From an optimization exercise on the open Yosys and OpenROAD flow, aimed at small area, a short achievable clock period and few clock cycles per item; shortcuts taken in it are not production practice.
RTL that was checked went through simulation tests only; none was proved equivalent to the original.
Not every run is shown, and edits may drop behaviour that the tests do not exercise.
For runs 2, 3 and 16, only the layout was checked, not whether the RTL still works.
The clock cells of runs 14 to 16 come from the design's own scripts or RTL, not from TritonCTS.
No driver is modelled on the clock port, so clock power and skew are understated where the tree is cut down; a real chip needs a root buffer or a tree.
Power is estimated from default activity; no workload was simulated.

===== design.v =====
`timescale 1ns / 1ps
module Encoder(clk, reset, start, p_text, m_key, done, c_text);
    input clk, reset, start;
    input wire [block_length-1 : 0] p_text;
    input wire [key_length-1: 0] m_key;
    output reg done;
    output reg [block_length-1 : 0]  c_text;
    reg[4:0] counter ;
    reg [key_length-1:0] key;
    reg [63:0] s_in; 
    wire [key_length-1:0] key_reg;
    wire [63:0] s_out;
    parameter block_length = 64;
    parameter key_length = 80;
    Round_Enc u2(key,s_in,s_out);
    Key_Generator u1(key,counter,key_reg);
    parameter IDLE = 2'b00;
    parameter LOAD = 2'b01;
    parameter ROUND = 2'b10;
    parameter ROUND25 = 2'b11;
    reg [1:0] state;
      always @(posedge clk) begin
        if(reset) begin
            state <= IDLE;
            counter <= 5'd0; 
            done <= 1'b0;
        end 
        else begin
            case (state) 
              IDLE: begin 
                  done <= 0;
                  if (start == 1) begin
                      counter <= 5'd0;
                      state <= LOAD;
                  end
              end 
              LOAD: begin
                  if (counter == 0) begin
                      key <= m_key; 
                      s_in <= p_text;
                      counter <= counter +1;
                  end
                  else begin
                  counter <= counter -1;
                  state <= ROUND;
                  end
              end
              ROUND: begin      
                  if (counter < 5'd24) begin
                      counter <= counter +1;
                      key <= key_reg; 
                      s_in <= s_out;
                  end 
                  else if (counter == 5'd24) begin
                      state <= ROUND25;
                  end
               end
               ROUND25: begin
                  done <= 1;
                  c_text <= s_out[63:0] ^ key_reg[63:0] ;
                  state <= IDLE;
               end   
            endcase
         end
      end
endmodule
module Key_Generator(Key, RC, Key_Register);
    input [79:0] Key;
    input [4:0] RC; 
    output [79:0] Key_Register;
    wire [79:0] keywire; 
    wire [3:0] key1; 
    wire [4:0] key2;
    assign keywire = {Key[66:0],Key[79:67]};
    S_Box lsb(keywire[3:0],key1);        
    assign key2 = (RC ^ keywire[63:59]);
    assign Key_Register = {keywire[79:64],key2,keywire[58:4],key1};
endmodule
module Round_Enc(round_key, state_in, state_out);
    input [79:0] round_key;
    input [63:0] state_in;
    output [63:0] state_out;
    wire [63:0] S1,S2;
    Add_round_key     f1(state_in, round_key[63:0], S1);  
    S_Box_Layer       f2(S1,S2);
    Permutation_Layer f3(S2,state_out);
endmodule    
module Add_round_key(S_in, R_key, S_out);
    input [63:0] S_in;
    input [63:0] R_key;
    output [63:0] S_out;
    assign S_out = R_key ^ S_in;
endmodule
module S_Box_Layer(a, S_a);
    input [63:0] a;
    output [63:0] S_a;
    genvar i;
    generate for(i=0; i<16; i=i+1) begin  
        S_Box f(a[(4*i+3) : (4*i)], S_a[(4*i+3) : (4*i)]); 
        end 
    endgenerate
endmodule
module S_Box(k, S_k);
    input [3:0] k;
    output reg [3:0] S_k; 
    always @* begin
        case(k)
            4'h0: S_k= 4'hE; 
            4'h1: S_k= 4'h4;    
            4'h2: S_k= 4'hB; 
            4'h3: S_k= 4'h1;
            4'h4: S_k= 4'h7; 
            4'h5: S_k= 4'h9;
            4'h6: S_k= 4'hC; 
            4'h7: S_k= 4'hA;    
            4'h8: S_k= 4'hD; 
            4'h9: S_k= 4'h2;
            4'hA: S_k= 4'h0; 
            4'hB: S_k= 4'hF;
            4'hC: S_k= 4'h8; 
            4'hD: S_k= 4'h5;
            4'hE: S_k= 4'h3; 
            4'hF: S_k= 4'h6;
        endcase
    end
endmodule
module Permutation_Layer(s_in, s_out);
    input [63:0] s_in;
    output [63:0] s_out;
    wire [63:0] S1, S2;
    Block_Shuffle     bs(s_in,S1);
    Round_Permutation rp(S1,S2);
    XOR_Operation     xr(S2,s_out);
endmodule
module Block_Shuffle(j, B_j);
    input [63:0] j;
    output [63:0] B_j;
    genvar i;
    generate for(i=0; i<4; i=i+1)  
    Block_S f(j[(16*i+15) : (16*i)], B_j[(16*i+15) : (16*i)]);  
    endgenerate
endmodule
module Block_S(j, B_j);
    input [15:0] j;
    output reg [15:0] B_j;
    always @* begin
        B_j[3:0]  = j[11:8];
        B_j[7:4]  = j[15:12];
        B_j[11:8] = j[3:0];
        B_j[15:12]= j[7:4];
    end
endmodule
module XOR_Operation(X, W_x);
    input [63:0] X;
    output reg [63:0] W_x;
    always @* begin
        W_x[63:48] = (X[63:48]^X[47:32]^X[15:0]);
        W_x[47:32] = (X[47:32]^X[15:0]);
        W_x[31:16] = (X[63:48]^X[31:16]);
        W_x[15:0]  = (X[63:48]^X[31:16]^X[15:0]);
    end
endmodule
module Round_Permutation(j, r_j);
    input [63:0] j;
    output reg [63:0] r_j ;
    always @* begin
        r_j[15:0]  = {j[14:0],j[15]};
        r_j[31:16] = {j[27:16],j[31:28]};
        r_j[47:32] = {j[40:32],j[47:41]};
        r_j[63:48] = {j[54:48],j[63:55]};
    end
endmodule

===== run.sh =====
#!/bin/bash
# synth_recipe.tcl (not shown) runs the flow's synth.tcl, then flattens the netlist and writes it again
# the make line also repeats each setting of config.mk as NAME=value (left out here)
make -C /OpenROAD-flow-scripts/flow DESIGN_CONFIG=/design/flow/config.mk WORK_HOME=/design/flow/orfs CLKGATE_MAP_FILE= SYNTH_SCRIPT=/design/flow/synth_recipe.tcl finish

===== config.mk =====
export PLATFORM = sky130hd
export DESIGN_NAME = Encoder
export DESIGN_NICKNAME = Encoder
export VERILOG_FILES = /design/flow/design.v
export SDC_FILE = /design/flow/constraint.sdc
export NUM_CORES = 4
export LEC_CHECK = 0
export CAP_MARGIN = 20
export CORE_MARGIN = 2
export CORE_UTILIZATION = 40
export SLEW_MARGIN = 20

===== constraint.sdc =====
create_clock -name core_clock -period 3.5 [get_ports {clk}]
set_input_delay 0.7000 -clock core_clock [delete_from_list [all_inputs] [get_ports {clk}]]
set_output_delay 0.7000 -clock core_clock [all_outputs]
set_load 0.01 [all_outputs]

==> flow_summary.json, run 1 <==
{
  "syn_area_um2": 13090,
  "worst_pin_slew_ns": 0.7373,
  "slew_viol_final": 0,
  "seq_area_share_pct": 38.84,
  "worst_setup_path_start_kind": "flop",
  "hold_viol": 0,
  "max_slew_margin_pct": 50.50,
  "design.seq.count": 220,
  "root_buffer": "clkbuf_16",
  "hold_end": "done$_SDFFE_PP0P_",
  "nFillCells": 2894,
  "grt_use_met2_pct": 31.63,
  "power_frac_seq_pct": 25.9,
  "rsz0062_at_grt": "false",
  "outcome": "no timing/DRC/antenna violations",
  "period_needed_ns": 3.155,
  "r2r-end": "s_in[1]$_DFFE_PN_",
  "critPathMostFrequentCell": "xnor2_1",
  "dominant_cells": "registers",
  "portBuffers": 211,
  "r2r_slack_ns": 0.34,
  "rr_worst_depth": 7,
  "ys_ff_latch": 220,
  "fin_crit_sh_pct": 90.15,
  "powerComb_mw": 11.2,
  "fin_util_pct": 51.65,
  "fin_total_pwr_mw": 18.54,
  "drt_iter0_drc": 502,
  "powerDensity_nw_per_um2": 1109,
  "n_all_inverters": 48,
  "num_antenna_cells": 0,
  "critPathMaxFanout": 4,
  "path_cells": "xnor2_1, ha_1, mux2i_1, xnor2_1, xor2_1, xnor2_1, mux2_2",
  "top_usage_layer": "met2",
  "clkCellAreaFrac_pct": 4.692,
  "pg_seq_mw": 4.80,
  "wl_mm": 34.25,
  "maxPowerGroup": "combinational logic",
  "grt_start_max_net_pins": 78,
  "synthTopCellsByCount": "208 x edfxtp_1, 121 x xnor2_1, 112 x mux2_2, 81 x mux2i_1, 80 x xor2_1",
  "clkbuf_count": 33,
  "cp_slowest_cell": "xor2_1",
  "multi_input_area_um2": 6392,
  "final-seq-area_um2": 6494,
  "clkPwrFrac_pct": 13.8,
  "largest_reg_flops": 80,
  "syn_inst": 978,
  "p_int_mw": 10.53,
  "power.share.switching_pct": 43.20,
  "synth.distinct_cells": 51,
  "drc": 0,
  "area_growth_pct": 27.70,
  "ys_async_sr_fraction_pct": 0,
  "synth_edf_count": 208,
  "buffer_area_share_pct": 13.83,
  "synth_area_leader_cell": "edfxtp_1",
  "final_area_um2": 16720,
  "start_util_pct": 40.45,
  "crit_arrival_ns": 3.43,
  "multi_input_gates": 684,
  "critical_path_class": "flop to flop",
  "grt_pass1_wl_mm": 50.49,
  "worstSetupStartpoint": "key[48]$_DFFE_PN_",
  "rows": 66,
  "layout_common_cells": "211 x clkdlybuf4s50_1, 208 x edfxtp_1, 121 x xnor2_1",
  "grt_pass1_vias": 8194,
  "firstDrtPassIters": 5,
  "setup_viol": 0,
  "vias_per_cell": 5.006,
  "n_tap_cell": 442
}
Testbench counts for the RTL of run 1, summed over its fixed seeds: cycles 14,848, items 512.
==> run 1: through the flow <==
step	std cells	setup WS [ns]	hold WS, ns
after global placement	1625	0.3500	0.4950
final	1670	0.3446	0.4995
after floorplan	978	-2.653	0.4999
after CTS	1670	0.3402	0.5147
after global routing	1670	0.2272	0.5684
after detailed placement	1625	0.3653	0.5018
==> run 1: cell families (layout without fill, tap and decap cells) <==
family	after synthesis	in the layout	synth area share, %
xor+xnor	235	235	17.75
flops	220	220	49.54
mux	215	215	19.39
simple gates	112	112	3.755
compound gates	82	82	3.612
buf+inv	74	324	2.131
fa+ha+maj	40	40	3.822
==> run 1: worst max-delay path, delay by kind of cell, from the launching register on <==
family	cells	cell delay (ns)
DFF	1	0.50
muxes	2	0.53
adders and majority gates	1	0.36
xor gates and xnor gates	4	1.51
==> run 1: per-layer routing <==
| metal | wire length (um) | vias to the layer above | part of all wire [%] |
|---|---|---|---|
| met3 | 1937 | 31 | 5.7 |
| met4 | 482 | 0 | 1.4 |
| li1 | - | 3980 | - |
| met2 | 15700 | 235 | 46 |
| met5 | 0 | - | 0 |
| met1 | 16140 | 4114 | 47 |
Figure 1. Drive-strength map (run 1).
Scale: 2 px per um.
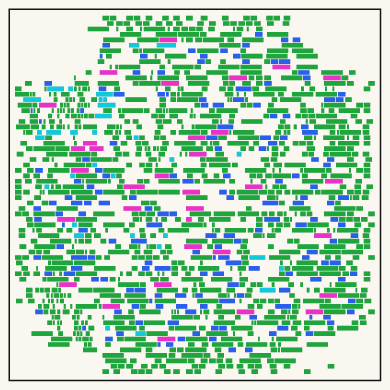
color	size	cells
magenta	x6 and larger	33
blue	x2	170
cyan	x3 and x4	32
green	x1 and smaller	993

Figure 2. Register map, names as in the netlist (run 1).
Scale: 2 px per um. Other sequential cells in the stronger gray, the rest of the logic in the fainter gray.
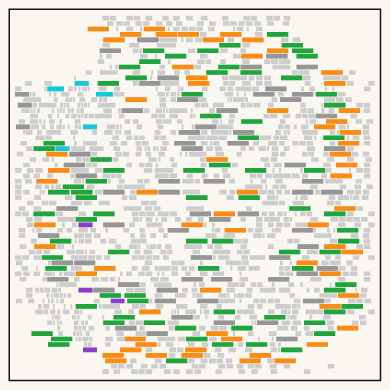
color	name in the netlist	placed flops	where
green	`key`	80	spread over the die
cyan	`counter`	5	north-west
orange	`c_text`	64	spread over the die
purple	`u1.key1`	4	south-west

Figure 3. Routing congestion map (run 1).
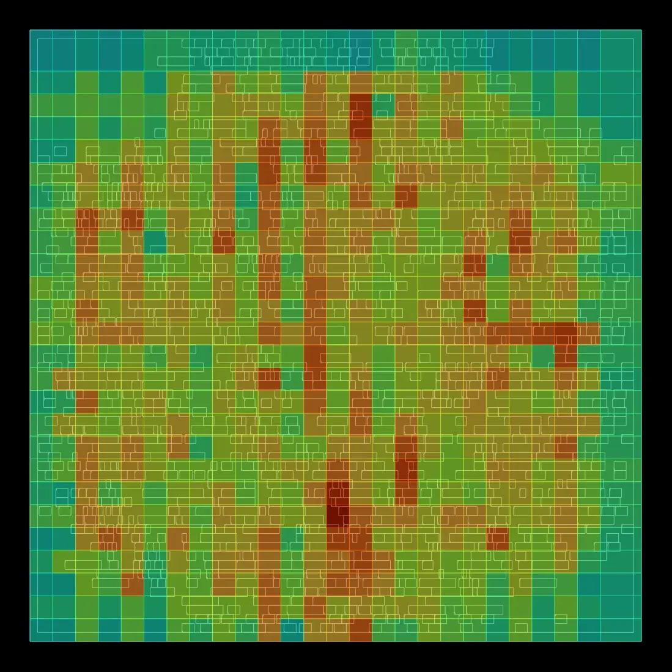
met1 Usage GRT: 28.85%
wire per inst: 20.51 um
GRT Total Usage: 19.85%
met3 Resource Use GR: 2.969%

Figure 4. Clock network drawn from the DEF (run 1).
Scale: 2 px per um.
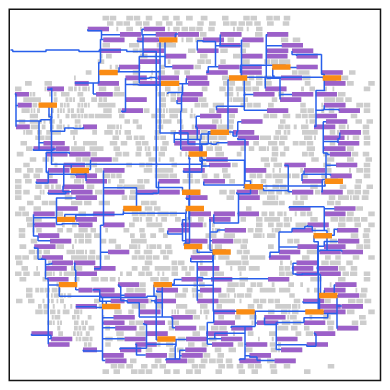
[purple] flip-flops | count: 220
[orange] clock-net drivers | count: 26
[blue] clock wires | length: 3200 um
flops lie	spread over the die
routed clock nets	27
Worst-Skew Late Latency: 0.53 ns
clock skew: 0.02217 ns

Figure 5. I/O pins on the die edge (run 1).
Scale: 2 px per um. Pins as bars across the die edge, other pins in gray.
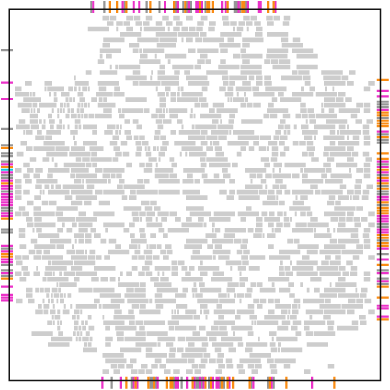

==> inputs of run 2 (changes only) <==
==> design.v (replaced) <==
`timescale 1ns / 1ps
module Encoder(clk, reset, start, p_text, m_key, done, c_text);
    input clk, reset, start;
    input wire [63:0] p_text;
    input wire [79:0] m_key;
    output reg done;
    output wire [63:0] c_text;
    reg [63:0] t;
    reg [79:0] k;
    reg [4:0]  cnt;
    reg        busy;
    function [3:0] sbox(input [3:0] x);
        begin
            sbox[0] = x[1] ^ x[2] ^ x[3] ^ (x[0] & x[3]);
            sbox[1] = ~(x[0] ^ x[3] ^ (x[1] & x[2]) ^ (x[0] & x[2] & x[3]));
            sbox[2] = ~(x[1] ^ (x[0] & x[2]) ^ (x[1] & x[2]) ^ (x[0] & x[3]) ^ (x[2] & x[3])
                        ^ (x[0] & x[2] & x[3]));
            sbox[3] = ~(x[0] ^ x[2] ^ (x[1] & x[2]) ^ (x[0] & x[1] & x[2]) ^ (x[1] & x[3])
                        ^ (x[2] & x[3]) ^ (x[1] & x[2] & x[3]));
        end
    endfunction
    wire [79:0] w = {k[66:0], k[79:67]};
    wire [79:0] g = {w[79:64], cnt ^ w[63:59], w[58:4], sbox(w[3:0])};
    wire [79:0] kd = busy ? g : m_key;
    wire [63:0] b;
    genvar i;
    generate for (i = 0; i < 16; i = i + 1) begin : sb
        assign b[4*i+3:4*i] = sbox(t[4*i+3:4*i]) & {4{busy}};
    end endgenerate
    wire [63:0] c, d, s;
    generate for (i = 0; i < 4; i = i + 1) begin : sh
        assign c[16*i+15:16*i] = {b[16*i+7:16*i+4], b[16*i+3:16*i],
                                  b[16*i+15:16*i+12], b[16*i+11:16*i+8]};
    end endgenerate
    assign d[15:0]  = {c[14:0],  c[15]};
    assign d[31:16] = {c[27:16], c[31:28]};
    assign d[47:32] = {c[40:32], c[47:41]};
    assign d[63:48] = {c[54:48], c[63:55]};
    assign s[63:48] = d[63:48] ^ d[47:32] ^ d[15:0];
    assign s[47:32] = d[47:32] ^ d[15:0];
    assign s[31:16] = d[63:48] ^ d[31:16];
    assign s[15:0]  = d[63:48] ^ d[31:16] ^ d[15:0];
    wire [63:0] y = busy ? g[63:0] : (p_text ^ m_key[63:0]);
    assign c_text = t;
    always @(posedge clk) begin
        t <= s ^ y;
        k <= kd;
        cnt <= busy ? cnt + 5'd1 : 5'd0;
        if (reset) begin
            busy <= 1'b0;
            done <= 1'b0;
        end else if (!busy) begin
            done <= 1'b0;
            busy <= start;
        end else if (cnt == 5'd24) begin
            busy <= 1'b0;
            done <= 1'b1;
        end
    end
endmodule
--- a/config.mk
+++ b/config.mk
@@ -5,6 +5,7 @@
 export SDC_FILE = /design/flow/constraint.sdc
 export NUM_CORES = 4
 export LEC_CHECK = 0
+export ABC_AREA = 1
 export CAP_MARGIN = 20
 export CORE_MARGIN = 2
 export CORE_UTILIZATION = 40
Figure 6. I/O pins on the die edge (run 2).
Scale: 3 px per um. Pins as bars across the die edge, other pins in gray.
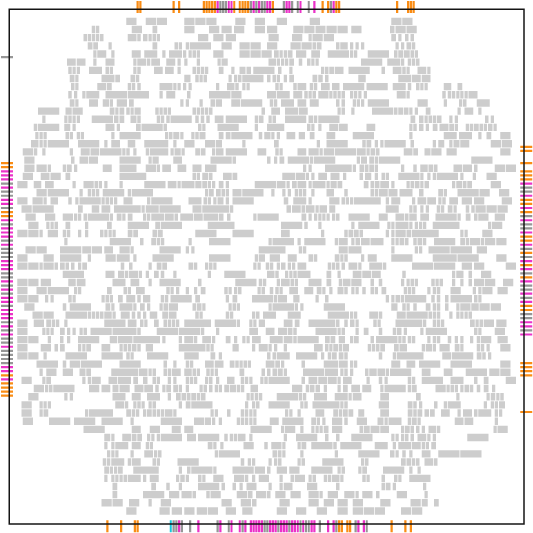
color	port	pins	direction	edge
cyan	`done`	1	output	south
magenta	`m_key`	80	input	27 south, 27 west, 14 east, 12 north
orange	`c_text`	64	output	23 north, 21 east, 11 south, 9 west
all pins by edge	59 west, 57 south, 49 east, 47 north

Figure 7. Register map, names as in the netlist (run 2).
Scale: 2 px per um. Other sequential cells in the stronger gray, the rest of the logic in the fainter gray.
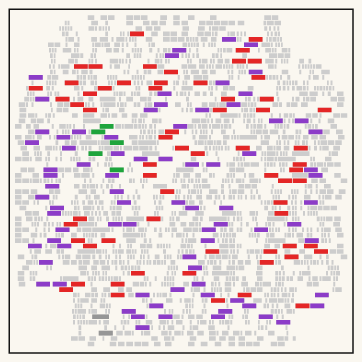
color	name in the netlist	placed flops	where
green	`cnt`	5	west
red	`t`	64	spread over the die
purple	`k`	80	spread over the die
not colored	2
seq pwr: 3.13 mW
register area: 3027 um2
Seq/total area: 21.51%
Final Util: 50.92%

==> flow_summary.json, run 2 <==
{
  "p_int_mw": 7.301,
  "synth.distinct_cells": 37,
  "start_util_pct": 40.41,
  "critPathMaxFanout": 9,
  "buffer_area_share_pct": 15.46,
  "ys_async_sr_fraction_pct": 0,
  "rows": 61,
  "clkCellAreaFrac_pct": 3.940,
  "clkPwrFrac_pct": 12.1,
  "worst_pin_slew_ns": 0.6534,
  "n_tap_cell": 378,
  "whs_ns": 0.4294,
  "fin_crit_sh_pct": 68.45,
  "path_buf_inv": 1,
  "synth_area_leader_cell": "dfxtp_1",
  "clkbuf_count": 23,
  "fin_total_pwr_mw": 14.62,
  "clock_skew_ns": 0.01424,
  "cp_slowest_cell": "dfxtp_1",
  "maxPowerGroup": "combinational logic",
  "synth_edf_count": 0,
  "syn_area_um2": 11160,
  "synthAdderAreaFrac_pct": 5.940,
  "synth_xor_area_share_pct": 13.96,
  "r2r_slack_ns": 1.13,
  "drc": 0,
  "setup_viol": 0,
  "root_buffer": "clkbuf_16",
  "worstSetupStartpoint": "t[59]$_DFF_P_",
  "routedWlPerCell_um": 14.56,
  "largest_reg_flops": 80,
  "outcome": "no timing/DRC/antenna violations",
  "max_slew_margin_pct": 56.13,
  "portBuffers": 211,
  "vias_per_cell": 4.757,
  "powerComb_mw": 9.72,
  "worst_setup_path_start_kind": "flop",
  "grt_start_max_net_pins": 128,
  "multi_input_gates": 1343,
  "grtUsageTotal_pct": 23.25,
  "num_antenna_cells": 0,
  "synthSimpleGateAreaFrac_pct": 37.51,
  "clock_latency_ns": 0.43,
  "drt_iter0_drc": 652,
  "hold_end": "k[73]$_DFF_P_",
  "path_cells": "clkdlybuf4s50_1",
  "n_all_inverters": 198,
  "wl_mm": 33.75,
  "layout_common_cells": "752 x nand2_1, 211 x clkdlybuf4s50_1, 194 x inv_1",
  "hold_viol": 0,
  "power_frac_seq_pct": 21.4,
  "synth_top_family_by_area": "simple AND/OR/NAND/NOR gates",
  "multi_input_area_um2": 7093
}
## run 2: changes by cell type after synthesis, moves of 58 or more
cell / previous run / this run
nand2_1: 14 / 752
edfxtp_1: 208 / 0
xnor2_1: 121 / 63
inv_1: 48 / 194
mux2i_1: 81 / 0
mux2_2: 112 / 0
dfxtp_1: 12 / 151
nand3_1: 7 / 109
## run 2: per-layer routing
| layer | vias up | GRT usage, % | part of all wire (%) | routed length [um] |
|---|---|---|---|---|
| met5 | - | 0 | 0 | 0 |
| met4 | 0 | 5.859 | 1.6 | 531 |
| met3 | 24 | 4.025 | 5.7 | 1910 |
| met2 | 289 | 38.71 | 46 | 15620 |
| met1 | 4905 | 31.13 | 46 | 15680 |
| li1 | 5808 | - | - | - |
## run 2: cells by family (layout without fill, tap and decap cells)
logic type / Yosys count / count (layout)
and+or+nand+nor: 996 / 996
AOI/OAI and AO/OA: 124 / 124
DFF: 151 / 151
buffers and inverters: 242 / 446
adders and majority gates: 53 / 53
xor gates and xnor gates: 170 / 170
## run 2: stage by stage
step	setup slack, ns	std cells
finish	1.104	2318
global route	0.9541	2318
CTS	1.099	2318
detailed placement	1.119	2286
global placement	1.156	2286
floorplan	1.798	1736
Figure 8. Clock network drawn from the DEF (run 2).
Scale: 3 px per um.
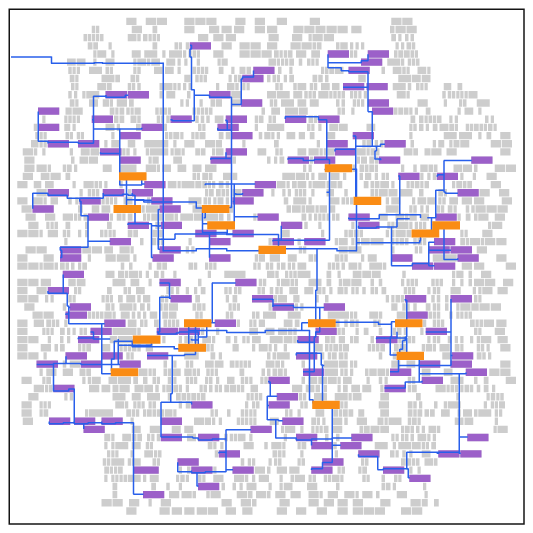

==> inputs of run 3 (changes only) <==
--- a/config.mk
+++ b/config.mk
@@ -9,4 +9,5 @@
 export CAP_MARGIN = 20
 export CORE_MARGIN = 2
 export CORE_UTILIZATION = 40
+export SETUP_SLACK_MARGIN = 2.0
 export SLEW_MARGIN = 20
Figure 9. Clock network drawn from the DEF (run 3).
Scale: 3 px per um.
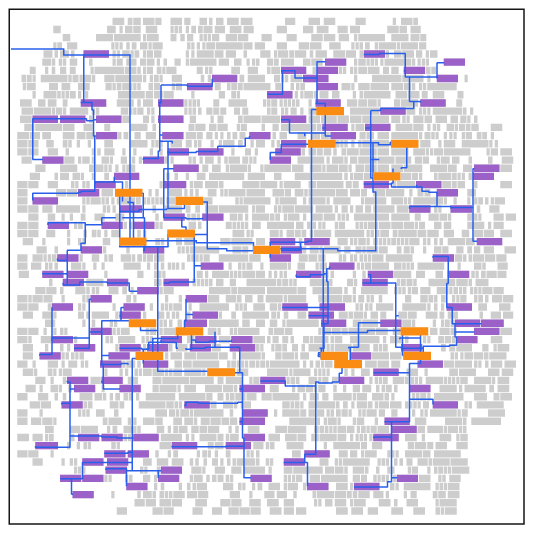
[blue] clock wires | length: 2300 um
[orange] clock-net drivers | count: 17
[purple] flip-flops | count: 151
routed clock nets	18
clock share of power: 8.9%
P_clk: 1.90 mW
clock skew: 0.01373 ns
Worst-Skew Late Latency: 0.45 ns

Figure 10. Routing congestion map (run 3).
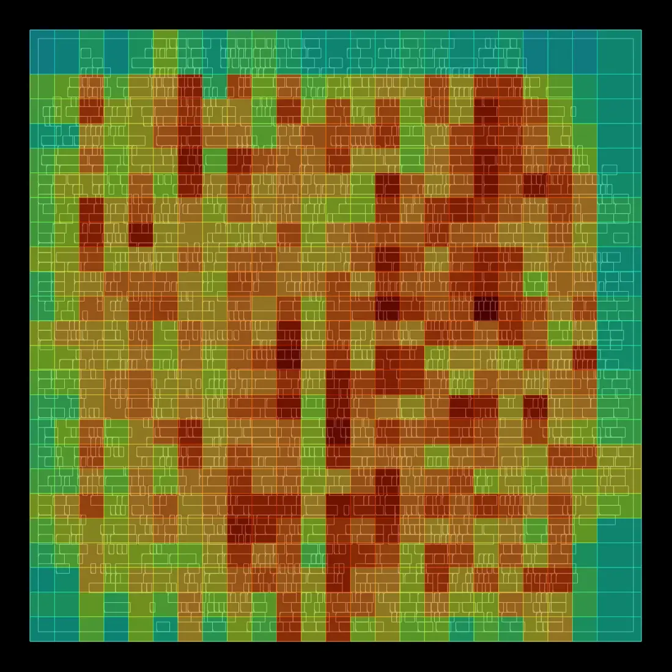
met1 Usage GRT: 35.71%
met3 Resource Use GR: 5.505%
wire per inst: 18.47 um
gr busiest metal: met2
grt met2 use: 49.72%

==> flow_summary.json, run 3 <==
{
  "clkCellAreaFrac_pct": 3.248,
  "maxPowerGroup": "combinational logic",
  "setup_viol": 0,
  "hold_viol": 0,
  "largest_reg_flops": 80,
  "worst_setup_path_start_kind": "flop",
  "fin_crit_sh_pct": 53.25,
  "path_buf_inv": 2,
  "synth_xor_area_share_pct": 13.96,
  "synthSimpleGateAreaFrac_pct": 37.51,
  "path_cells": "buf_4, ha_4, xnor2_4, xor2_2, inv_2, nand2_4, nand4_1, nand3_2, nand2_1",
  "pre_cts_ws_ns": 1.153,
  "worst_pin_slew_ns": 0.5304,
  "buffer_area_share_pct": 21.44,
  "critPathMaxFanout": 3,
  "synth_top_family_by_area": "simple AND/OR/NAND/NOR gates",
  "vias_per_cell": 5.057,
  "largest_register": "k",
  "n_tap_cell": 378,
  "drc": 0,
  "multi_input_gates": 1343,
  "seq_area_share_pct": 17.56,
  "placed_cells": 2286,
  "instances_no_fill": 2480,
  "powerComb_mw": 16.2,
  "n_all_inverters": 201,
  "synth_edf_count": 0,
  "portBuffers": 211,
  "synth_mux_area_share_pct": 0,
  "fin_total_pwr_mw": 21.47,
  "clk_pin_slew_ns": 0.08,
  "num_antenna_cells": 0,
  "synth.distinct_cells": 37,
  "synthAdderAreaFrac_pct": 5.940,
  "syn_area_um2": 11160,
  "multi_input_area_um2": 9455,
  "layout_common_cells": "617 x nand2_1, 163 x inv_1, 145 x clkdlybuf4s50_1",
  "drt_iter0_drc": 824,
  "max_slew_margin_pct": 64.27,
  "start_util_pct": 40.41,
  "clkbuf_count": 17,
  "outcome": "no timing/DRC/antenna violations",
  "cp_slowest_cell": "dfxtp_4",
  "power_frac_seq_pct": 15.7,
  "grtUsageTotal_pct": 28.77,
  "final-seq-area_um2": 3267,
  "wl_mm": 45.81,
  "pg_seq_mw": 3.38,
  "grt_start_max_net_pins": 57
}
[run 3: worst paths after layout]
kind | startpoint | to | slack (ns) | cells after the start
max | t[12]$_DFF_P_ | t[54]$_DFF_P_ | 1.64 | 9
min | k[65]$_DFF_P_ | k[78]$_DFF_P_ | 0.43 | 2
max reg2reg | t[12]$_DFF_P_ | t[54]$_DFF_P_ | 1.64 | 9
min reg2reg | k[65]$_DFF_P_ | k[78]$_DFF_P_ | 0.43 | 2
[run 3: per-stage QoR]
stage               util (%)  hold slack [ns]
finish                 67.35           0.4289
global route           67.35           0.4358
CTS                    59.85           0.4263
detailed placement     50.29           0.4098
global placement       50.29           0.4091
floorplan                  -           0.4030
[run 3: routing by layer]
| layer | up-vias | routed length, um | track usage (%) |
|---|---|---|---|
| li1 | 6117 | - | - |
| met1 | 5882 | 18640 | 35.71 |
| met3 | 106 | 3016 | 5.505 |
| met5 | - | 0 | 0 |
| met2 | 436 | 22330 | 49.72 |
| met4 | 0 | 1826 | 9.985 |
[run 3: repair_timing]
item                                    4_1_cts  5_1_grt
setup buffers                                90       60
endpoints found under the setup margin      156      147
resized for setup                           583      358
gates cloned                                 10        2
pin swaps                                    79      169
Figure 11. Drive-strength map (run 3).
Scale: 2 px per um.
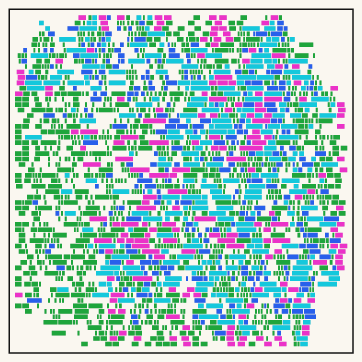

--- run 4 (changed files replaced; the others as in run 3) ---
==> design.v <==
`timescale 1ns / 1ps
module Encoder(clk, reset, start, p_text, m_key, done, c_text);
    input clk, reset, start;
    input wire [63:0] p_text;
    input wire [79:0] m_key;
    output reg done;
    output wire [63:0] c_text;
    reg [63:0] t;
    reg [79:0] k;
    reg [4:0]  cnt;
    reg        busy;
    wire idle;
    C_inv ui (.A(busy), .Y(idle));
    genvar i;
    wire [79:0] w = {k[66:0], k[79:67]};
    wire [3:0] ks;
    SBox uk (.x(w[3:0]), .y(ks));
    wire [4:0] rcx;
    generate for (i = 0; i < 5; i = i + 1) begin : rc
        C_xor2 u (.A(cnt[i]), .B(w[59+i]), .X(rcx[i]));
    end endgenerate
    wire [79:0] g = {w[79:64], rcx, w[58:4], ks};
    wire [79:0] kd;
    generate for (i = 0; i < 80; i = i + 1) begin : km
        wire n0, n1;
        C_nand2 u0 (.A(g[i]), .B(busy), .Y(n0));
        C_nand2 u1 (.A(m_key[i]), .B(idle), .Y(n1));
        C_nand2 u2 (.A(n0), .B(n1), .Y(kd[i]));
    end endgenerate
    wire [63:0] pn, y;
    generate for (i = 0; i < 64; i = i + 1) begin : yk
        C_nand2 u0 (.A(p_text[i]), .B(idle), .Y(pn[i]));
        C_xnor2 u1 (.A(kd[i]), .B(pn[i]), .Y(y[i]));
    end endgenerate
    wire [63:0] b;
    generate for (i = 0; i < 16; i = i + 1) begin : sb
        SBoxG u (.x(t[4*i+3:4*i]), .en(busy), .enn(idle), .y(b[4*i+3:4*i]));
    end endgenerate
    wire [63:0] c, d;
    generate for (i = 0; i < 4; i = i + 1) begin : sh
        assign c[16*i+15:16*i] = {b[16*i+7:16*i+4], b[16*i+3:16*i],
                                  b[16*i+15:16*i+12], b[16*i+11:16*i+8]};
    end endgenerate
    assign d[15:0]  = {c[14:0],  c[15]};
    assign d[31:16] = {c[27:16], c[31:28]};
    assign d[47:32] = {c[40:32], c[47:41]};
    assign d[63:48] = {c[54:48], c[63:55]};
    wire [63:0] tn;
    wire [15:0] e2, e1, a3, a0;
    generate for (i = 0; i < 16; i = i + 1) begin : mx
        C_xor2 x0 (.A(d[32+i]), .B(d[i]),    .X(e2[i]));
        C_xor2 x1 (.A(d[48+i]), .B(d[16+i]), .X(e1[i]));
        C_xor2 x2 (.A(d[48+i]), .B(y[48+i]), .X(a3[i]));
        C_xor2 x3 (.A(d[i]),    .B(y[i]),    .X(a0[i]));
        C_xor2 x4 (.A(a3[i]),   .B(e2[i]),   .X(tn[48+i]));
        C_xor2 x5 (.A(e2[i]),   .B(y[32+i]), .X(tn[32+i]));
        C_xor2 x6 (.A(e1[i]),   .B(y[16+i]), .X(tn[16+i]));
        C_xor2 x7 (.A(a0[i]),   .B(e1[i]),   .X(tn[i]));
    end endgenerate
    assign c_text = t;
    always @(posedge clk) begin
        t <= tn;
        k <= kd;
        cnt <= busy ? cnt + 5'd1 : 5'd0;
        if (reset) begin
            busy <= 1'b0;
            done <= 1'b0;
        end else if (!busy) begin
            done <= 1'b0;
            busy <= start;
        end else if (cnt == 5'd24) begin
            busy <= 1'b0;
            done <= 1'b1;
        end
    end
endmodule
module SBoxG(x, en, enn, y);
    input [3:0] x;
    input en, enn;
    output [3:0] y;
    wire _00_;
    wire _01_;
    wire _02_;
    wire _03_;
    wire _04_;
    wire _05_;
    wire _06_;
    wire _07_;
    wire _08_;
    wire _09_;
    wire _10_;
    wire _11_;
    wire _12_;
    wire _13_;
    wire _14_;
    wire _15_;
    wire _16_;
    wire _17_;
    wire _18_;
    C_inv g0 (.A(x[0]), .Y(_00_));
    C_inv g1 (.A(x[2]), .Y(_01_));
    C_inv g2 (.A(x[3]), .Y(_02_));
    C_nand2 g3 (.A(_00_), .B(_02_), .Y(_03_));
    C_nor2 g4 (.A(_01_), .B(_03_), .Y(_04_));
    C_nor2 g5 (.A(_00_), .B(_02_), .Y(_05_));
    C_nor2 g6 (.A(x[1]), .B(x[2]), .Y(_06_));
    C_nand2 g7 (.A(_05_), .B(_06_), .Y(_07_));
    C_o311a g8 (.A1(_05_), .A2(_06_), .A3(_04_), .B1(en), .C1(_07_), .X(y[2]));
    C_nand2 g9 (.A(_01_), .B(_05_), .Y(_08_));
    C_nand2 g10 (.A(x[1]), .B(x[2]), .Y(_09_));
    C_inv g11 (.A(_09_), .Y(_10_));
    C_o21ai g12 (.A1(_03_), .A2(_09_), .B1(en), .Y(_11_));
    C_a31oi g13 (.A1(_08_), .A2(_09_), .A3(_03_), .B1(_11_), .Y(y[1]));
    C_nor2 g14 (.A(_06_), .B(_10_), .Y(_12_));
    C_nor2 g15 (.A(x[0]), .B(_02_), .Y(_13_));
    C_o21ai g16 (.A1(_12_), .A2(_13_), .B1(en), .Y(_14_));
    C_a31oi g17 (.A1(_00_), .A2(x[3]), .A3(_12_), .B1(_14_), .Y(y[0]));
    C_o22ai g18 (.A1(x[2]), .A2(x[3]), .B1(x[1]), .B2(_02_), .Y(_15_));
    C_nand2 g19 (.A(_00_), .B(_15_), .Y(_16_));
    C_or2 g20 (.A(_00_), .B(_15_), .X(_17_));
    C_o21ai g21 (.A1(_02_), .A2(_09_), .B1(en), .Y(_18_));
    C_a31oi g22 (.A1(_09_), .A2(_17_), .A3(_16_), .B1(_18_), .Y(y[3]));
endmodule
module SBox(x, y);
    input [3:0] x;
    output [3:0] y;
    wire _00_;
    wire _01_;
    wire _02_;
    wire _03_;
    wire _04_;
    wire _05_;
    wire _06_;
    wire _07_;
    wire _08_;
    wire _09_;
    wire _10_;
    wire _11_;
    wire _12_;
    wire _13_;
    wire _14_;
    wire _15_;
    C_inv g0 (.A(x[0]), .Y(_15_));
    C_inv g1 (.A(x[2]), .Y(_00_));
    C_inv g2 (.A(x[1]), .Y(_01_));
    C_inv g3 (.A(x[3]), .Y(_02_));
    C_o22ai g4 (.A1(_01_), .A2(_02_), .B1(_00_), .B2(x[3]), .Y(_03_));
    C_nor2 g5 (.A(_00_), .B(_01_), .Y(_04_));
    C_inv g6 (.A(_04_), .Y(_05_));
    C_o22ai g7 (.A1(_02_), .A2(_05_), .B1(_15_), .B2(_03_), .Y(_06_));
    C_a31oi g8 (.A1(_15_), .A2(_05_), .A3(_03_), .B1(_06_), .Y(y[3]));
    C_nor2 g9 (.A(_15_), .B(_02_), .Y(_07_));
    C_nor2 g10 (.A(x[2]), .B(x[1]), .Y(_08_));
    C_nor2 g11 (.A(x[0]), .B(x[3]), .Y(_09_));
    C_nand2 g12 (.A(x[2]), .B(_09_), .Y(_10_));
    C_nor2 g13 (.A(_07_), .B(_08_), .Y(_11_));
    C_a32oi g14 (.A1(x[0]), .A2(x[3]), .A3(_08_), .B1(_10_), .B2(_11_), .Y(y[2]));
    C_a311oi g15 (.A1(x[0]), .A2(x[3]), .A3(_00_), .B1(_04_), .C1(_09_), .Y(_12_));
    C_a31oi g16 (.A1(_15_), .A2(_02_), .A3(_04_), .B1(_12_), .Y(y[1]));
    C_nor2 g17 (.A(_04_), .B(_08_), .Y(_13_));
    C_nor2 g18 (.A(x[0]), .B(_02_), .Y(_14_));
    C_xor2 g19 (.A(_13_), .B(_14_), .X(y[0]));
endmodule
module C_a311oi(A1, A2, A3, B1, C1, Y);
    input A1, A2, A3, B1, C1;
    output Y;
    assign Y = (~A1&~B1&~C1) | (~A2&~B1&~C1) | (~A3&~B1&~C1);
endmodule
module C_a31oi(A1, A2, A3, B1, Y);
    input A1, A2, A3, B1;
    output Y;
    assign Y = (~A1&~B1) | (~A2&~B1) | (~A3&~B1);
endmodule
module C_a32oi(A1, A2, A3, B1, B2, Y);
    input A1, A2, A3, B1, B2;
    output Y;
    assign Y = (~A1&~B1) | (~A1&~B2) | (~A2&~B1) | (~A3&~B1) | (~A2&~B2) | (~A3&~B2);
endmodule
module C_inv(A, Y);
    input A;
    output Y;
    assign Y = (~A);
endmodule
module C_nand2(A, B, Y);
    input A, B;
    output Y;
    assign Y = (~A) | (~B);
endmodule
module C_nor2(A, B, Y);
    input A, B;
    output Y;
    assign Y = (~A&~B);
endmodule
module C_o21ai(A1, A2, B1, Y);
    input A1, A2, B1;
    output Y;
    assign Y = (~A1&~A2) | (~B1);
endmodule
module C_o22ai(A1, A2, B1, B2, Y);
    input A1, A2, B1, B2;
    output Y;
    assign Y = (~B1&~B2) | (~A1&~A2);
endmodule
module C_o311a(A1, A2, A3, B1, C1, X);
    input A1, A2, A3, B1, C1;
    output X;
    assign X = (A1&B1&C1) | (A2&B1&C1) | (A3&B1&C1);
endmodule
module C_or2(A, B, X);
    input A, B;
    output X;
    assign X = (A) | (B);
endmodule
module C_xnor2(A, B, Y);
    input A, B;
    output Y;
    assign Y = (~A&~B) | (A&B);
endmodule
module C_xor2(A, B, X);
    input A, B;
    output X;
    assign X = (A&~B) | (~A&B);
endmodule
==> config.mk <==
export PLATFORM = sky130hd
export DESIGN_NAME = Encoder
export DESIGN_NICKNAME = Encoder
export VERILOG_FILES = /design/flow/design.v
export SDC_FILE = /design/flow/constraint.sdc
export NUM_CORES = 4
export LEC_CHECK = 0
export CAP_MARGIN = 20
export CORE_MARGIN = 2
export CORE_UTILIZATION = 40
export SLEW_MARGIN = 20
export SYNTH_HIERARCHICAL = 1
Figure 12. Drive-strength map (run 4).
Scale: 2 px per um.
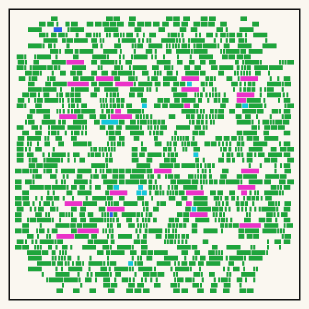
color	size	cells
blue	x2	2
green	x1 and smaller	1271
cyan	x3 and x4	11
magenta	x6 and larger	26

==> flow_summary.json, run 4 <==
{
  "drt_iter0_drc": 598,
  "powerDensity_nw_per_um2": 835.4,
  "clock_latency_ns": 0.43,
  "grt_util_met3_pct": 5.464,
  "slew_viol_final": 0,
  "whs_ns": 0.4243,
  "worst_pin_slew_ns": 0.8404,
  "rsz0062_at_grt": "false",
  "r2r_slack_ns": 1.11,
  "reg_top3": "k (80), t (64), cnt (5)",
  "io_pins": 212,
  "core_area_um2": 19400,
  "ys_ff_latch": 151,
  "rr_worst_depth": 5,
  "grtUsageTotal_pct": 22.38,
  "max_slew_margin_pct": 43.97,
  "top_layer": "met4",
  "hold_end": "k[66]$_DFF_P_",
  "worst_setup_path_start_kind": "flop",
  "min_from": "k[53]$_DFF_P_",
  "grt_util_met1_pct": 29.66,
  "crit_arrival_ns": 2.73,
  "path_depth": 5,
  "cts_resized": 0,
  "synth_top_area_share_pct": 38.31,
  "grt_use_met2_pct": 36.77,
  "dr_wl_met3_mm": 1.540,
  "setup_viol": 0,
  "wl_met1_mm": 10.84,
  "power_leakage_nw": 5.264,
  "rows": 51,
  "worstReg2RegStart": "busy$_SDFF_PP0_",
  "met2_length_mm": 10.92,
  "outcome": "no timing/DRC/antenna violations",
  "grt_start_max_net_pins": 89,
  "path_buf_inv": 1,
  "top_usage_layer": "met2",
  "syn_area_um2": 7890,
  "cts_tree": "built",
  "antenna_found_initial": 0,
  "yosysMostFrequentCell": "nand2_1",
  "critPathMostFrequentCell": "xor2_1",
  "fin_crit_sh_pct": 68.17,
  "ys_top_cells_by_area": "dfxtp_1 38%, nand2_1 18%, xor2_1 15%",
  "nets": 1446,
  "drc": 0,
  "clock_skew_ns": 0.01011,
  "grt_pass1_vias": 6644,
  "grt_pass1_wl_mm": 34.91,
  "largest_register": "k",
  "routedWlPerCell_um": 15.01,
  "whs_path_depth": 2,
  "largest_reg_flops": 80,
  "cp_top_family": "compound AO/OA/AOI/OAI gates",
  "worstSetupStartpoint": "busy$_SDFF_PP0_",
  "crit_path_end": "t[12]$_DFF_P_",
  "gp_congestion": 0.8479,
  "cp-end-kind": "flop",
  "area_growth_pct": 39.53,
  "synth.distinct_cells": 23,
  "wl_mm": 23.64,
  "ys_async_sr_fraction_pct": 0,
  "firstDrtPassIters": 7,
  "max_freq_mhz": 419.1,
  "start_util_pct": 40.67,
  "grt-ovfl-total": 0,
  "vias_per_cell": 4.739,
  "hold_viol": 0,
  "critPathMaxFanout": 60,
  "post-cts-setup-buffers": 0,
  "clk_pin_slew_ns": 0.06,
  "synthTopCellsByCount": "387 x nand2_1, 151 x dfxtp_1, 135 x xor2_1, 88 x nor2_1, 73 x inv_1",
  "tns_ns": 0,
  "portBuffers": 211,
  "cts_sinks": 151,
  "htree_num_levels": 4,
  "cts_buffers": 17,
  "drtAntennaViolNets": 0,
  "yosys_warnings": 7,
  "path_cells": "buf_4, o21ai_1, a31oi_1, xor2_1, xor2_1",
  "dieArea_um2": 20860,
  "num_antenna_cells": 0,
  "syn-mean-instance-area_um2": 7.422,
  "period_needed_ns": 2.386,
  "final_common_cell": "nand2_1",
  "critical_path_required_ns": 3.85,
  "chipWidth_um": 144.4,
  "fin_total_pwr_mw": 9.197,
  "cp_slowest_cell": "buf_4",
  "slowest_delay_ns": 0.56,
  "r2r-end": "t[12]$_DFF_P_",
  "hp-class": "flop to flop",
  "syn_nets": 1212,
  "layout_common_cells": "387 x nand2_1, 211 x clkdlybuf4s50_1, 150 x dfxtp_1",
  "synth_edf_count": 0,
  "root_buffer": "clkbuf_16"
}
Testbench counts for the RTL of run 4, summed over its fixed seeds: cycles 13,312, items 512.
Figure 13. Register map, names as in the netlist (run 4).
Scale: 2 px per um. Other sequential cells in the stronger gray, the rest of the logic in the fainter gray.
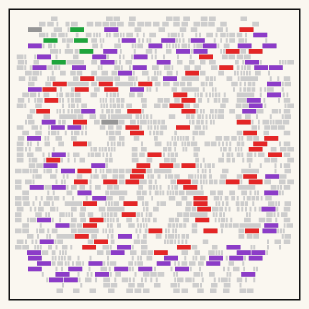
color	name in the netlist	placed flops
red	`t`	64
purple	`k`	80
green	`cnt`	5
not colored	2

==> run 4: kinds of logic (layout without fill, tap and decap cells) <==
group,Yosys count,after routing,share of synthesized area (%)
xor gates and xnor gates,199,199,22.09
muxes,2,2,0.2537
adders and majority gates,2,2,0.3171
buffers and inverters,74,321,3.536
DFF,151,151,38.31
AOI/OAI and AO/OA,136,136,10.97
and+or+nand+nor,499,499,24.52
==> run 4: layout make-up <==
type	instances	area (um2)
tap	265	331.6
fill	1891	8389
sequential	151	3027
multi-input combinational	838	4588
timing repair buffer	216	2150
inverter	73	277.8
clock inverter	13	192.7
clock buffer	19	442.9
==> run 4: power breakdown <==
group	total (mW)	leakage, nW	switching, mW	internal (mW)
Sequential	2.78	1.27	0.511	2.27
Clock	1.99	0.305	0.763	1.22
Combinational	4.43	3.69	2.51	1.91
==> run 4: metrics by stage <==
step	utilization [%]	setup slack [ns]	instances	cell area, um2
2_1_floorplan	-	0.01217	1063	7898
3_3_place_gp	53.48	1.169	1543	10370
3_5_place_dp	53.48	1.139	1543	10370
4_1_cts	56.75	1.084	1575	11010
5_1_grt	56.75	0.9239	1575	11010
6_report	56.75	1.114	1575	11010
Figure 14. Routing congestion map (run 4).
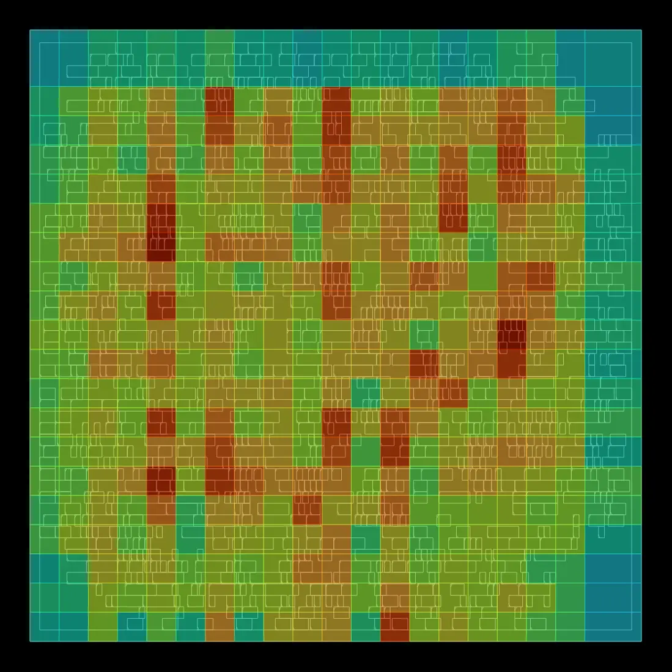

==> inputs of run 5 (changes only) <==
--- a/config.mk
+++ b/config.mk
@@ -8,5 +8,6 @@
 export CAP_MARGIN = 20
 export CORE_MARGIN = 2
 export CORE_UTILIZATION = 40
+export SETUP_SLACK_MARGIN = 2.2
 export SLEW_MARGIN = 20
 export SYNTH_HIERARCHICAL = 1
Figure 15. Routing congestion map (run 5).
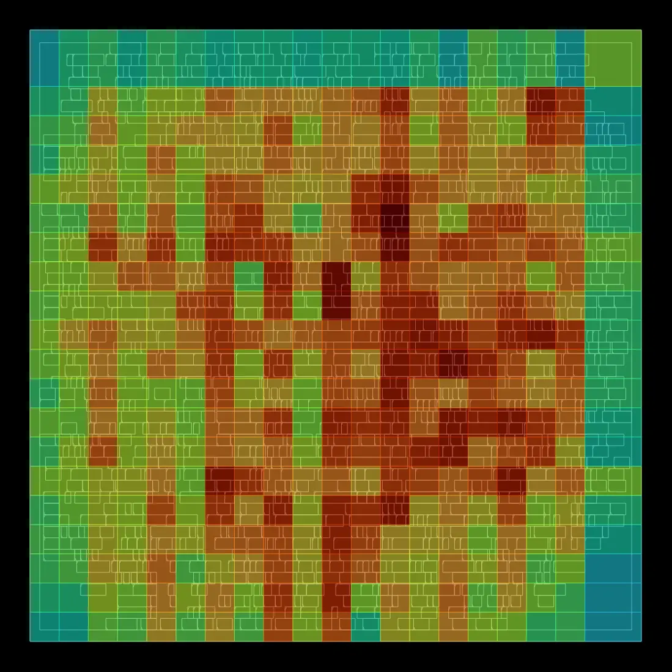
Final Util: 75.12%
met3 Resource Use GR: 6.457%
grt met2 use: 46.62%

==> flow_summary.json, run 5 <==
{
  "outcome": "no timing/DRC/antenna violations",
  "power_leakage_nw": 6.576,
  "rsz0062_at_grt": "true",
  "crit_arrival_ns": 2.16,
  "worstReg2RegStart": "t[12]$_DFF_P_",
  "setup_viol": 0,
  "period_needed_ns": 1.807,
  "syn-mean-instance-area_um2": 7.422,
  "ys_top_cells_by_area": "dfxtp_1 38%, nand2_1 18%, xor2_1 15%",
  "p_switching_mw": 5.515,
  "whs_ns": 0.4253,
  "hold_viol": 0,
  "start_util_pct": 40.67,
  "synthTopCellsByCount": "387 x nand2_1, 151 x dfxtp_1, 135 x xor2_1, 88 x nor2_1, 73 x inv_1",
  "clk_pin_slew_ns": 0.06,
  "cts_buffers": 17,
  "clock_skew_ns": 0.01452,
  "rr_worst_depth": 6,
  "core_area_um2": 19400,
  "worst_setup_path_start_kind": "flop",
  "hold_end": "k[66]$_DFF_P_",
  "min_from": "k[53]$_DFF_P_",
  "critical_path_required_ns": 3.85,
  "slowest_delay_ns": 0.41,
  "instances_no_fill": 1697,
  "chipWidth_um": 144.4,
  "cts_sinks": 151,
  "largest_reg_flops": 80,
  "hp-class": "flop to flop",
  "root_buffer": "clkbuf_16",
  "maxPowerGroup": "combinational logic",
  "r2r-end": "t[38]$_DFF_P_",
  "synth_edf_count": 0,
  "grt-ovfl-total": 0,
  "clock_latency_ns": 0.43,
  "wl_met1_mm": 12.90,
  "slew_viol_final": 0,
  "grtUsageTotal_pct": 27.70,
  "yosysMostFrequentCell": "nand2_1",
  "p_int_mw": 7.004,
  "cp-end-kind": "flop",
  "drc": 0,
  "cp_top_family": "simple AND/OR/NAND/NOR gates",
  "path_depth": 6,
  "syn_area_um2": 7890,
  "pg_seq_mw": 3.14,
  "tns_ns": 0,
  "dieArea_um2": 20860,
  "clkPwrFrac_pct": 15.0,
  "cts_resized": 693,
  "combPwrFrac_pct": 59.9,
  "powerDensity_nw_per_um2": 859.1,
  "power_frac_seq_pct": 25.1,
  "vias_per_cell": 5.118,
  "yosys_warnings": 7,
  "power.share.switching_pct": 44.05,
  "gp_congestion": 0.8438,
  "dr_wl_met3_mm": 2.263,
  "grt_util_met1_pct": 35.16,
  "ys_ff_latch": 151,
  "powerComb_mw": 7.49,
  "routedWlPerCell_um": 18.92,
  "top_usage_layer": "met2",
  "post-cts-setup-buffers": 85,
  "firstDrtPassIters": 7,
  "largest_register": "k",
  "critPathMaxFanout": 5,
  "reg_top3": "k (80), t (64), cnt (5)",
  "portBuffers": 211,
  "met2_length_mm": 15.92,
  "final_area_um2": 14570,
  "crit_path_end": "t[38]$_DFF_P_",
  "grt_pass1_vias": 7873,
  "synth.distinct_cells": 23,
  "layout_common_cells": "328 x nand2_1, 146 x clkdlybuf4s50_1, 102 x xor2_1",
  "grt_pass1_wl_mm": 42.94,
  "drt_iter0_drc": 584,
  "cp_slowest_cell": "dfxtp_4",
  "nets": 1566,
  "worstSetupStartpoint": "t[12]$_DFF_P_",
  "antenna_found_initial": 2,
  "pre_cts_ws_ns": 1.033
}
Figure 16. Drive-strength map (run 5).
Scale: 2 px per um.
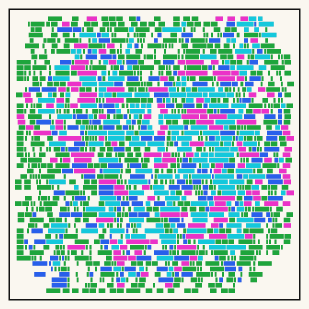
color	size	cells
cyan	x3 and x4	228
green	x1 and smaller	875
blue	x2	191
magenta	x6 and larger	136
Area growth syn-to-layout: 84.70%
setup ws final: 1.693 ns

## run 5: cell counts after synthesis
No cell type changed its count.
## run 5: cells by family (layout without fill, tap and decap cells)
logic type / Yosys count / count (layout) / synth area share (%)
XOR/XNOR: 199 / 199 / 22.09
other: 0 / 2 / 0
adder cells (fa/ha/maj): 2 / 2 / 0.3171
AO/OA/AOI/OAI: 136 / 136 / 10.97
multiplexers: 2 / 2 / 0.2537
buffers and inverters: 74 / 441 / 3.536
AND/OR/NAND/NOR: 499 / 499 / 24.52
flip-flops: 151 / 151 / 38.31
## run 5: layout make-up
| type | count | area (um2) |
|---|---|---|
| Multi-Input combinational cell | 838 | 6477 |
| Inverter | 73 | 326.6 |
| Tap cell | 265 | 331.6 |
| Sequential cell | 151 | 3219 |
| Fill cell | 1406 | 4826 |
| Timing Repair Buffer | 335 | 3616 |
| Antenna cell | 2 | 5.005 |
| Clock buffer | 20 | 436.7 |
| Timing Repair inverter | 1 | 7.507 |
| Clock inverter | 12 | 152.6 |
## run 5: worst register-to-register path, cell delays in order, from the launching register on
cell        delay [ns]
dfxtp_4           0.41
clkinvlp_4        0.19
nor2_1            0.29
nand2_1           0.16
a31oi_4           0.27
xor2_4            0.25
xor2_1            0.17
Figure 17. I/O pins on the die edge (run 5).
Scale: 3 px per um. Pins as bars across the die edge, other pins in gray.
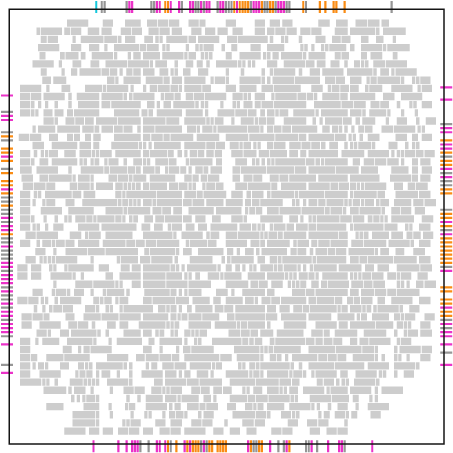

==> inputs of run 6 (changes only) <==
--- a/config.mk
+++ b/config.mk
@@ -8,6 +8,6 @@
 export CAP_MARGIN = 20
 export CORE_MARGIN = 2
 export CORE_UTILIZATION = 40
-export SETUP_SLACK_MARGIN = 2.2
+export SETUP_SLACK_MARGIN = 1.5
 export SLEW_MARGIN = 20
 export SYNTH_HIERARCHICAL = 1
Figure 18. I/O pins on the die edge (run 6).
Scale: 3 px per um. Pins as bars across the die edge, other pins in gray.
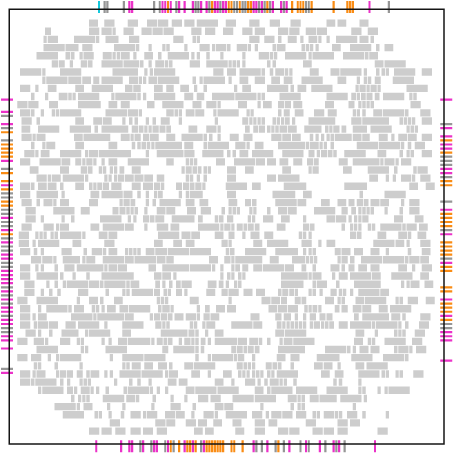
color	port	pins	direction	edge
orange	`c_text`	64	output	20 east, 17 north, 16 south, 11 west
magenta	`m_key`	80	input	24 west, 21 north, 19 south, 16 east
cyan	`done`	1	output	north

==> flow_summary.json, run 6 <==
{
  "outcome": "no timing/DRC/antenna violations",
  "dr_wl_met3_mm": 1.420,
  "portBuffers": 211,
  "critPathMaxFanout": 4,
  "synthSimpleGateAreaFrac_pct": 24.52,
  "hold_viol": 0,
  "synth.distinct_cells": 23,
  "yosysMostFrequentCell": "nand2_1",
  "wl_met1_mm": 11.10,
  "routedWlPerCell_um": 15.35,
  "post-cts-setup-buffers": 2,
  "clock_skew_ns": 0.01166,
  "maxPowerGroup": "combinational logic",
  "synthAdderAreaFrac_pct": 0.3172,
  "chipWidth_um": 144.4,
  "synth_edf_count": 0,
  "clk_pin_slew_ns": 0.06,
  "power_leakage_nw": 5.404,
  "worst_setup_path_start_kind": "flop",
  "combPwrFrac_pct": 47.1,
  "syn_area_um2": 7890,
  "pg_seq_mw": 2.82,
  "num_antenna_cells": 0,
  "synth_xor_area_share_pct": 22.09,
  "pre_cts_ws_ns": 1.225,
  "ys_top_cells_by_area": "dfxtp_1 38%, nand2_1 18%, xor2_1 15%",
  "cts_sinks": 151,
  "gp_congestion": 0.8746,
  "cp_top_family": "flip-flops",
  "hp-class": "flop to flop",
  "drc": 0,
  "period_needed_ns": 1.902,
  "grt-ovfl-total": 0,
  "powerDensity_nw_per_um2": 802.0,
  "cp_slowest_cell": "dfxtp_1",
  "slew_viol_final": 0,
  "vias_per_cell": 4.765,
  "power_frac_seq_pct": 31.8,
  "cts_resized": 80,
  "tns_ns": 0,
  "fin_util_pct": 56.88,
  "cp-end-kind": "output port",
  "grt_pass1_vias": 6841,
  "clkPwrFrac_pct": 21.0,
  "core_area_um2": 19400,
  "drt_iter0_drc": 420,
  "antenna_found_initial": 0,
  "critical_path_required_ns": 2.80,
  "p_int_mw": 5.041,
  "synth_mux_area_share_pct": 0.2537,
  "clock_latency_ns": 0.43,
  "cts_buffers": 17
}
Figure 19. Drive-strength map (run 6).
Scale: 2 px per um.
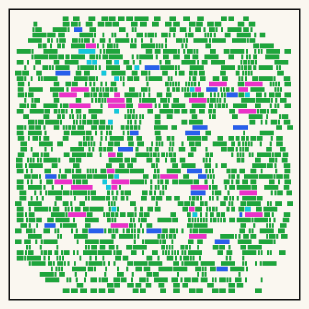
color	size	cells
blue	x2	20
cyan	x3 and x4	17
magenta	x6 and larger	28
green	x1 and smaller	1253
fin area: 11030 um2
nonclk buf count: 224
setup ws final: 1.598 ns
Area growth syn-to-layout: 39.84%

## run 6: cell counts after synthesis
Identical to the previous run, type by type.
## run 6: final timing paths
check,start,to
setup / recovery,t[7]$_DFF_P_,c_text[7]
hold / removal,k[53]$_DFF_P_,k[66]$_DFF_P_
setup reg to reg,busy$_SDFF_PP0_,t[33]$_DFF_P_
hold reg to reg,k[53]$_DFF_P_,k[66]$_DFF_P_
## run 6: cell type report
| type | instances | area [um2] |
|---|---|---|
| multi-input combinational | 838 | 4638 |
| inverter | 73 | 277.8 |
| fill | 1940 | 8366 |
| clock inverter | 13 | 146.4 |
| sequential | 151 | 3040 |
| tap | 265 | 331.6 |
| clock buffer | 19 | 442.9 |
| timing repair buffer | 224 | 2156 |
## run 6: metal layers
| metal | track usage (%) | vias up |
|---|---|---|
| li1 | - | 3899 |
| met1 | 29.91 | 3418 |
| met2 | 37.59 | 200 |
| met3 | 6.192 | 26 |
| met4 | 7.103 | 0 |
| met5 | 0 | - |
## run 6: worst register-to-register path: stages, from the launching register on
cell and delay, ns:
dfxtp_4 0.42, buf_4 0.15, buf_12 0.22, o21ai_1 0.14, a31oi_2 0.31, xor2_1 0.41
xor2_1 0.18
Figure 20. Routing congestion map (run 6).
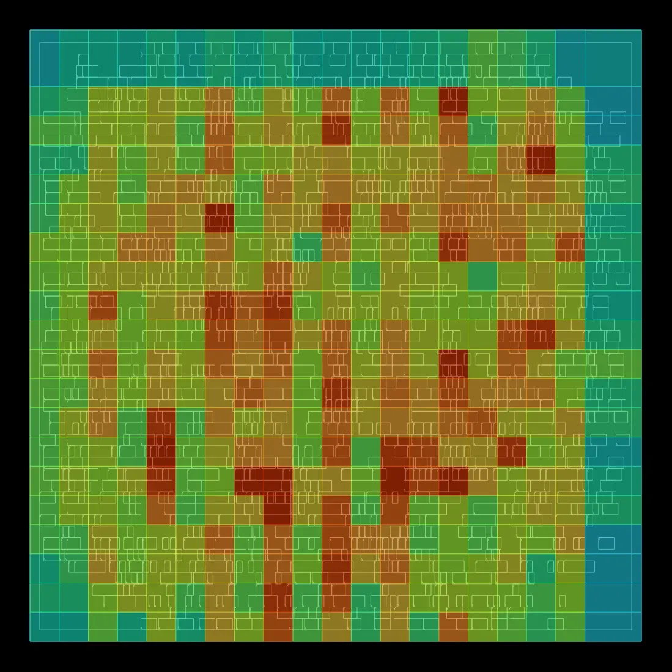

==> inputs of run 7 (changes only) <==
==> flow/run.sh (new file) <==
#!/bin/bash
# The standard layout, with plain buf_1 cells as the port buffers.
set -uo pipefail
export BUFFER_PORTS_ARGS="-buffer_cell sky130_fd_sc_hd__buf_1"
bash standard.sh > standard_flow.log 2>&1
==> standard.sh (new file) <==
#!/bin/bash
# synth_recipe.tcl (not shown) runs the flow's synth.tcl, then flattens the netlist and writes it again
# the make line also repeats each setting of config.mk as NAME=value (left out here)
make -C /OpenROAD-flow-scripts/flow DESIGN_CONFIG=/design/flow/config.mk WORK_HOME=/design/flow/orfs CLKGATE_MAP_FILE= SYNTH_SCRIPT=/design/flow/synth_recipe.tcl "${@:-finish}"
--- a/config.mk
+++ b/config.mk
@@ -8,6 +8,5 @@
 export CAP_MARGIN = 20
 export CORE_MARGIN = 2
 export CORE_UTILIZATION = 40
-export SETUP_SLACK_MARGIN = 1.5
 export SLEW_MARGIN = 20
 export SYNTH_HIERARCHICAL = 1
removed: run.sh
Figure 21. Routing congestion map (run 7).
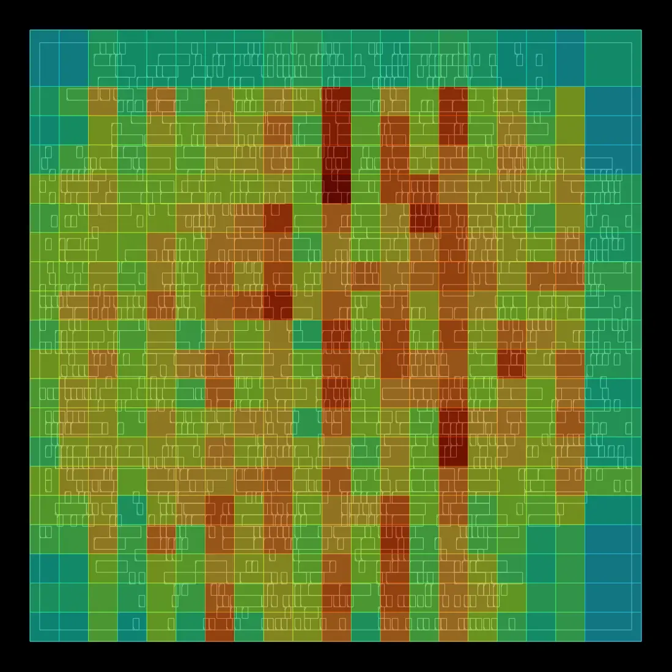
GRT Total Usage: 22.59%
grt met2 use: 36.27%
met1 Usage GRT: 30.22%
Final Util: 49.75%
met3 Resource Use GR: 4.570%

Figure 22. Clock network drawn from the DEF (run 7).
Scale: 3 px per um.
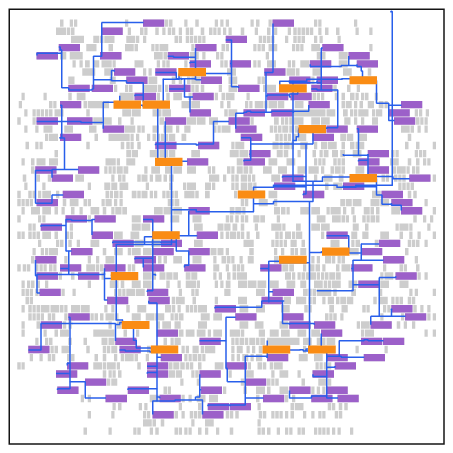
Worst-Skew Late Latency: 0.43 ns
clock share of power: 21.4%

==> flow_summary.json, run 7 <==
{
  "maxPowerGroup": "combinational logic",
  "die_h_um": 144.4,
  "clock_skew_ns": 0.007517,
  "slew_viol_final": 0,
  "multi_input_area_um2": 4588,
  "power_leakage_nw": 4.665,
  "ys_top_cells_by_area": "dfxtp_1 38%, nand2_1 18%, xor2_1 15%",
  "p_int_mw": 4.716,
  "rr_worst_depth": 5,
  "post-cts-setup-buffers": 0,
  "r2r-end": "t[33]$_DFF_P_",
  "power.share.switching_pct": 44.43,
  "path_buf_inv": 1,
  "dr_wl_met3_mm": 1.526,
  "clk_pin_slew_ns": 0.06,
  "nFillCells": 2032,
  "top_usage_layer": "met2",
  "hold_viol": 0,
  "gp_congestion": 0.8556,
  "outcome": "no timing/DRC/antenna violations",
  "powerDensity_nw_per_um2": 879.3,
  "maxCapViolations": 0,
  "tns_ns": 0,
  "vias_per_cell": 4.825,
  "hp-class": "flop to flop",
  "period_needed_ns": 2.285,
  "worstSetupStartpoint": "busy$_SDFF_PP0_",
  "worst_setup_path_start_kind": "flop",
  "top_layer": "met4",
  "routedWlPerCell_um": 15.01,
  "core_area_um2": 19400,
  "drc": 0,
  "cp_slowest_cell": "a31oi_1",
  "grt_pass1_vias": 6727,
  "syn_nets": 1212,
  "crit_path_end": "t[33]$_DFF_P_",
  "drt_iter0_drc": 434,
  "synth_edf_count": 0,
  "path_depth": 5,
  "power_frac_seq_pct": 33.2,
  "area_growth_pct": 22.33,
  "cts_resized": 0,
  "final-seq-area_um2": 3027,
  "combPwrFrac_pct": 45.4,
  "pg_seq_mw": 2.81,
  "syn_area_um2": 7890,
  "rows": 51,
  "wl_met1_mm": 10.70,
  "cp_top_family": "compound AO/OA/AOI/OAI gates",
  "critical_path_required_ns": 3.86,
  "yosysMostFrequentCell": "nand2_1",
  "io_pins": 212,
  "portBuffers": 211,
  "cts_sinks": 151,
  "cts_buffers": 17,
  "pre_cts_ws_ns": 1.311,
  "worstReg2RegStart": "busy$_SDFF_PP0_",
  "cp-end-kind": "flop",
  "hold_end": "k[70]$_DFF_P_",
  "num_antenna_cells": 0,
  "min_from": "k[57]$_DFF_P_",
  "synth_top_area_share_pct": 38.31,
  "setup_slack_ns": 1.215,
  "grt-ovfl-total": 0,
  "antenna_found_initial": 0,
  "setup_viol": 0,
  "synth.distinct_cells": 23,
  "chipWidth_um": 144.4
}
==> run 7: metrics by stage <==
stage / cell area, um2 / util [%]
3_3_place_gp: 9076 / 46.79
5_1_grt: 9652 / 49.75
3_5_place_dp: 9076 / 46.79
4_1_cts: 9652 / 49.75
2_1_floorplan: 7898 / -
6_report: 9652 / 49.75
==> run 7: cells by family (layout without fill, tap and decap cells) <==
group / after synthesis / after routing / share of synthesized area, %
AO/OA/AOI/OAI: 136 / 136 / 10.97
XOR/XNOR: 199 / 199 / 22.09
adder cells (fa/ha/maj): 2 / 2 / 0.3171
buffers and inverters: 74 / 318 / 3.536
flip-flops: 151 / 151 / 38.31
multiplexers: 2 / 2 / 0.2537
AND/OR/NAND/NOR: 499 / 499 / 24.52
==> run 7: layout make-up <==
type | count | area share [%]
inverters | 73 | 2.878
clock inverters | 7 | 0.9723
multi-input cells | 838 | 47.54
clock buffers | 24 | 4.991
well taps | 265 | 3.435
repair buffers | 214 | 8.828
flip-flops and latches | 151 | 31.36
==> run 7: worst min-delay path, cell delays in order, from the launching register on <==
cell and delay, ns:
dfxtp_1 0.30, nand2_1 0.05, nand2_1 0.05
Figure 23. I/O pins on the die edge (run 7).
Scale: 3 px per um. Pins as bars across the die edge, other pins in gray.
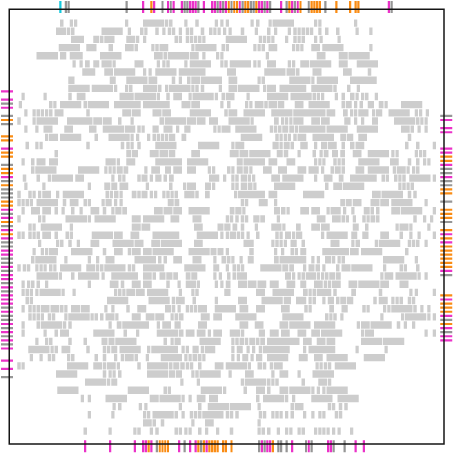

==> inputs of run 8 (changes only) <==
--- a/config.mk
+++ b/config.mk
@@ -8,5 +8,6 @@
 export CAP_MARGIN = 20
 export CORE_MARGIN = 2
 export CORE_UTILIZATION = 40
+export SETUP_SLACK_MARGIN = 1.8
 export SLEW_MARGIN = 20
 export SYNTH_HIERARCHICAL = 1
Figure 24. I/O pins on the die edge (run 8).
Scale: 3 px per um. Pins as bars across the die edge, other pins in gray.
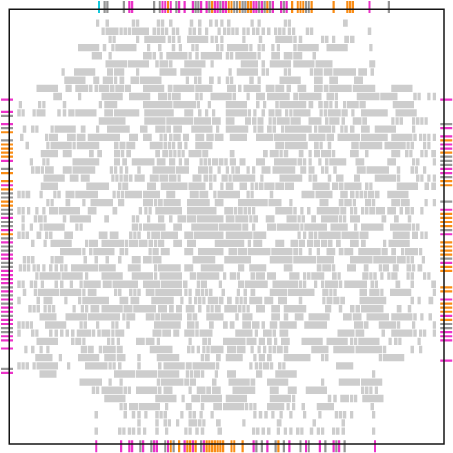
color	port	pins	direction	edge
cyan	`done`	1	output	north
orange	`c_text`	64	output	20 east, 17 north, 16 south, 11 west
magenta	`m_key`	80	input	24 west, 21 north, 19 south, 16 east

==> flow_summary.json, run 8 <==
{
  "grtUsageTotal_pct": 23.86,
  "clock_skew_ns": 0.01421,
  "syn-mean-instance-area_um2": 7.422,
  "synthSimpleGateAreaFrac_pct": 24.52,
  "hp-class": "flop to flop",
  "cts_resized": 119,
  "setup_slack_ns": 1.804,
  "area_growth_pct": 37.23,
  "synth_edf_count": 0,
  "final_area_um2": 10830,
  "worst_setup_path_start_kind": "flop",
  "synth.distinct_cells": 23,
  "crit_arrival_ns": 2.01,
  "max_freq_mhz": 589.7,
  "nFillCells": 1907,
  "powerDensity_nw_per_um2": 871.8,
  "yosysMostFrequentCell": "nand2_1",
  "syn_area_um2": 7890,
  "dp_hpwl_mm": 17.67,
  "setup_viol": 0,
  "hold_end": "k[66]$_DFF_P_",
  "synth_top_family_by_area": "simple AND/OR/NAND/NOR gates",
  "gp_congestion": 0.8521,
  "synth_mux_area_share_pct": 0.2537,
  "start_util_pct": 40.67,
  "io_pins": 212,
  "grt-ovfl-total": 0,
  "drt_iter0_drc": 581,
  "ys_async_sr_fraction_pct": 0,
  "chipWidth_um": 144.4,
  "synth_ff_type": "dfxtp_1",
  "portBuffers": 211,
  "routedWlPerCell_um": 17.04,
  "ys_seq_area_share_pct": 38.31,
  "worstReg2RegStart": "t[15]$_DFF_P_",
  "period_needed_ns": 1.696,
  "crit_path_end": "t[40]$_DFF_P_",
  "firstDrtPassIters": 6,
  "hold_viol": 0,
  "r2r-end": "t[40]$_DFF_P_",
  "root_buffer": "clkbuf_16",
  "clk_pin_slew_ns": 0.06,
  "core_area_um2": 19400,
  "num_vias": 7861,
  "outcome": "no timing/DRC/antenna violations",
  "grt_pass1_wl_mm": 36.58,
  "synth_xor_area_share_pct": 22.09,
  "antenna_found_initial": 0,
  "fin_crit_sh_pct": 48.45,
  "worstSetupStartpoint": "t[15]$_DFF_P_",
  "vias_per_cell": 4.932,
  "cts_sinks": 151,
  "tns_ns": 0,
  "clock_latency_ns": 0.44,
  "drc": 0,
  "slew_viol_final": 0,
  "synth_top_area_share_pct": 38.31,
  "synth_area_leader_cell": "dfxtp_1",
  "wl_mm": 27.15,
  "rr_worst_depth": 7,
  "cts_buffers": 17,
  "die_h_um": 144.4,
  "cp-end-kind": "flop",
  "min_from": "k[53]$_DFF_P_",
  "synthAdderAreaFrac_pct": 0.3172,
  "pre_cts_ws_ns": 1.295,
  "critical_path_required_ns": 3.81,
  "maxCapViolations": 0,
  "ys_ff_latch": 151,
  "synthTopCellsByCount": "387 x nand2_1, 151 x dfxtp_1, 135 x xor2_1, 88 x nor2_1, 73 x inv_1",
  "num_antenna_cells": 0,
  "rows": 51,
  "syn_nets": 1212,
  "postPlaceCellArea_um2": 9056,
  "synth_compound_area_share_pct": 10.97,
  "post-cts-setup-buffers": 9,
  "instances_no_fill": 1594,
  "grt_pass1_vias": 6872,
  "ys_top_cells_by_area": "dfxtp_1 38%, nand2_1 18%, xor2_1 15%",
  "power_leakage_nw": 5.202
}
Figure 25. Register map, names as in the netlist (run 8).
Scale: 2 px per um. Other sequential cells in the stronger gray, the rest of the logic in the fainter gray.
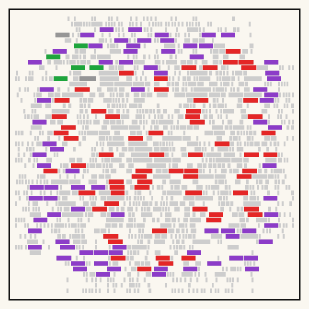
color	name in the netlist	placed flops
purple	`k`	80
green	`cnt`	5
red	`t`	64
not colored	2
Seq/total area: 28.67%
Final Util: 55.82%
register area: 3104 um2

[run 8: cell counts after synthesis]
No cell type changed its count.
[run 8: cell type report]
type | count | area, um2 | share of cell area, %
Multi-Input combinational cell | 838 | 5251 | 48.50
Inverter | 73 | 277.8 | 2.565
Sequential cell | 151 | 3104 | 28.67
Clock buffer | 19 | 442.9 | 4.091
Clock inverter | 13 | 156.4 | 1.444
Tap cell | 265 | 331.6 | 3.062
Timing Repair Buffer | 235 | 1264 | 11.67
[run 8: per-layer routing]
metal / up-vias / wire (um) / GRT usage (%)
li1: 3900 / - / -
met1: 3619 / 11650 / 30.90
met2: 305 / 12740 / 39.46
met3: 37 / 2026 / 5.199
met4: 0 / 730 / 8.074
met5: - / 0 / 0
[run 8: report_power, final]
part           leakage, nW  switching [mW]  internal (mW)
Combinational         3.64            2.87           1.78
Clock                0.292           0.739           1.14
Sequential            1.27           0.552           2.36
[run 8: critical path, stage by stage, from the launching register on]
cell and delay [ns]:
dfxtp_2 0.35, inv_1 0.14, o22ai_1 0.15, or2_1 0.26
a31oi_2 0.27, xor2_1 0.10, buf_4 0.16, xor2_1 0.15
Figure 26. Clock network drawn from the DEF (run 8).
Scale: 3 px per um.
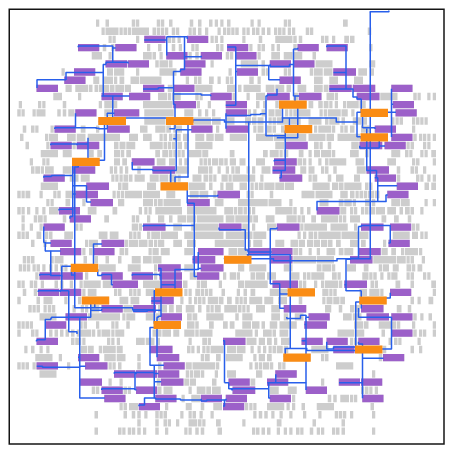

==> inputs of run 9 (changes only) <==
--- a/config.mk
+++ b/config.mk
@@ -7,7 +7,9 @@
 export LEC_CHECK = 0
 export CAP_MARGIN = 20
 export CORE_MARGIN = 2
-export CORE_UTILIZATION = 40
+export CORE_UTILIZATION = 60
+export CTS_BUF_LIST = sky130_fd_sc_hd__clkbuf_4 sky130_fd_sc_hd__clkbuf_8
+export PLACE_DENSITY = 0.7
 export SETUP_SLACK_MARGIN = 1.8
 export SLEW_MARGIN = 20
 export SYNTH_HIERARCHICAL = 1
Figure 27. Clock network drawn from the DEF (run 9).
Scale: 4 px per um.
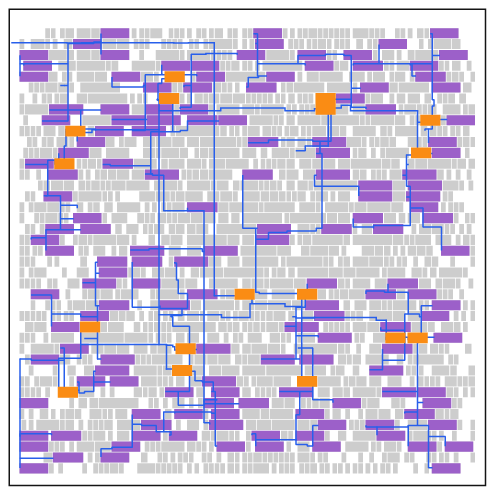
P_clk: 1.55 mW
Worst-Skew Late Latency: 0.47 ns
clock share of power: 15.6%
clock skew: 0.02182 ns

==> flow_summary.json, run 9 <==
{
  "outcome": "no timing/DRC/antenna violations",
  "seq_area_share_pct": 28.65,
  "postPlaceCellArea_um2": 8940,
  "drt_iter0_drc": 1004,
  "final-seq-area_um2": 3184,
  "synthTopCellsByCount": "387 x nand2_1, 151 x dfxtp_1, 135 x xor2_1, 88 x nor2_1, 73 x inv_1",
  "path_cells": "clkinvlp_4, buf_12, buf_16, nand2_1, nand2_2, xnor2_4, xor2_2, xor2_1",
  "root_buffer": "clkbuf_8",
  "grt_pass1_wl_mm": 37.36,
  "multi_input_area_share_pct": 49.34,
  "critical_path_required_ns": 3.87,
  "setup_slack_ns": 1.595,
  "ys_async_sr_fraction_pct": 0,
  "worst_setup_path_start_kind": "flop",
  "slew_viol_final": 0,
  "synth_ff_type": "dfxtp_1",
  "gp_congestion": 0.8810,
  "grt_pass1_vias": 7342,
  "synth_top_area_share_pct": 38.31,
  "io_pins": 212,
  "num_vias": 8760,
  "cp_slowest_cell": "dfxtp_4",
  "synthAdderAreaFrac_pct": 0.3172,
  "n_tap_cell": 172,
  "n_all_inverters": 73,
  "tns_ns": 0,
  "fin_util_pct": 87.37,
  "routedWlPerCell_um": 20.34,
  "ys_top_cells_by_area": "dfxtp_1 38%, nand2_1 18%, xor2_1 15%",
  "antenna_found_initial": 1,
  "cts_sinks": 151,
  "syn_nets": 1212,
  "crit_arrival_ns": 2.28,
  "grt-ovfl-total": 0,
  "post-cts-setup-buffers": 9,
  "final_area_um2": 11120,
  "path_buf_inv": 3,
  "min_from": "m_key[65]",
  "rows": 41,
  "ys_ff_latch": 151,
  "num_antenna_cells": 0,
  "clk_pin_slew_ns": 0.10,
  "synth.distinct_cells": 23,
  "wl_mm": 30.68,
  "pre_cts_ws_ns": 1.391,
  "core_area_um2": 12720,
  "syn_area_um2": 7890,
  "hp-class": "input port to flop",
  "area_growth_pct": 40.88,
  "max_freq_mhz": 524.9,
  "vias_per_cell": 5.809,
  "cp-end-kind": "flop",
  "slowest_delay_ns": 0.41,
  "design.seq.count": 151,
  "fin_crit_sh_pct": 54.44,
  "syn-mean-instance-area_um2": 7.422,
  "period_needed_ns": 1.905,
  "n_all_buffers": 243,
  "buffer_area_share_pct": 13.52,
  "synth_compound_area_share_pct": 10.97,
  "clkbuf_count": 21,
  "hold_viol": 0,
  "cts_resized": 165,
  "power_leakage_nw": 5.334,
  "cp_top_family": "XOR/XNOR gates"
}
Figure 28. I/O pins on the die edge (run 9).
Scale: 4 px per um. Pins as bars across the die edge, other pins in gray.
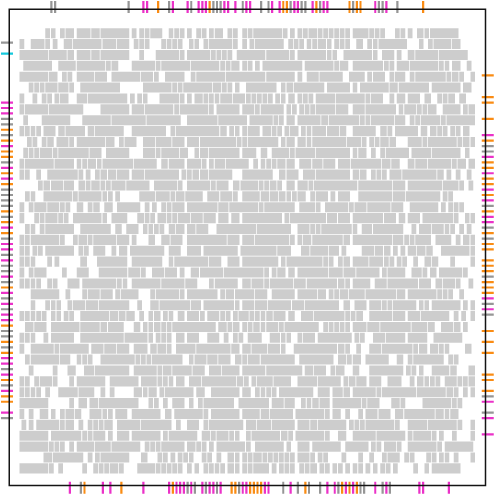
die width: 118.7 um
Die Y-Extent: 118.7 um
Port Buf Inserts: 211

==> run 9: layer usage <==
layer	track usage (%)	vias to the layer above	share of wire (%)
met5	0	-	0
met4	14.21	0	6.6
met3	9.122	185	12
met2	54.81	691	45
met1	43.98	3973	36
li1	-	3911	-
==> run 9: final timing paths <==
kind / depth (start not counted) / end / slack [ns]
max reg2reg: 8 / t[3]$_DFF_P_ / 1.59
max: 8 / t[3]$_DFF_P_ / 1.59
min: 3 / k[65]$_DFF_P_ / 0.42
min reg2reg: 2 / k[79]$_DFF_P_ / 0.43
==> run 9: per-stage QoR <==
step / instances / power (mW)
floorplan: 1063 / 5.416
global placement: 1447 / 6.451
detailed placement: 1447 / 6.540
CTS: 1491 / 8.619
finish: 1508 / 9.915
global route: 1508 / 10.30
==> run 9: report_power, final <==
part / internal, mW / switching [mW]
clock network: 0.892 / 0.654
registers: 2.44 / 0.622
logic: 2.02 / 3.29
==> run 9: worst min-delay path: cells and delay by family <==
family | cells | cell delay (ns)
AND/OR/NAND/NOR | 2 | 0.08
buffers and inverters | 1 | 0.07
Figure 29. Drive-strength map (run 9).
Scale: 3 px per um.
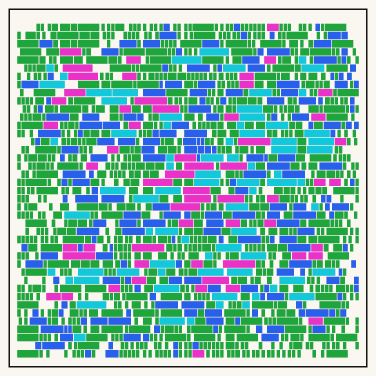

==> inputs of run 10 (changes only) <==
--- a/design.v
+++ b/design.v
@@ -9,8 +9,8 @@
     reg [79:0] k;
     reg [4:0]  cnt;
     reg        busy;
-    wire idle;
-    C_inv ui (.A(busy), .Y(idle));
+    reg [3:0]  busy_k;
+    reg [5:0]  idle_r;
     genvar i;
     wire [79:0] w = {k[66:0], k[79:67]};
     wire [3:0] ks;
@@ -23,18 +23,18 @@
     wire [79:0] kd;
     generate for (i = 0; i < 80; i = i + 1) begin : km
         wire n0, n1;
-        C_nand2 u0 (.A(g[i]), .B(busy), .Y(n0));
-        C_nand2 u1 (.A(m_key[i]), .B(idle), .Y(n1));
+        C_nand2 u0 (.A(g[i]), .B(busy_k[i%2]), .Y(n0));
+        C_nand2 u1 (.A(m_key[i]), .B(idle_r[i%2]), .Y(n1));
         C_nand2 u2 (.A(n0), .B(n1), .Y(kd[i]));
     end endgenerate
     wire [63:0] pn, y;
     generate for (i = 0; i < 64; i = i + 1) begin : yk
-        C_nand2 u0 (.A(p_text[i]), .B(idle), .Y(pn[i]));
+        C_nand2 u0 (.A(p_text[i]), .B(idle_r[2+i%2]), .Y(pn[i]));
         C_xnor2 u1 (.A(kd[i]), .B(pn[i]), .Y(y[i]));
     end endgenerate
     wire [63:0] b;
     generate for (i = 0; i < 16; i = i + 1) begin : sb
-        SBoxG u (.x(t[4*i+3:4*i]), .en(busy), .enn(idle), .y(b[4*i+3:4*i]));
+        SBoxG u (.x(t[4*i+3:4*i]), .en(busy_k[2+i%2]), .enn(idle_r[4+i%2]), .y(b[4*i+3:4*i]));
     end endgenerate
     wire [63:0] c, d;
     generate for (i = 0; i < 4; i = i + 1) begin : sh
@@ -58,10 +58,15 @@
         C_xor2 x7 (.A(a0[i]),   .B(e1[i]),   .X(tn[i]));
     end endgenerate
     assign c_text = t;
+    integer j;
     always @(posedge clk) begin
         t <= tn;
         k <= kd;
         cnt <= busy ? cnt + 5'd1 : 5'd0;
+        for (j = 0; j < 4; j = j + 1)
+            busy_k[j] <= !reset && (busy_k[j] ? cnt != 5'd24 : start);
+        for (j = 0; j < 6; j = j + 1)
+            idle_r[j] <= reset || (idle_r[j] ? !start : cnt == 5'd24);
         if (reset) begin
             busy <= 1'b0;
             done <= 1'b0;
==> config.mk (replaced) <==
export PLATFORM = sky130hd
export DESIGN_NAME = Encoder
export DESIGN_NICKNAME = Encoder
export VERILOG_FILES = /design/flow/design.v
export SDC_FILE = /design/flow/constraint.sdc
export NUM_CORES = 4
export LEC_CHECK = 0
export CAP_MARGIN = 20
export CORE_MARGIN = 2
export CORE_UTILIZATION = 40
export SETUP_SLACK_MARGIN = 1.95
export SLEW_MARGIN = 20
export SYNTH_HIERARCHICAL = 1
Figure 30. Drive-strength map (run 10).
Scale: 2 px per um.
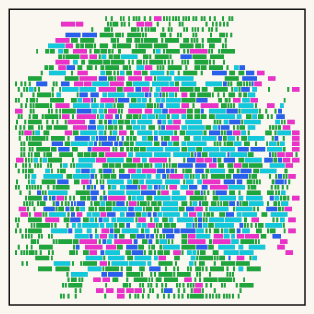
color	size	cells
cyan	x3 and x4	251
blue	x2	158
magenta	x6 and larger	138
green	x1 and smaller	920
setup ws final: 1.771 ns
fin area: 13420 um2
Area growth syn-to-layout: 63.72%

==> flow_summary.json, run 10 <==
{
  "critical_path_required_ns": 2.80,
  "pre_cts_ws_ns": 1.406,
  "routedWlPerCell_um": 19.95,
  "instances_no_fill": 1737,
  "grt_util_met1_pct": 35.90,
  "clockBufferDepth": 2,
  "syn_nets": 1238,
  "grt_use_met2_pct": 45.96,
  "clock_latency_ns": 0.43,
  "top_usage_layer": "met2",
  "fin_total_pwr_mw": 12.50,
  "dr_wl_met3_mm": 2.690,
  "num_vias": 9120,
  "crit_arrival_ns": 1.03,
  "final-seq-area_um2": 3442,
  "syn_area_um2": 8194,
  "io_pins": 212,
  "grt-ovfl-total": 0,
  "ir_drop_v": 0.0005182,
  "rows": 52,
  "clk_pin_slew_ns": 0.06,
  "chipWidth_um": 147.1,
  "placed_cells": 1572,
  "grt_pass1_wl_mm": 45.25,
  "syn-mean-instance-area_um2": 7.524,
  "met2_length_mm": 16.62,
  "grtUsageTotal_pct": 27.42,
  "fin_crit_sh_pct": 49.41,
  "wl_met1_mm": 14.03,
  "max_freq_mhz": 578.3,
  "top_layer": "met4",
  "worst_setup_path_start_kind": "flop",
  "root_buffer": "clkbuf_16",
  "gp_congestion": 0.8700,
  "hp-class": "flop to flop",
  "vias_per_cell": 5.250,
  "cp-end-kind": "output port",
  "whs_ns": 0.4248,
  "core_area_um2": 20170,
  "outcome": "no timing/DRC/antenna violations",
  "clock_skew_ns": 0.01037,
  "die_h_um": 147.1,
  "period_needed_ns": 1.729,
  "antenna_found_initial": 0,
  "hold_viol": 0,
  "tns_ns": 0,
  "cts_sinks": 159,
  "drt_iter0_drc": 716,
  "grt_util_met3_pct": 5.124,
  "slew_viol_final": 0
}
Testbench counts for the RTL of run 10, summed over its fixed seeds: cycles 13,312, items 512.
Figure 31. Register map, names as in the netlist (run 10).
Scale: 2 px per um. Other sequential cells in the stronger gray, the rest of the logic in the fainter gray.
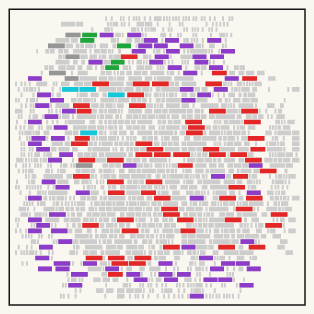
color	name in the netlist	placed flops
cyan	`busy_k`	4
purple	`k`	80
green	`cnt`	5
red	`t`	64
not colored	6

-- run 10: power breakdown --
part / internal (mW) / switching (mW)
Clock: 1.03 / 0.769
Sequential: 2.60 / 0.847
Combinational: 3.38 / 3.87
-- run 10: final timing paths --
path / start / end / slack (ns) / cells past startpoint
max: t[62]$_DFF_P_ / c_text[62] / 1.77 / 2
min: k[57]$_DFF_P_ / k[70]$_DFF_P_ / 0.42 / 2
max reg2reg: t[62]$_DFF_P_ / t[0]$_DFF_P_ / 1.81 / 7
min reg2reg: k[57]$_DFF_P_ / k[70]$_DFF_P_ / 0.42 / 2
-- run 10: what timing repair did --
item | 4_1_cts | 5_1_grt
pin swaps | 29 | 117
resized for setup | 332 | 302
buffers inserted | 56 | 78
hold endpoints to repair | 0 | 0
endpoints found under the setup margin | 129 | 129
hold buffers | 0 | 0
-- run 10: area by class of cell --
class / instances / area share (%)
multi-input cells: 855 / 45.44
flip-flops and latches: 159 / 25.66
repair buffers: 350 / 19.76
clock buffers: 22 / 3.535
well taps: 270 / 2.518
inverters: 72 / 2.453
clock inverters: 9 / 0.6342
-- run 10: critical path: stages (launching register included) --
cell     delay [ns]
dfxtp_4        0.37
buf_6          0.12
buf_6          0.11
Figure 32. Clock network drawn from the DEF (run 10).
Scale: 3 px per um.
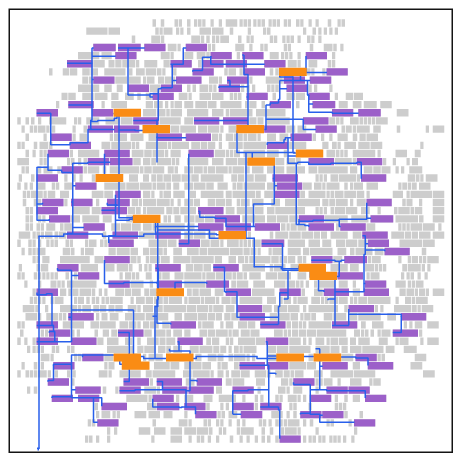

==> inputs of run 11 (changes only) <==
--- a/config.mk
+++ b/config.mk
@@ -7,7 +7,7 @@
 export LEC_CHECK = 0
 export CAP_MARGIN = 20
 export CORE_MARGIN = 2
-export CORE_UTILIZATION = 40
-export SETUP_SLACK_MARGIN = 1.95
+export CORE_UTILIZATION = 55
+export SETUP_SLACK_MARGIN = 1.8
 export SLEW_MARGIN = 20
 export SYNTH_HIERARCHICAL = 1
Figure 33. Clock network drawn from the DEF (run 11).
Scale: 4 px per um.
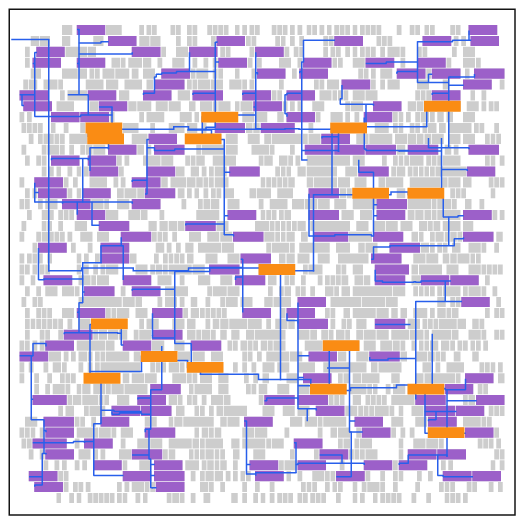
[orange] clock-net drivers | count: 17
[purple] flip-flops | count: 159
[blue] clock wires | length: 1870 um
flops lie	spread over the die
routed clock nets	18

==> flow_summary.json, run 11 <==
{
  "r2r-end": "t[5]$_DFF_P_",
  "instances_no_fill": 1532,
  "syn_area_um2": 8194,
  "num_vias": 8085,
  "antenna_found_initial": 0,
  "syn-mean-instance-area_um2": 7.524,
  "p_int_mw": 5.303,
  "r2r_slack_ns": 1.77,
  "critical_path_required_ns": 3.84,
  "outcome": "no timing/DRC/antenna violations",
  "max_freq_mhz": 579.2,
  "ctsHoldBuffers": 0,
  "rows": 44,
  "cts_sinks": 159,
  "tns_ns": 0,
  "final_area_um2": 10710,
  "worstSetupStartpoint": "t[13]$_DFF_P_",
  "cp-end-kind": "flop",
  "setup_slack_ns": 1.774,
  "clock_latency_ns": 0.42,
  "min_from": "k[65]$_DFF_P_",
  "crit_arrival_ns": 2.07,
  "slew_viol_final": 0,
  "placed_cells": 1491,
  "hold_end": "k[78]$_DFF_P_",
  "grtUsageTotal_pct": 30.92,
  "grt-ovfl-total": 0,
  "period_needed_ns": 1.726,
  "hold_viol": 0,
  "clockBufferDepth": 2,
  "grt_pass1_wl_mm": 38.37,
  "cts_resized": 79,
  "whs_ns": 0.4255,
  "crit_path_end": "t[5]$_DFF_P_",
  "hp-class": "flop to flop",
  "clkPwrFrac_pct": 20.3,
  "vias_per_cell": 5.277,
  "fin_total_pwr_mw": 9.489,
  "routedWlPerCell_um": 16.66,
  "clock_skew_ns": 0.008192,
  "power_frac_seq_pct": 31.7,
  "io_pins": 212,
  "clk_pin_slew_ns": 0.06,
  "fin_crit_sh_pct": 49.33,
  "syn_nets": 1238,
  "whs_path_depth": 2,
  "core_area_um2": 14530,
  "post-cts-setup-buffers": 3,
  "p_switching_mw": 4.186,
  "worstReg2RegStart": "t[13]$_DFF_P_",
  "critPathMaxFanout": 5,
  "portBuffers": 211,
  "gp_congestion": 0.8682
}
Figure 34. I/O pins on the die edge (run 11).
Scale: 4 px per um. Pins as bars across the die edge, other pins in gray.
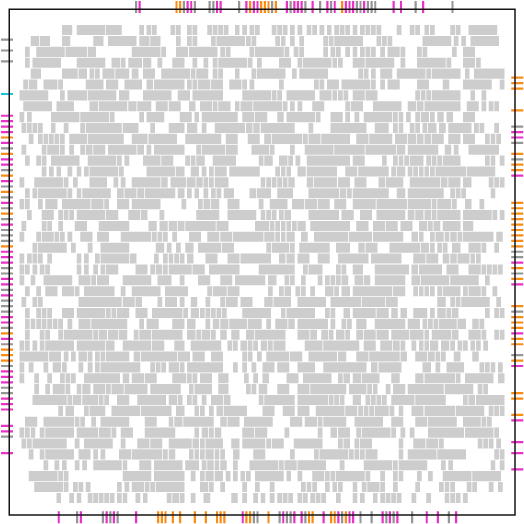
Die Y-Extent: 126.1 um
die width: 126.1 um

run 11: cell type report:
type	count	area, um2
Timing Repair Buffer	230	1028
Multi-Input combinational cell	855	5303
Inverter	72	275.3
Clock buffer	20	456.7
Clock inverter	12	160.2
Fill cell	1184	3824
Tap cell	184	230.2
Sequential cell	159	3257
run 11: worst max-delay path, cell delays in order, from the launching register on:
cell     delay (ns)
dfxtp_2        0.35
nand2_1        0.18
inv_1          0.07
nor2_1         0.20
o21ai_1        0.12
a31oi_2        0.33
xor2_1         0.23
xor2_1         0.16
run 11: power by group through the flow:
stage                     logic (mW)  registers [mW]  clock network, mW
after floorplan                 2.52            2.99                  0
after global placement          3.71            2.90                  0
after CTS                       4.01            2.89               1.94
after global routing            4.97            3.07               2.02
after detailed placement        3.78            2.90                  0
final                           4.56            3.01               1.93
run 11: routing by layer:
layer / global-route usage, % / routed length, um / up-vias
li1: - / - / 3968
met1: 40.98 / 11050 / 3736
met2: 50.92 / 12010 / 342
met3: 7.222 / 2070 / 39
met4: 8.209 / 399 / 0
met5: 0 / 0 / -
Figure 35. Drive-strength map (run 11).
Scale: 3 px per um.
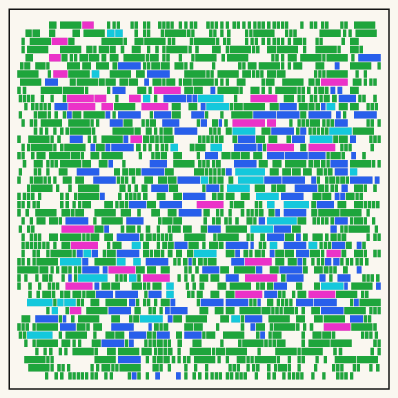

==> inputs of run 12 (changes only) <==
--- a/config.mk
+++ b/config.mk
@@ -7,7 +7,7 @@
 export LEC_CHECK = 0
 export CAP_MARGIN = 20
 export CORE_MARGIN = 2
-export CORE_UTILIZATION = 55
+export CORE_UTILIZATION = 40
 export SETUP_SLACK_MARGIN = 1.8
 export SLEW_MARGIN = 20
 export SYNTH_HIERARCHICAL = 1
Figure 36. Drive-strength map (run 12).
Scale: 2 px per um.
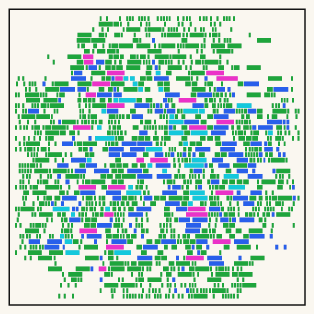
color	size	cells
magenta	x6 and larger	26
blue	x2	169
green	x1 and smaller	1112
cyan	x3 and x4	40
nonclk buf count: 230
Area growth syn-to-layout: 30.51%
fin area: 10690 um2

==> flow_summary.json, run 12 <==
{
  "period_needed_ns": 1.699,
  "grt_pass1_wl_mm": 39.85,
  "cts_resized": 127,
  "gp_congestion": 0.8988,
  "maxPowerGroup": "combinational logic",
  "hold_viol": 0,
  "vias_per_cell": 4.952,
  "whs_ns": 0.4256,
  "antenna_found_initial": 0,
  "slowest_delay_ns": 0.41,
  "cts_sinks": 159,
  "crit_path_end": "c_text[27]",
  "slew_viol_final": 0,
  "crit_arrival_ns": 1.00,
  "tns_ns": 0,
  "grt-ovfl-total": 0,
  "hp-class": "flop to flop",
  "p_int_mw": 5.183,
  "chipWidth_um": 147.1,
  "clockBufferDepth": 2,
  "die_h_um": 147.1,
  "r2r-end": "t[49]$_DFF_P_",
  "path_cells": "buf_2",
  "nFillCells": 2023,
  "routedWlPerCell_um": 16.69,
  "instances_no_fill": 1617,
  "fin_crit_sh_pct": 48.55,
  "powerComb_mw": 4.39,
  "worstReg2RegStart": "t[10]$_DFF_P_",
  "cp_top_family": "flip-flops",
  "fin_total_pwr_mw": 9.310,
  "pg_seq_mw": 3.08,
  "syn_area_um2": 8194,
  "placed_cells": 1579,
  "path_buf_inv": 1,
  "r2r_slack_ns": 1.86,
  "ctsHoldBuffers": 0,
  "outcome": "no timing/DRC/antenna violations",
  "critical_path_required_ns": 2.80,
  "path_depth": 1,
  "p_switching_mw": 4.127,
  "cp-end-kind": "output port"
}
Figure 37. Clock network drawn from the DEF (run 12).
Scale: 3 px per um.
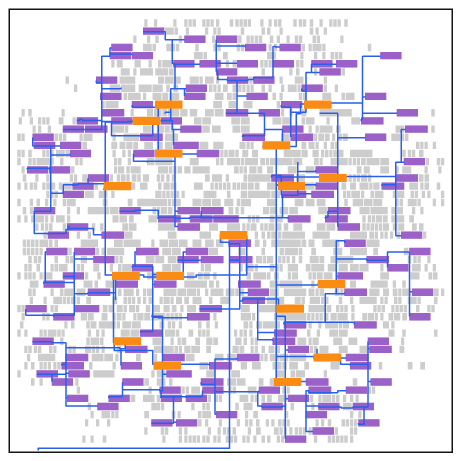
[blue] clock wires | length: 2110 um
[orange] clock-net drivers | count: 17
[purple] flip-flops | count: 159
flops lie	spread over the die
routed clock nets	18
P_clk: 1.84 mW
Worst-Skew Late Latency: 0.43 ns
clock share of power: 19.8%
clock skew: 0.008950 ns

run 12: routing by layer:
layer  global-route usage [%]  share of wire (%)
met5                        0                  0
met3                    4.193                6.8
met1                    32.73                 45
met2                    40.12                 46
met4                    6.587                1.7
run 12: worst min-delay path by stage:
stage | start | end | slack, ns
6_report | k[62]$_DFF_P_ | k[75]$_DFF_P_ | 0.43
3_5_place_dp | k[62]$_DFF_P_ | k[75]$_DFF_P_ | 0.41
2_1_floorplan | k[51]$_DFF_P_ | k[64]$_DFF_P_ | 0.40
4_1_cts | k[62]$_DFF_P_ | k[75]$_DFF_P_ | 0.42
5_1_grt | k[62]$_DFF_P_ | k[75]$_DFF_P_ | 0.45
3_3_place_gp | k[56]$_DFF_P_ | k[69]$_DFF_P_ | 0.41
run 12: cell type report:
cell class                      count  area, um2  share of cell area (%)
Multi-Input combinational cell    855       5204                   48.66
Sequential cell                   159       3274                   30.62
Timing Repair Buffer              230       1030                   9.629
Clock buffer                       20      456.7                   4.271
Tap cell                          270      337.8                   3.159
Inverter                           72      275.3                   2.574
Clock inverter                     11      116.4                   1.088
==> inputs of run 13 (changes only) <==
--- a/config.mk
+++ b/config.mk
@@ -8,6 +8,8 @@
 export CAP_MARGIN = 20
 export CORE_MARGIN = 2
 export CORE_UTILIZATION = 40
+export CTS_CLUSTER_DIAMETER = 80
+export CTS_CLUSTER_SIZE = 25
 export SETUP_SLACK_MARGIN = 1.8
 export SLEW_MARGIN = 20
 export SYNTH_HIERARCHICAL = 1
Figure 38. I/O pins on the die edge (run 13).
Scale: 3 px per um. Pins as bars across the die edge, other pins in gray.
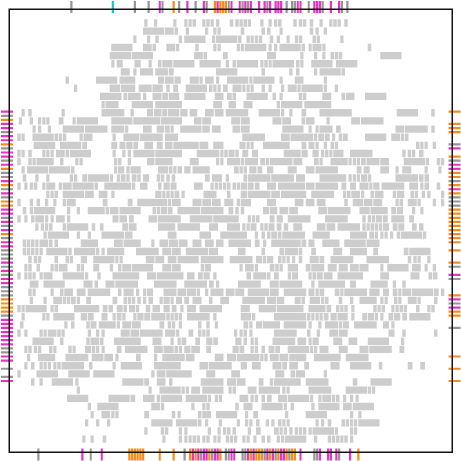
color	port	pins	direction	edge
orange	`c_text`	64	output	26 east, 22 south, 11 west, 5 north
magenta	`m_key`	80	input	30 west, 22 south, 21 north, 7 east
cyan	`done`	1	output	north
die width: 147.1 um
Die Y-Extent: 147.1 um

==> flow_summary.json, run 13 <==
{
  "outcome": "no timing/DRC/antenna violations",
  "path_buf_inv": 1,
  "clock_skew_ns": 0.008950,
  "period_needed_ns": 1.699,
  "core_area_um2": 20170,
  "critPathMaxFanout": 4,
  "cp_top_family": "flip-flops",
  "drive_above_1_share_pct": 17.45,
  "cts_tree": "built",
  "r2r_slack_ns": 1.86,
  "pg_seq_mw": 3.08,
  "slew_viol_final": 0,
  "critical_path_class": "flop to output port",
  "clockBufferDepth": 2,
  "nFillCells": 2023,
  "min_from": "k[62]$_DFF_P_",
  "slowest_delay_ns": 0.41,
  "fin_total_pwr_mw": 9.310,
  "cp-end-kind": "output port",
  "pg_clk_mw": 1.84,
  "final_area_um2": 10690,
  "grt-ovfl-total": 0,
  "hp-class": "flop to flop",
  "cts_sinks": 159,
  "crit_arrival_ns": 1.00,
  "crit_path_end": "c_text[27]",
  "instances_no_fill": 1617,
  "r2r-end": "t[49]$_DFF_P_",
  "powerDensity_nw_per_um2": 870.6,
  "clock_latency_ns": 0.43,
  "grt_pass1_wl_mm": 39.85,
  "placed_cells": 1579,
  "fin_crit_sh_pct": 48.55,
  "path_cells": "buf_2",
  "tns_ns": 0,
  "p_int_mw": 5.183,
  "hold_viol": 0,
  "gp_congestion": 0.8988,
  "critical_path_required_ns": 2.80,
  "powerComb_mw": 4.39,
  "area_growth_pct": 30.51,
  "cp_slowest_cell": "dfxtp_2",
  "worstReg2RegStart": "t[10]$_DFF_P_",
  "syn_area_um2": 8194,
  "p_switching_mw": 4.127,
  "maxPowerGroup": "combinational logic",
  "vias_per_cell": 4.952,
  "whs_path_depth": 2,
  "clkPwrFrac_pct": 19.8,
  "worst_setup_path_start_kind": "flop",
  "path_depth": 1,
  "antenna_found_initial": 0,
  "syn_nets": 1238,
  "hold_end": "k[75]$_DFF_P_"
}
Figure 39. Routing congestion map (run 13).
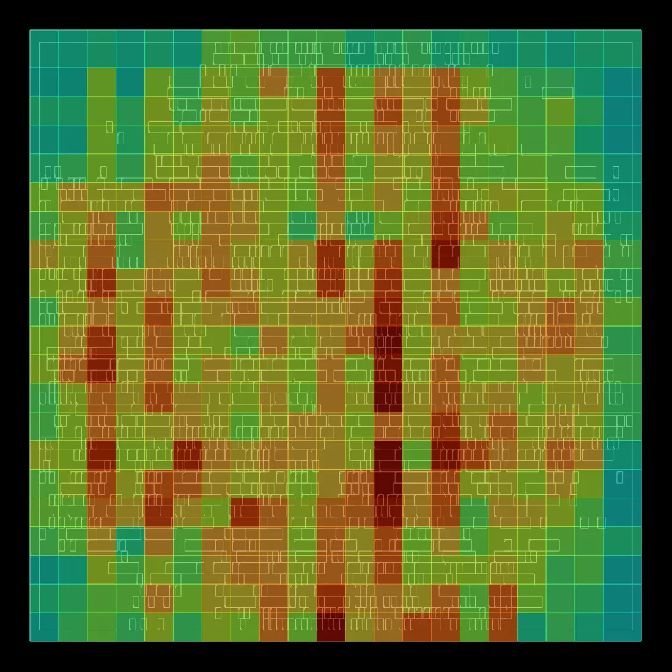
Final Util: 53.02%
met1 Usage GRT: 32.73%
wire per inst: 16.69 um
GRT Total Usage: 24.24%
grt met2 use: 40.12%

==> run 13: metal layers <==
| metal | wire length [um] | global-route usage, % |
|---|---|---|
| met4 | 469 | 6.587 |
| met5 | 0 | 0 |
| met1 | 12150 | 32.73 |
| met2 | 12520 | 40.12 |
| met3 | 1839 | 4.193 |
==> run 13: area by class of cell <==
| class | count | area [um2] | share of cell area, % |
|---|---|---|---|
| clock buffers | 20 | 456.7 | 4.271 |
| clock inverters | 11 | 116.4 | 1.088 |
| inverters | 72 | 275.3 | 2.574 |
| multi-input cells | 855 | 5204 | 48.66 |
| flip-flops and latches | 159 | 3274 | 30.62 |
| well taps | 270 | 337.8 | 3.159 |
| repair buffers | 230 | 1030 | 9.629 |
==> run 13: stage by stage <==
step           utilization [%]  hold WS, ns
2_1_floorplan                -       0.4030
3_3_place_gp             46.56       0.4076
3_5_place_dp             46.56       0.4110
4_1_cts                  50.87       0.4219
5_1_grt                  53.02       0.4474
6_report                 53.02       0.4256
==> run 13: repair_timing <==
| item | CTS | global route |
|---|---|---|
| pin swaps | 2 | 16 |
| setup buffers | 1 | 6 |
| resized for setup | 127 | 84 |
| hold buffers | 0 | 0 |
| setup endpoints to repair | 123 | 66 |
Figure 40. Register map, names as in the netlist (run 13).
Scale: 2 px per um. Other sequential cells in the stronger gray, the rest of the logic in the fainter gray.
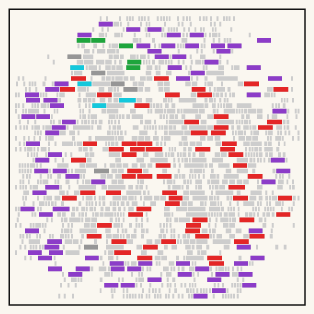

==> inputs of run 14 (changes only) <==
==> flow/run.sh (replaced) <==
#!/bin/bash
# The standard layout, with plain buf_1 cells as the port buffers and a
# hand-built two-level clock tree (flow/clock_tree.tcl) in place of TritonCTS.
set -uo pipefail
export BUFFER_PORTS_ARGS="-buffer_cell sky130_fd_sc_hd__buf_1"
export PRE_CTS_TCL="$PWD/flow/clock_tree.tcl"
bash standard.sh > standard_flow.log 2>&1
==> flow/clock_tree.tcl (new file) <==
# Sourced by ORFS's cts.tcl (PRE_CTS_TCL) after the placed design is loaded:
# builds a two-level clock tree (clock port -> 2 clkbuf_16 -> 8 clkbuf_16 ->
# flip-flops, each last-level buffer serving the flip-flops of one region),
# and replaces TritonCTS for this run.
source [file join [file dirname [info script]] clock_tree_lib.tcl]
manual_clock_tree2 1 2 2 4 sky130_fd_sc_hd__clkbuf_16 sky130_fd_sc_hd__clkbuf_16
set_propagated_clock [all_clocks]
rename clock_tree_synthesis tritoncts_not_used
proc clock_tree_synthesis { args } {
  puts "clock_tree_synthesis skipped: the clock tree was built by flow/clock_tree.tcl"
}
==> flow/clock_tree_lib.tcl (new file) <==
# Two-level clock tree: the clock port drives n1 buffers; each drives
# buffers that each drive the flip-flops of one region.
proc mt_split { items nx ny } {
  # items: list of {obj x y}; returns nx*ny groups split by x then by y
  set sx [lsort -integer -index 1 $items]
  set n [llength $sx]
  set groups {}
  for {set i 0} {$i < $nx} {incr i} {
    set col [lrange $sx [expr {$i * $n / $nx}] [expr {($i + 1) * $n / $nx - 1}]]
    set col [lsort -integer -index 2 $col]
    set m [llength $col]
    for {set j 0} {$j < $ny} {incr j} {
      lappend groups [lrange $col [expr {$j * $m / $ny}] [expr {($j + 1) * $m / $ny - 1}]]
    }
  }
  return $groups
}
proc mt_centroid { g } {
  set sx 0; set sy 0
  foreach s $g { set sx [expr {$sx + [lindex $s 1]}]; set sy [expr {$sy + [lindex $s 2]}] }
  return [list [expr {$sx / [llength $g]}] [expr {$sy / [llength $g]}]]
}
proc mt_buffer { name master x y innet outname } {
  set block [ord::get_db_block]
  set inst [odb::dbInst_create $block $master $name]
  $inst setLocation $x $y
  $inst setPlacementStatus PLACED
  set net [odb::dbNet_create $block $outname]
  $net setSigType CLOCK
  [$inst findITerm A] connect $innet
  [$inst findITerm X] connect $net
  return [list $inst $net]
}
proc manual_clock_tree2 { n1x n1y n2x n2y cell1 cell2 } {
  set block [ord::get_db_block]
  set db [ord::get_db]
  set clkNet [$block findNet clk]
  set m1 [$db findMaster $cell1]
  set m2 [$db findMaster $cell2]
  set sinks {}
  foreach it [$clkNet getITerms] {
    set loc [[$it getInst] getLocation]
    lappend sinks [list $it [lindex $loc 0] [lindex $loc 1]]
  }
  # level 2 groups
  set l2 {}
  set k 0
  foreach g [mt_split $sinks $n2x $n2y] {
    lassign [mt_centroid $g] cx cy
    lappend l2 [list $g $cx $cy $k]
    incr k
  }
  # level 1 groups of level 2 buffers
  set k1 0
  foreach g1 [mt_split $l2 $n1x $n1y] {
    lassign [mt_centroid $g1] cx cy
    lassign [mt_buffer "clkbuf_l1_$k1" $m1 $cx $cy $clkNet "clknet_l1_$k1"] i1 n1
    foreach e $g1 {
      lassign $e g x y k2
      lassign [mt_buffer "clkbuf_l2_$k2" $m2 $x $y $n1 "clknet_l2_$k2"] i2 n2
      foreach s $g {
        set it [lindex $s 0]
        $it disconnect
        $it connect $n2
      }
    }
    incr k1
  }
}
--- a/config.mk
+++ b/config.mk
@@ -8,8 +8,6 @@
 export CAP_MARGIN = 20
 export CORE_MARGIN = 2
 export CORE_UTILIZATION = 40
-export CTS_CLUSTER_DIAMETER = 80
-export CTS_CLUSTER_SIZE = 25
 export SETUP_SLACK_MARGIN = 1.8
 export SLEW_MARGIN = 20
 export SYNTH_HIERARCHICAL = 1
Figure 41. Register map, names as in the netlist (run 14).
Scale: 2 px per um. Other sequential cells in the stronger gray, the rest of the logic in the fainter gray.
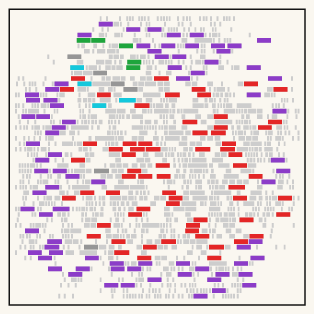
color	name in the netlist	placed flops
cyan	`busy_k`	4
green	`cnt`	5
red	`t`	64
purple	`k`	80

Figure 42. I/O pins on the die edge (run 14).
Scale: 3 px per um. Pins as bars across the die edge, other pins in gray.
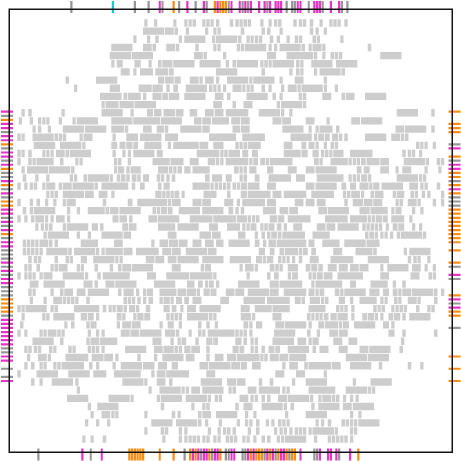
color	port	pins	direction	edge
cyan	`done`	1	output	north
magenta	`m_key`	80	input	30 west, 22 south, 21 north, 7 east
orange	`c_text`	64	output	26 east, 22 south, 11 west, 5 north
all pins by edge	65 west, 59 south, 45 north, 43 east

==> flow_summary.json, run 14 <==
{
  "top_usage_layer": "met2",
  "grtUsageTotal_pct": 23.18,
  "grt_pass1_vias": 7135,
  "tns_ns": 0,
  "portBuffers": 211,
  "rows": 52,
  "p_switching_mw": 4.001,
  "maxCapViolations": 0,
  "drive_above_1_share_pct": 9.879,
  "pg_seq_mw": 3.02,
  "num_vias": 7936,
  "cp_slowest_cell": "dfxtp_1",
  "gp_congestion": 0.8988,
  "syn_area_um2": 8194,
  "drc": 0,
  "power.share.switching_pct": 47.11,
  "io_pins": 212,
  "pre_cts_ws_ns": 1.476,
  "slowest_delay_ns": 0.44,
  "drtAntennaViolNets": 0,
  "power_frac_seq_pct": 35.5,
  "max_freq_mhz": 594.8,
  "powerComb_mw": 4.37,
  "hp-class": "flop to flop",
  "vias_per_cell": 4.972,
  "path_cells": "buf_1",
  "grt_util_met1_pct": 32.34,
  "clock_latency_ns": 0.32,
  "clkPwrFrac_pct": 13.0,
  "dieArea_um2": 21650,
  "grt_use_met2_pct": 39.74,
  "clock_skew_ns": 0.01401,
  "core_area_um2": 20170,
  "critical_path_class": "flop to output port",
  "cp-end-kind": "output port",
  "setup_slack_ns": 1.819,
  "die_h_um": 147.1,
  "syn_inst": 1089,
  "grt_start_max_net_pins": 43,
  "chipWidth_um": 147.1,
  "largest_register": "k",
  "dr_wl_met3_mm": 1.873,
  "dp_hpwl_mm": 20.72,
  "grt-ovfl-total": 0,
  "worst_pin_slew_ns": 0.4586,
  "slew_viol_final": 0,
  "path_buf_inv": 1,
  "ir_drop_v": 0.0002841,
  "fin_crit_sh_pct": 48.04,
  "top_layer": "met4",
  "syn-mean-instance-area_um2": 7.524,
  "clk_pin_slew_ns": 0.09,
  "outcome": "no timing/DRC/antenna violations",
  "drt_iter0_drc": 549,
  "ctsHoldBuffers": 0,
  "wl_met1_mm": 12.14,
  "layout_common_cells": "376 x nand2_1, 208 x buf_1, 140 x dfxtp_1",
  "grt_pass1_wl_mm": 39.45,
  "firstDrtPassIters": 6,
  "hold_viol": 0,
  "final_common_cell": "nand2_1",
  "met2_length_mm": 12.37,
  "critPathMaxFanout": 4,
  "worst_setup_path_start_kind": "flop",
  "combPwrFrac_pct": 51.5,
  "power_leakage_nw": 4.752,
  "crit_arrival_ns": 0.98,
  "area_growth_pct": 25.61,
  "maxPowerGroup": "combinational logic",
  "setup_viol": 0,
  "cp_top_family": "flip-flops",
  "yosys_warnings": 7,
  "p_int_mw": 4.492,
  "routedWlPerCell_um": 16.86,
  "rsz0062_at_grt": "true",
  "pg_clk_mw": 1.10,
  "num_antenna_cells": 0,
  "antenna_found_initial": 0,
  "start_util_pct": 40.63,
  "critical_path_required_ns": 2.80,
  "wl_mm": 26.90,
  "syn_nets": 1238,
  "nets": 1477,
  "largest_reg_flops": 80,
  "period_needed_ns": 1.681,
  "max_slew_margin_pct": 69.21,
  "reg_top3": "k (80), t (64), cnt (5)",
  "powerDensity_nw_per_um2": 825.1,
  "grt_util_met3_pct": 2.453
}
run 14: path summary, 6_finish.rpt:
kind                               startpoint             to  slack (ns)  depth (start not counted)
worst max-delay path            t[13]$_DFF_P_     c_text[13]        1.82                          1
worst min-delay path            k[62]$_DFF_P_  k[75]$_DFF_P_        0.43                          2
worst max register to register  k[70]$_DFF_P_   t[3]$_DFF_P_        1.82                          9
worst min register to register  k[62]$_DFF_P_  k[75]$_DFF_P_        0.43                          2
run 14: layout make-up:
type	count	area, um2
tap	270	337.8
fill	2065	9877
timing repair buffer	230	959.7
sequential	159	3214
multi-input combinational	855	5260
buffer	10	250.2
inverter	72	270.3
run 14: through the flow:
stage                     cells  utilization (%)  cell area [um2]  power [mW]  hold slack, ns
after floorplan            1089                -             8194       5.515          0.4030
after global placement     1579            46.56             9390       6.712          0.4076
after detailed placement   1579            46.56             9390       6.763          0.4110
after CTS                  1590            48.87             9857       8.033          0.4250
after global routing       1596            51.03            10290       9.047          0.4507
final                      1596            51.03            10290       8.492          0.4268
run 14: what timing repair did:
item | CTS | global route
pin swaps | 2 | 21
endpoints found under the setup margin | 65 | 64
buffers inserted | 1 | 6
resized for setup | 37 | 86
Figure 43. Drive-strength map (run 14).
Scale: 2 px per um.
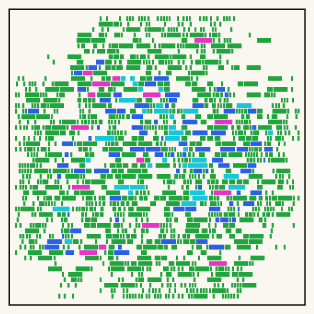

==> inputs of run 15 (changes only) <==
==> flow/clock_tree.tcl (replaced) <==
# Sourced by ORFS's cts.tcl (PRE_CTS_TCL) after the placed design is loaded:
# builds a two-level clock tree (clock port -> 4 clkbuf_16 -> 8 clkbuf_16 ->
# flip-flops, each last-level buffer serving the flip-flops of one region),
# and replaces TritonCTS for this run.
source [file join [file dirname [info script]] clock_tree_lib.tcl]
manual_clock_tree2 2 2 2 4 sky130_fd_sc_hd__clkbuf_16 sky130_fd_sc_hd__clkbuf_16
set_propagated_clock [all_clocks]
rename clock_tree_synthesis tritoncts_not_used
proc clock_tree_synthesis { args } {
  puts "clock_tree_synthesis skipped: the clock tree was built by flow/clock_tree.tcl"
}
Figure 44. Drive-strength map (run 15).
Scale: 2 px per um.
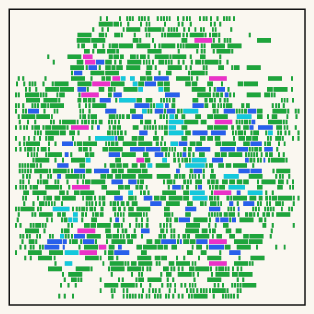
color	size	cells
green	x1 and smaller	1191
magenta	x6 and larger	17
cyan	x3 and x4	35
blue	x2	85
fin area: 10350 um2
Area growth syn-to-layout: 26.36%

Figure 45. I/O pins on the die edge (run 15).
Scale: 3 px per um. Pins as bars across the die edge, other pins in gray.
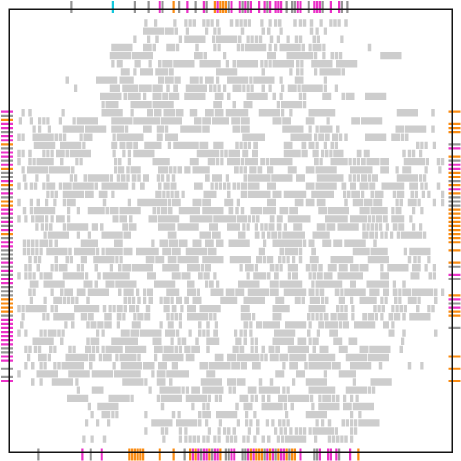
color	port	pins	direction	edge
cyan	`done`	1	output	north
orange	`c_text`	64	output	26 east, 22 south, 11 west, 5 north
magenta	`m_key`	80	input	30 west, 22 south, 21 north, 7 east
all pins by edge	65 west, 59 south, 45 north, 43 east

==> flow_summary.json, run 15 <==
{
  "outcome": "no timing/DRC/antenna violations",
  "worstReg2RegStart": "t[8]$_DFF_P_",
  "drtAntennaViolNets": 0,
  "reg_top3": "k (80), t (64), cnt (5)",
  "syn-mean-instance-area_um2": 7.524,
  "setup_slack_ns": 1.831,
  "multi_input_gates": 855,
  "num_vias": 7935,
  "cp-end-kind": "flop",
  "io_pins": 212,
  "clock_skew_ns": 0.01693,
  "yosys_warnings": 7,
  "drt_iter0_drc": 498,
  "nFillCells": 2064,
  "grt_start_max_net_pins": 43,
  "whs_path_depth": 2,
  "pre_cts_ws_ns": 1.476,
  "design.seq.count": 159,
  "max_freq_mhz": 599.2,
  "largest_register": "k",
  "postPlaceCellArea_um2": 9390,
  "worstSetupStartpoint": "t[8]$_DFF_P_",
  "seq_area_share_pct": 31.05,
  "crit_path_end": "t[51]$_DFF_P_",
  "min_from": "k[62]$_DFF_P_",
  "vias_per_cell": 4.966,
  "n_tap_cell": 270,
  "whs_ns": 0.4215,
  "nets": 1479,
  "layout_common_cells": "377 x nand2_1, 210 x buf_1, 140 x dfxtp_1",
  "n_all_inverters": 72,
  "period_needed_ns": 1.669,
  "ir_drop_v": 0.0002919,
  "clock_latency_ns": 0.28,
  "antenna_found_initial": 0,
  "dominant_cells": "multi-input gates",
  "syn_inst": 1089,
  "drive_above_1_share_pct": 10.32,
  "portBuffers": 211,
  "critical_path_class": "flop to flop",
  "hold_viol": 0,
  "cts_resized": 34,
  "power_leakage_nw": 4.771,
  "dp_hpwl_mm": 20.72,
  "gp_congestion": 0.8988,
  "ctsHoldBuffers": 0,
  "setup_viol": 0,
  "fin_crit_sh_pct": 47.68,
  "final_common_cell": "nand2_1",
  "core_area_um2": 20170,
  "syn_area_um2": 8194,
  "multi_input_area_share_pct": 50.85,
  "grtUsageTotal_pct": 23.24,
  "grt_pass1_vias": 7185,
  "r2r-end": "t[51]$_DFF_P_",
  "slew_viol_final": 0,
  "crit_arrival_ns": 1.84,
  "tns_ns": 0,
  "max_slew_margin_pct": 65.52,
  "worst_setup_path_start_kind": "flop",
  "maxCapViolations": 0,
  "wl_mm": 26.96,
  "grt-ovfl-total": 0,
  "fin_total_pwr_mw": 8.569,
  "die_h_um": 147.1,
  "post-cts-setup-buffers": 1,
  "powerDensity_nw_per_um2": 827.7,
  "fin_util_pct": 51.33,
  "critical_path_required_ns": 3.67,
  "dieArea_um2": 21650,
  "chipWidth_um": 147.1,
  "placed_cells": 1579,
  "rows": 52,
  "final-seq-area_um2": 3214,
  "r2r_slack_ns": 1.83,
  "instances_no_fill": 1598,
  "clk_pin_slew_ns": 0.09,
  "worst_pin_slew_ns": 0.5135,
  "grt_pass1_wl_mm": 39.63,
  "firstDrtPassIters": 5,
  "syn_nets": 1238,
  "largest_reg_flops": 80,
  "hp-class": "flop to flop",
  "drc": 0
}
run 15: changes by cell type in the layout (fill, tap and decap cells not counted), moves of 2 or more:
| cell | before | now |
|---|---|---|
| nor2_2 | 7 | 9 |
| buf_1 | 208 | 210 |
| a31oi_4 | 12 | 9 |
| nor2_1 | 84 | 81 |
| inv_1 | 67 | 65 |
| inv_4 | 0 | 2 |
| clkbuf_16 | 10 | 12 |
| a31oi_2 | 11 | 15 |
run 15: report_power, final:
| group | switching [mW] | internal, mW | total (mW) |
|---|---|---|---|
| Sequential | 0.639 | 2.39 | 3.03 |
| Clock | 0.572 | 0.613 | 1.19 |
| Combinational | 2.78 | 1.57 | 4.35 |
run 15: critical path: stages, from the launching register on:
cell,delay (ns)
dfxtp_1,0.40
inv_1,0.14
nand2_1,0.15
nor2_1,0.06
o311a_1,0.38
xor2_2,0.24
xor2_1,0.18
run 15: layer usage:
layer | vias to the layer above | global-route usage [%] | wire [um]
met2 | 281 | 39.44 | 12300
li1 | 3946 | - | -
met1 | 3673 | 32.23 | 12310
met5 | - | 0 | 0
met4 | 0 | 4.519 | 634
met3 | 35 | 2.547 | 1713
Figure 46. Routing congestion map (run 15).
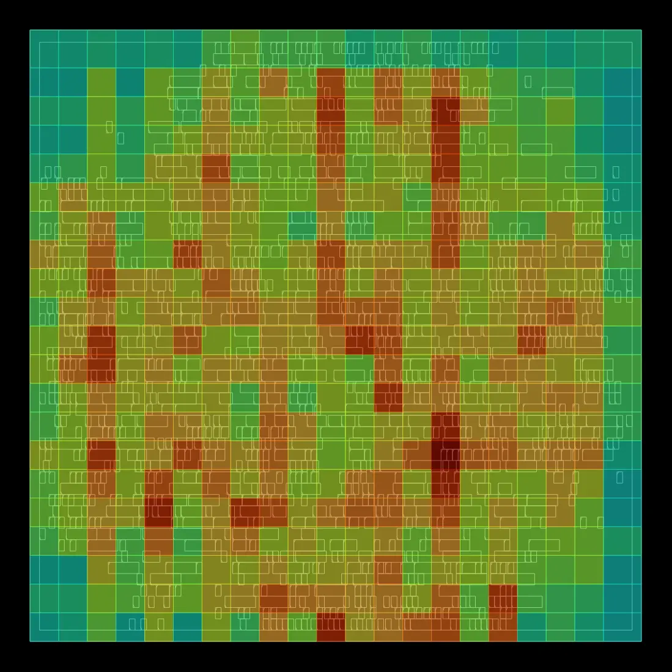

==> inputs of run 16 (changes only) <==
--- a/design.v
+++ b/design.v
@@ -13,14 +13,15 @@
     reg [5:0]  idle_r;
     genvar i;
     wire [79:0] w = {k[66:0], k[79:67]};
-    wire [3:0] ks;
-    SBox uk (.x(w[3:0]), .y(ks));
+    reg  [3:0] ks;
+    wire [3:0] ksd;
     wire [4:0] rcx;
     generate for (i = 0; i < 5; i = i + 1) begin : rc
         C_xor2 u (.A(cnt[i]), .B(w[59+i]), .X(rcx[i]));
     end endgenerate
     wire [79:0] g = {w[79:64], rcx, w[58:4], ks};
     wire [79:0] kd;
+    SBox uk (.x(kd[70:67]), .y(ksd));
     generate for (i = 0; i < 80; i = i + 1) begin : km
         wire n0, n1;
         C_nand2 u0 (.A(g[i]), .B(busy_k[i%2]), .Y(n0));
@@ -62,6 +63,7 @@
     always @(posedge clk) begin
         t <= tn;
         k <= kd;
+        ks <= ksd;
         cnt <= busy ? cnt + 5'd1 : 5'd0;
         for (j = 0; j < 4; j = j + 1)
             busy_k[j] <= !reset && (busy_k[j] ? cnt != 5'd24 : start);
--- a/config.mk
+++ b/config.mk
@@ -8,6 +8,6 @@
 export CAP_MARGIN = 20
 export CORE_MARGIN = 2
 export CORE_UTILIZATION = 40
-export SETUP_SLACK_MARGIN = 1.8
+export SETUP_SLACK_MARGIN = 1.9
 export SLEW_MARGIN = 20
 export SYNTH_HIERARCHICAL = 1
Figure 47. Routing congestion map (run 16).
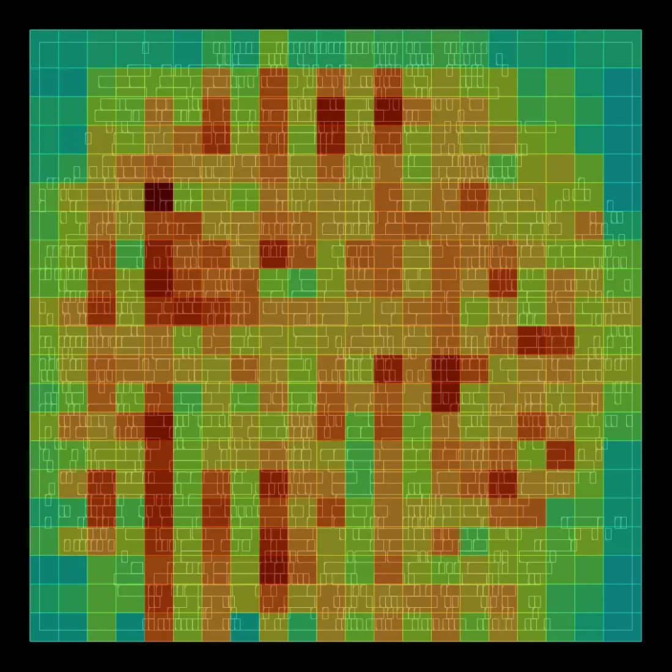
GRT Total Usage: 25.13%
met1 Usage GRT: 34.09%
Final Util: 55.86%
wire per inst: 18.60 um
grt met2 use: 42.94%

==> flow_summary.json, run 16 <==
{
  "period_needed_ns": 1.587,
  "min_from": "k[65]$_DFF_P_",
  "p_switching_mw": 4.351,
  "drtAntennaViolNets": 0,
  "max_slew_margin_pct": 65.99,
  "tns_ns": 0,
  "powerComb_mw": 5.02,
  "io_pins": 212,
  "cp_top_family": "flip-flops",
  "outcome": "no timing/DRC/antenna violations",
  "grt-ovfl-total": 0,
  "setup_viol": 0,
  "maxCapViolations": 0,
  "slew_viol_final": 0,
  "clock_skew_ns": 0.01452,
  "pg_seq_mw": 3.17,
  "nets": 1518,
  "cp-end-kind": "output port",
  "worstSetupStartpoint": "t[17]$_DFF_P_",
  "worst_setup_path_start_kind": "flop",
  "core_area_um2": 20170,
  "syn_area_um2": 8194,
  "syn_nets": 1238,
  "whs_ns": 0.4313,
  "drive_above_1_share_pct": 22.17,
  "antenna_found_initial": 0,
  "path_buf_inv": 1,
  "critical_path_required_ns": 2.80,
  "dp_hpwl_mm": 19.91,
  "portBuffers": 211,
  "reg_top3": "k (76), t (64), cnt (5)",
  "clock_latency_ns": 0.28,
  "hold_viol": 0,
  "dieArea_um2": 21650,
  "wl_mm": 30.45,
  "crit_arrival_ns": 0.89,
  "power.share.switching_pct": 46.34,
  "syn-mean-instance-area_um2": 7.524,
  "instances_no_fill": 1637,
  "largest_reg_flops": 76,
  "gp_congestion": 0.8472,
  "ctsHoldBuffers": 0,
  "num_vias": 8264,
  "critical_path_class": "flop to output port",
  "power_leakage_nw": 5.119,
  "pg_clk_mw": 1.20,
  "crit_path_end": "c_text[17]",
  "worstReg2RegStart": "idle_r[0]$_DFF_P_",
  "path_depth": 1,
  "slowest_delay_ns": 0.42
}
Figure 48. Drive-strength map (run 16).
Scale: 2 px per um.
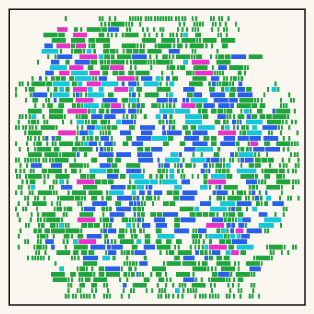
fin area: 11270 um2
setup ws final: 1.913 ns
Area growth syn-to-layout: 37.50%

-- run 16: layout make-up --
class | instances | area (um2) | share of cell area, %
plain buffers | 12 | 300.3 | 2.665
repair buffers | 269 | 1435 | 12.74
flip-flops and latches | 159 | 3307 | 29.35
inverters | 72 | 282.8 | 2.510
well taps | 270 | 337.8 | 2.998
multi-input cells | 855 | 5604 | 49.74
-- run 16: through the flow --
step / power, mW / instance area [um2] / worst slack, ns
after floorplan: 5.521 / 8202 / 1.972
after global placement: 6.677 / 9338 / 1.196
after detailed placement: 6.722 / 9338 / 1.235
after CTS: 8.505 / 10370 / 1.820
after global routing: 9.965 / 11270 / 1.851
final: 9.390 / 11270 / 1.913
-- run 16: timing repair --
action / 4_1_cts / 5_1_grt
setup buffers: 21 / 33
pin swaps: 22 / 51
endpoints found under the setup margin: 83 / 97
resized for setup: 110 / 170
-- run 16: metal layers --
metal,track usage (%),part of all wire [%],vias to the layer above,wire length (um)
met2,42.94,47,329,14240
li1,-,-,4035,-
met4,5.962,3.0,0,928
met1,34.09,44,3838,13250
met3,2.888,6.7,62,2034
met5,0,0,-,0

==> afterwards: timing with drivers on the ports <==
The flow's constraints put no driver on any port. The routed layouts listed below were extracted and timed again, unchanged, in two steps.
Step 1: set_driving_cell puts a clkbuf_16 on clk and a buf_2 on each other input, an assumption about the parent block.
Step 2 adds t to the input delays and takes it off the output delays; t is the mean of the earliest and latest rising clock arrival at the registers after step 1. Input paths then give back, and output paths get back, about the clock's delay inside the block.
Three values: ideal, step 1, step 2; two values: the first two.
run	shift t [ns]	slack for setup (ns)	worst setup path after step 2
run 1	0.569	0.345 / 0.345 / 0.345	register to register
run 2	0.474	1.104 / 1.056 / 1.128	register to register
run 3	0.490	1.636 / 1.606 / 1.257	input to register
run 4	0.468	1.114 / 1.114 / 1.114	register to register
run 5	0.470	1.693 / 1.693 / 1.488	input to register
run 6	0.475	1.598 / 1.550 / 1.404	input to register
run 7	0.466	1.215 / 1.215 / 1.215	register to register
run 8	0.475	1.804 / 1.763 / 1.804	register to register
run 9	0.505	1.595 / 1.595 / 1.595	register to register
run 10	0.476	1.771 / 1.723 / 1.769	input to register
run 11	0.465	1.774 / 1.756 / 1.755	input to register
run 12	0.470	1.801 / 1.756 / 1.732	input to register
run 13	0.470	1.801 / 1.756 / 1.732	input to register
run 14	0.369	1.819 / 1.761 / 1.761	input to register
run 15	0.373	1.831 / 1.748 / 1.713	input to register
run 16	0.373	1.913 / 1.817 / 1.742	input to register
After both steps every run listed still meets setup and hold. The setup slack of run 3, which loses most, moves by -0.030 ns with the drivers and by -0.379 ns with both steps.
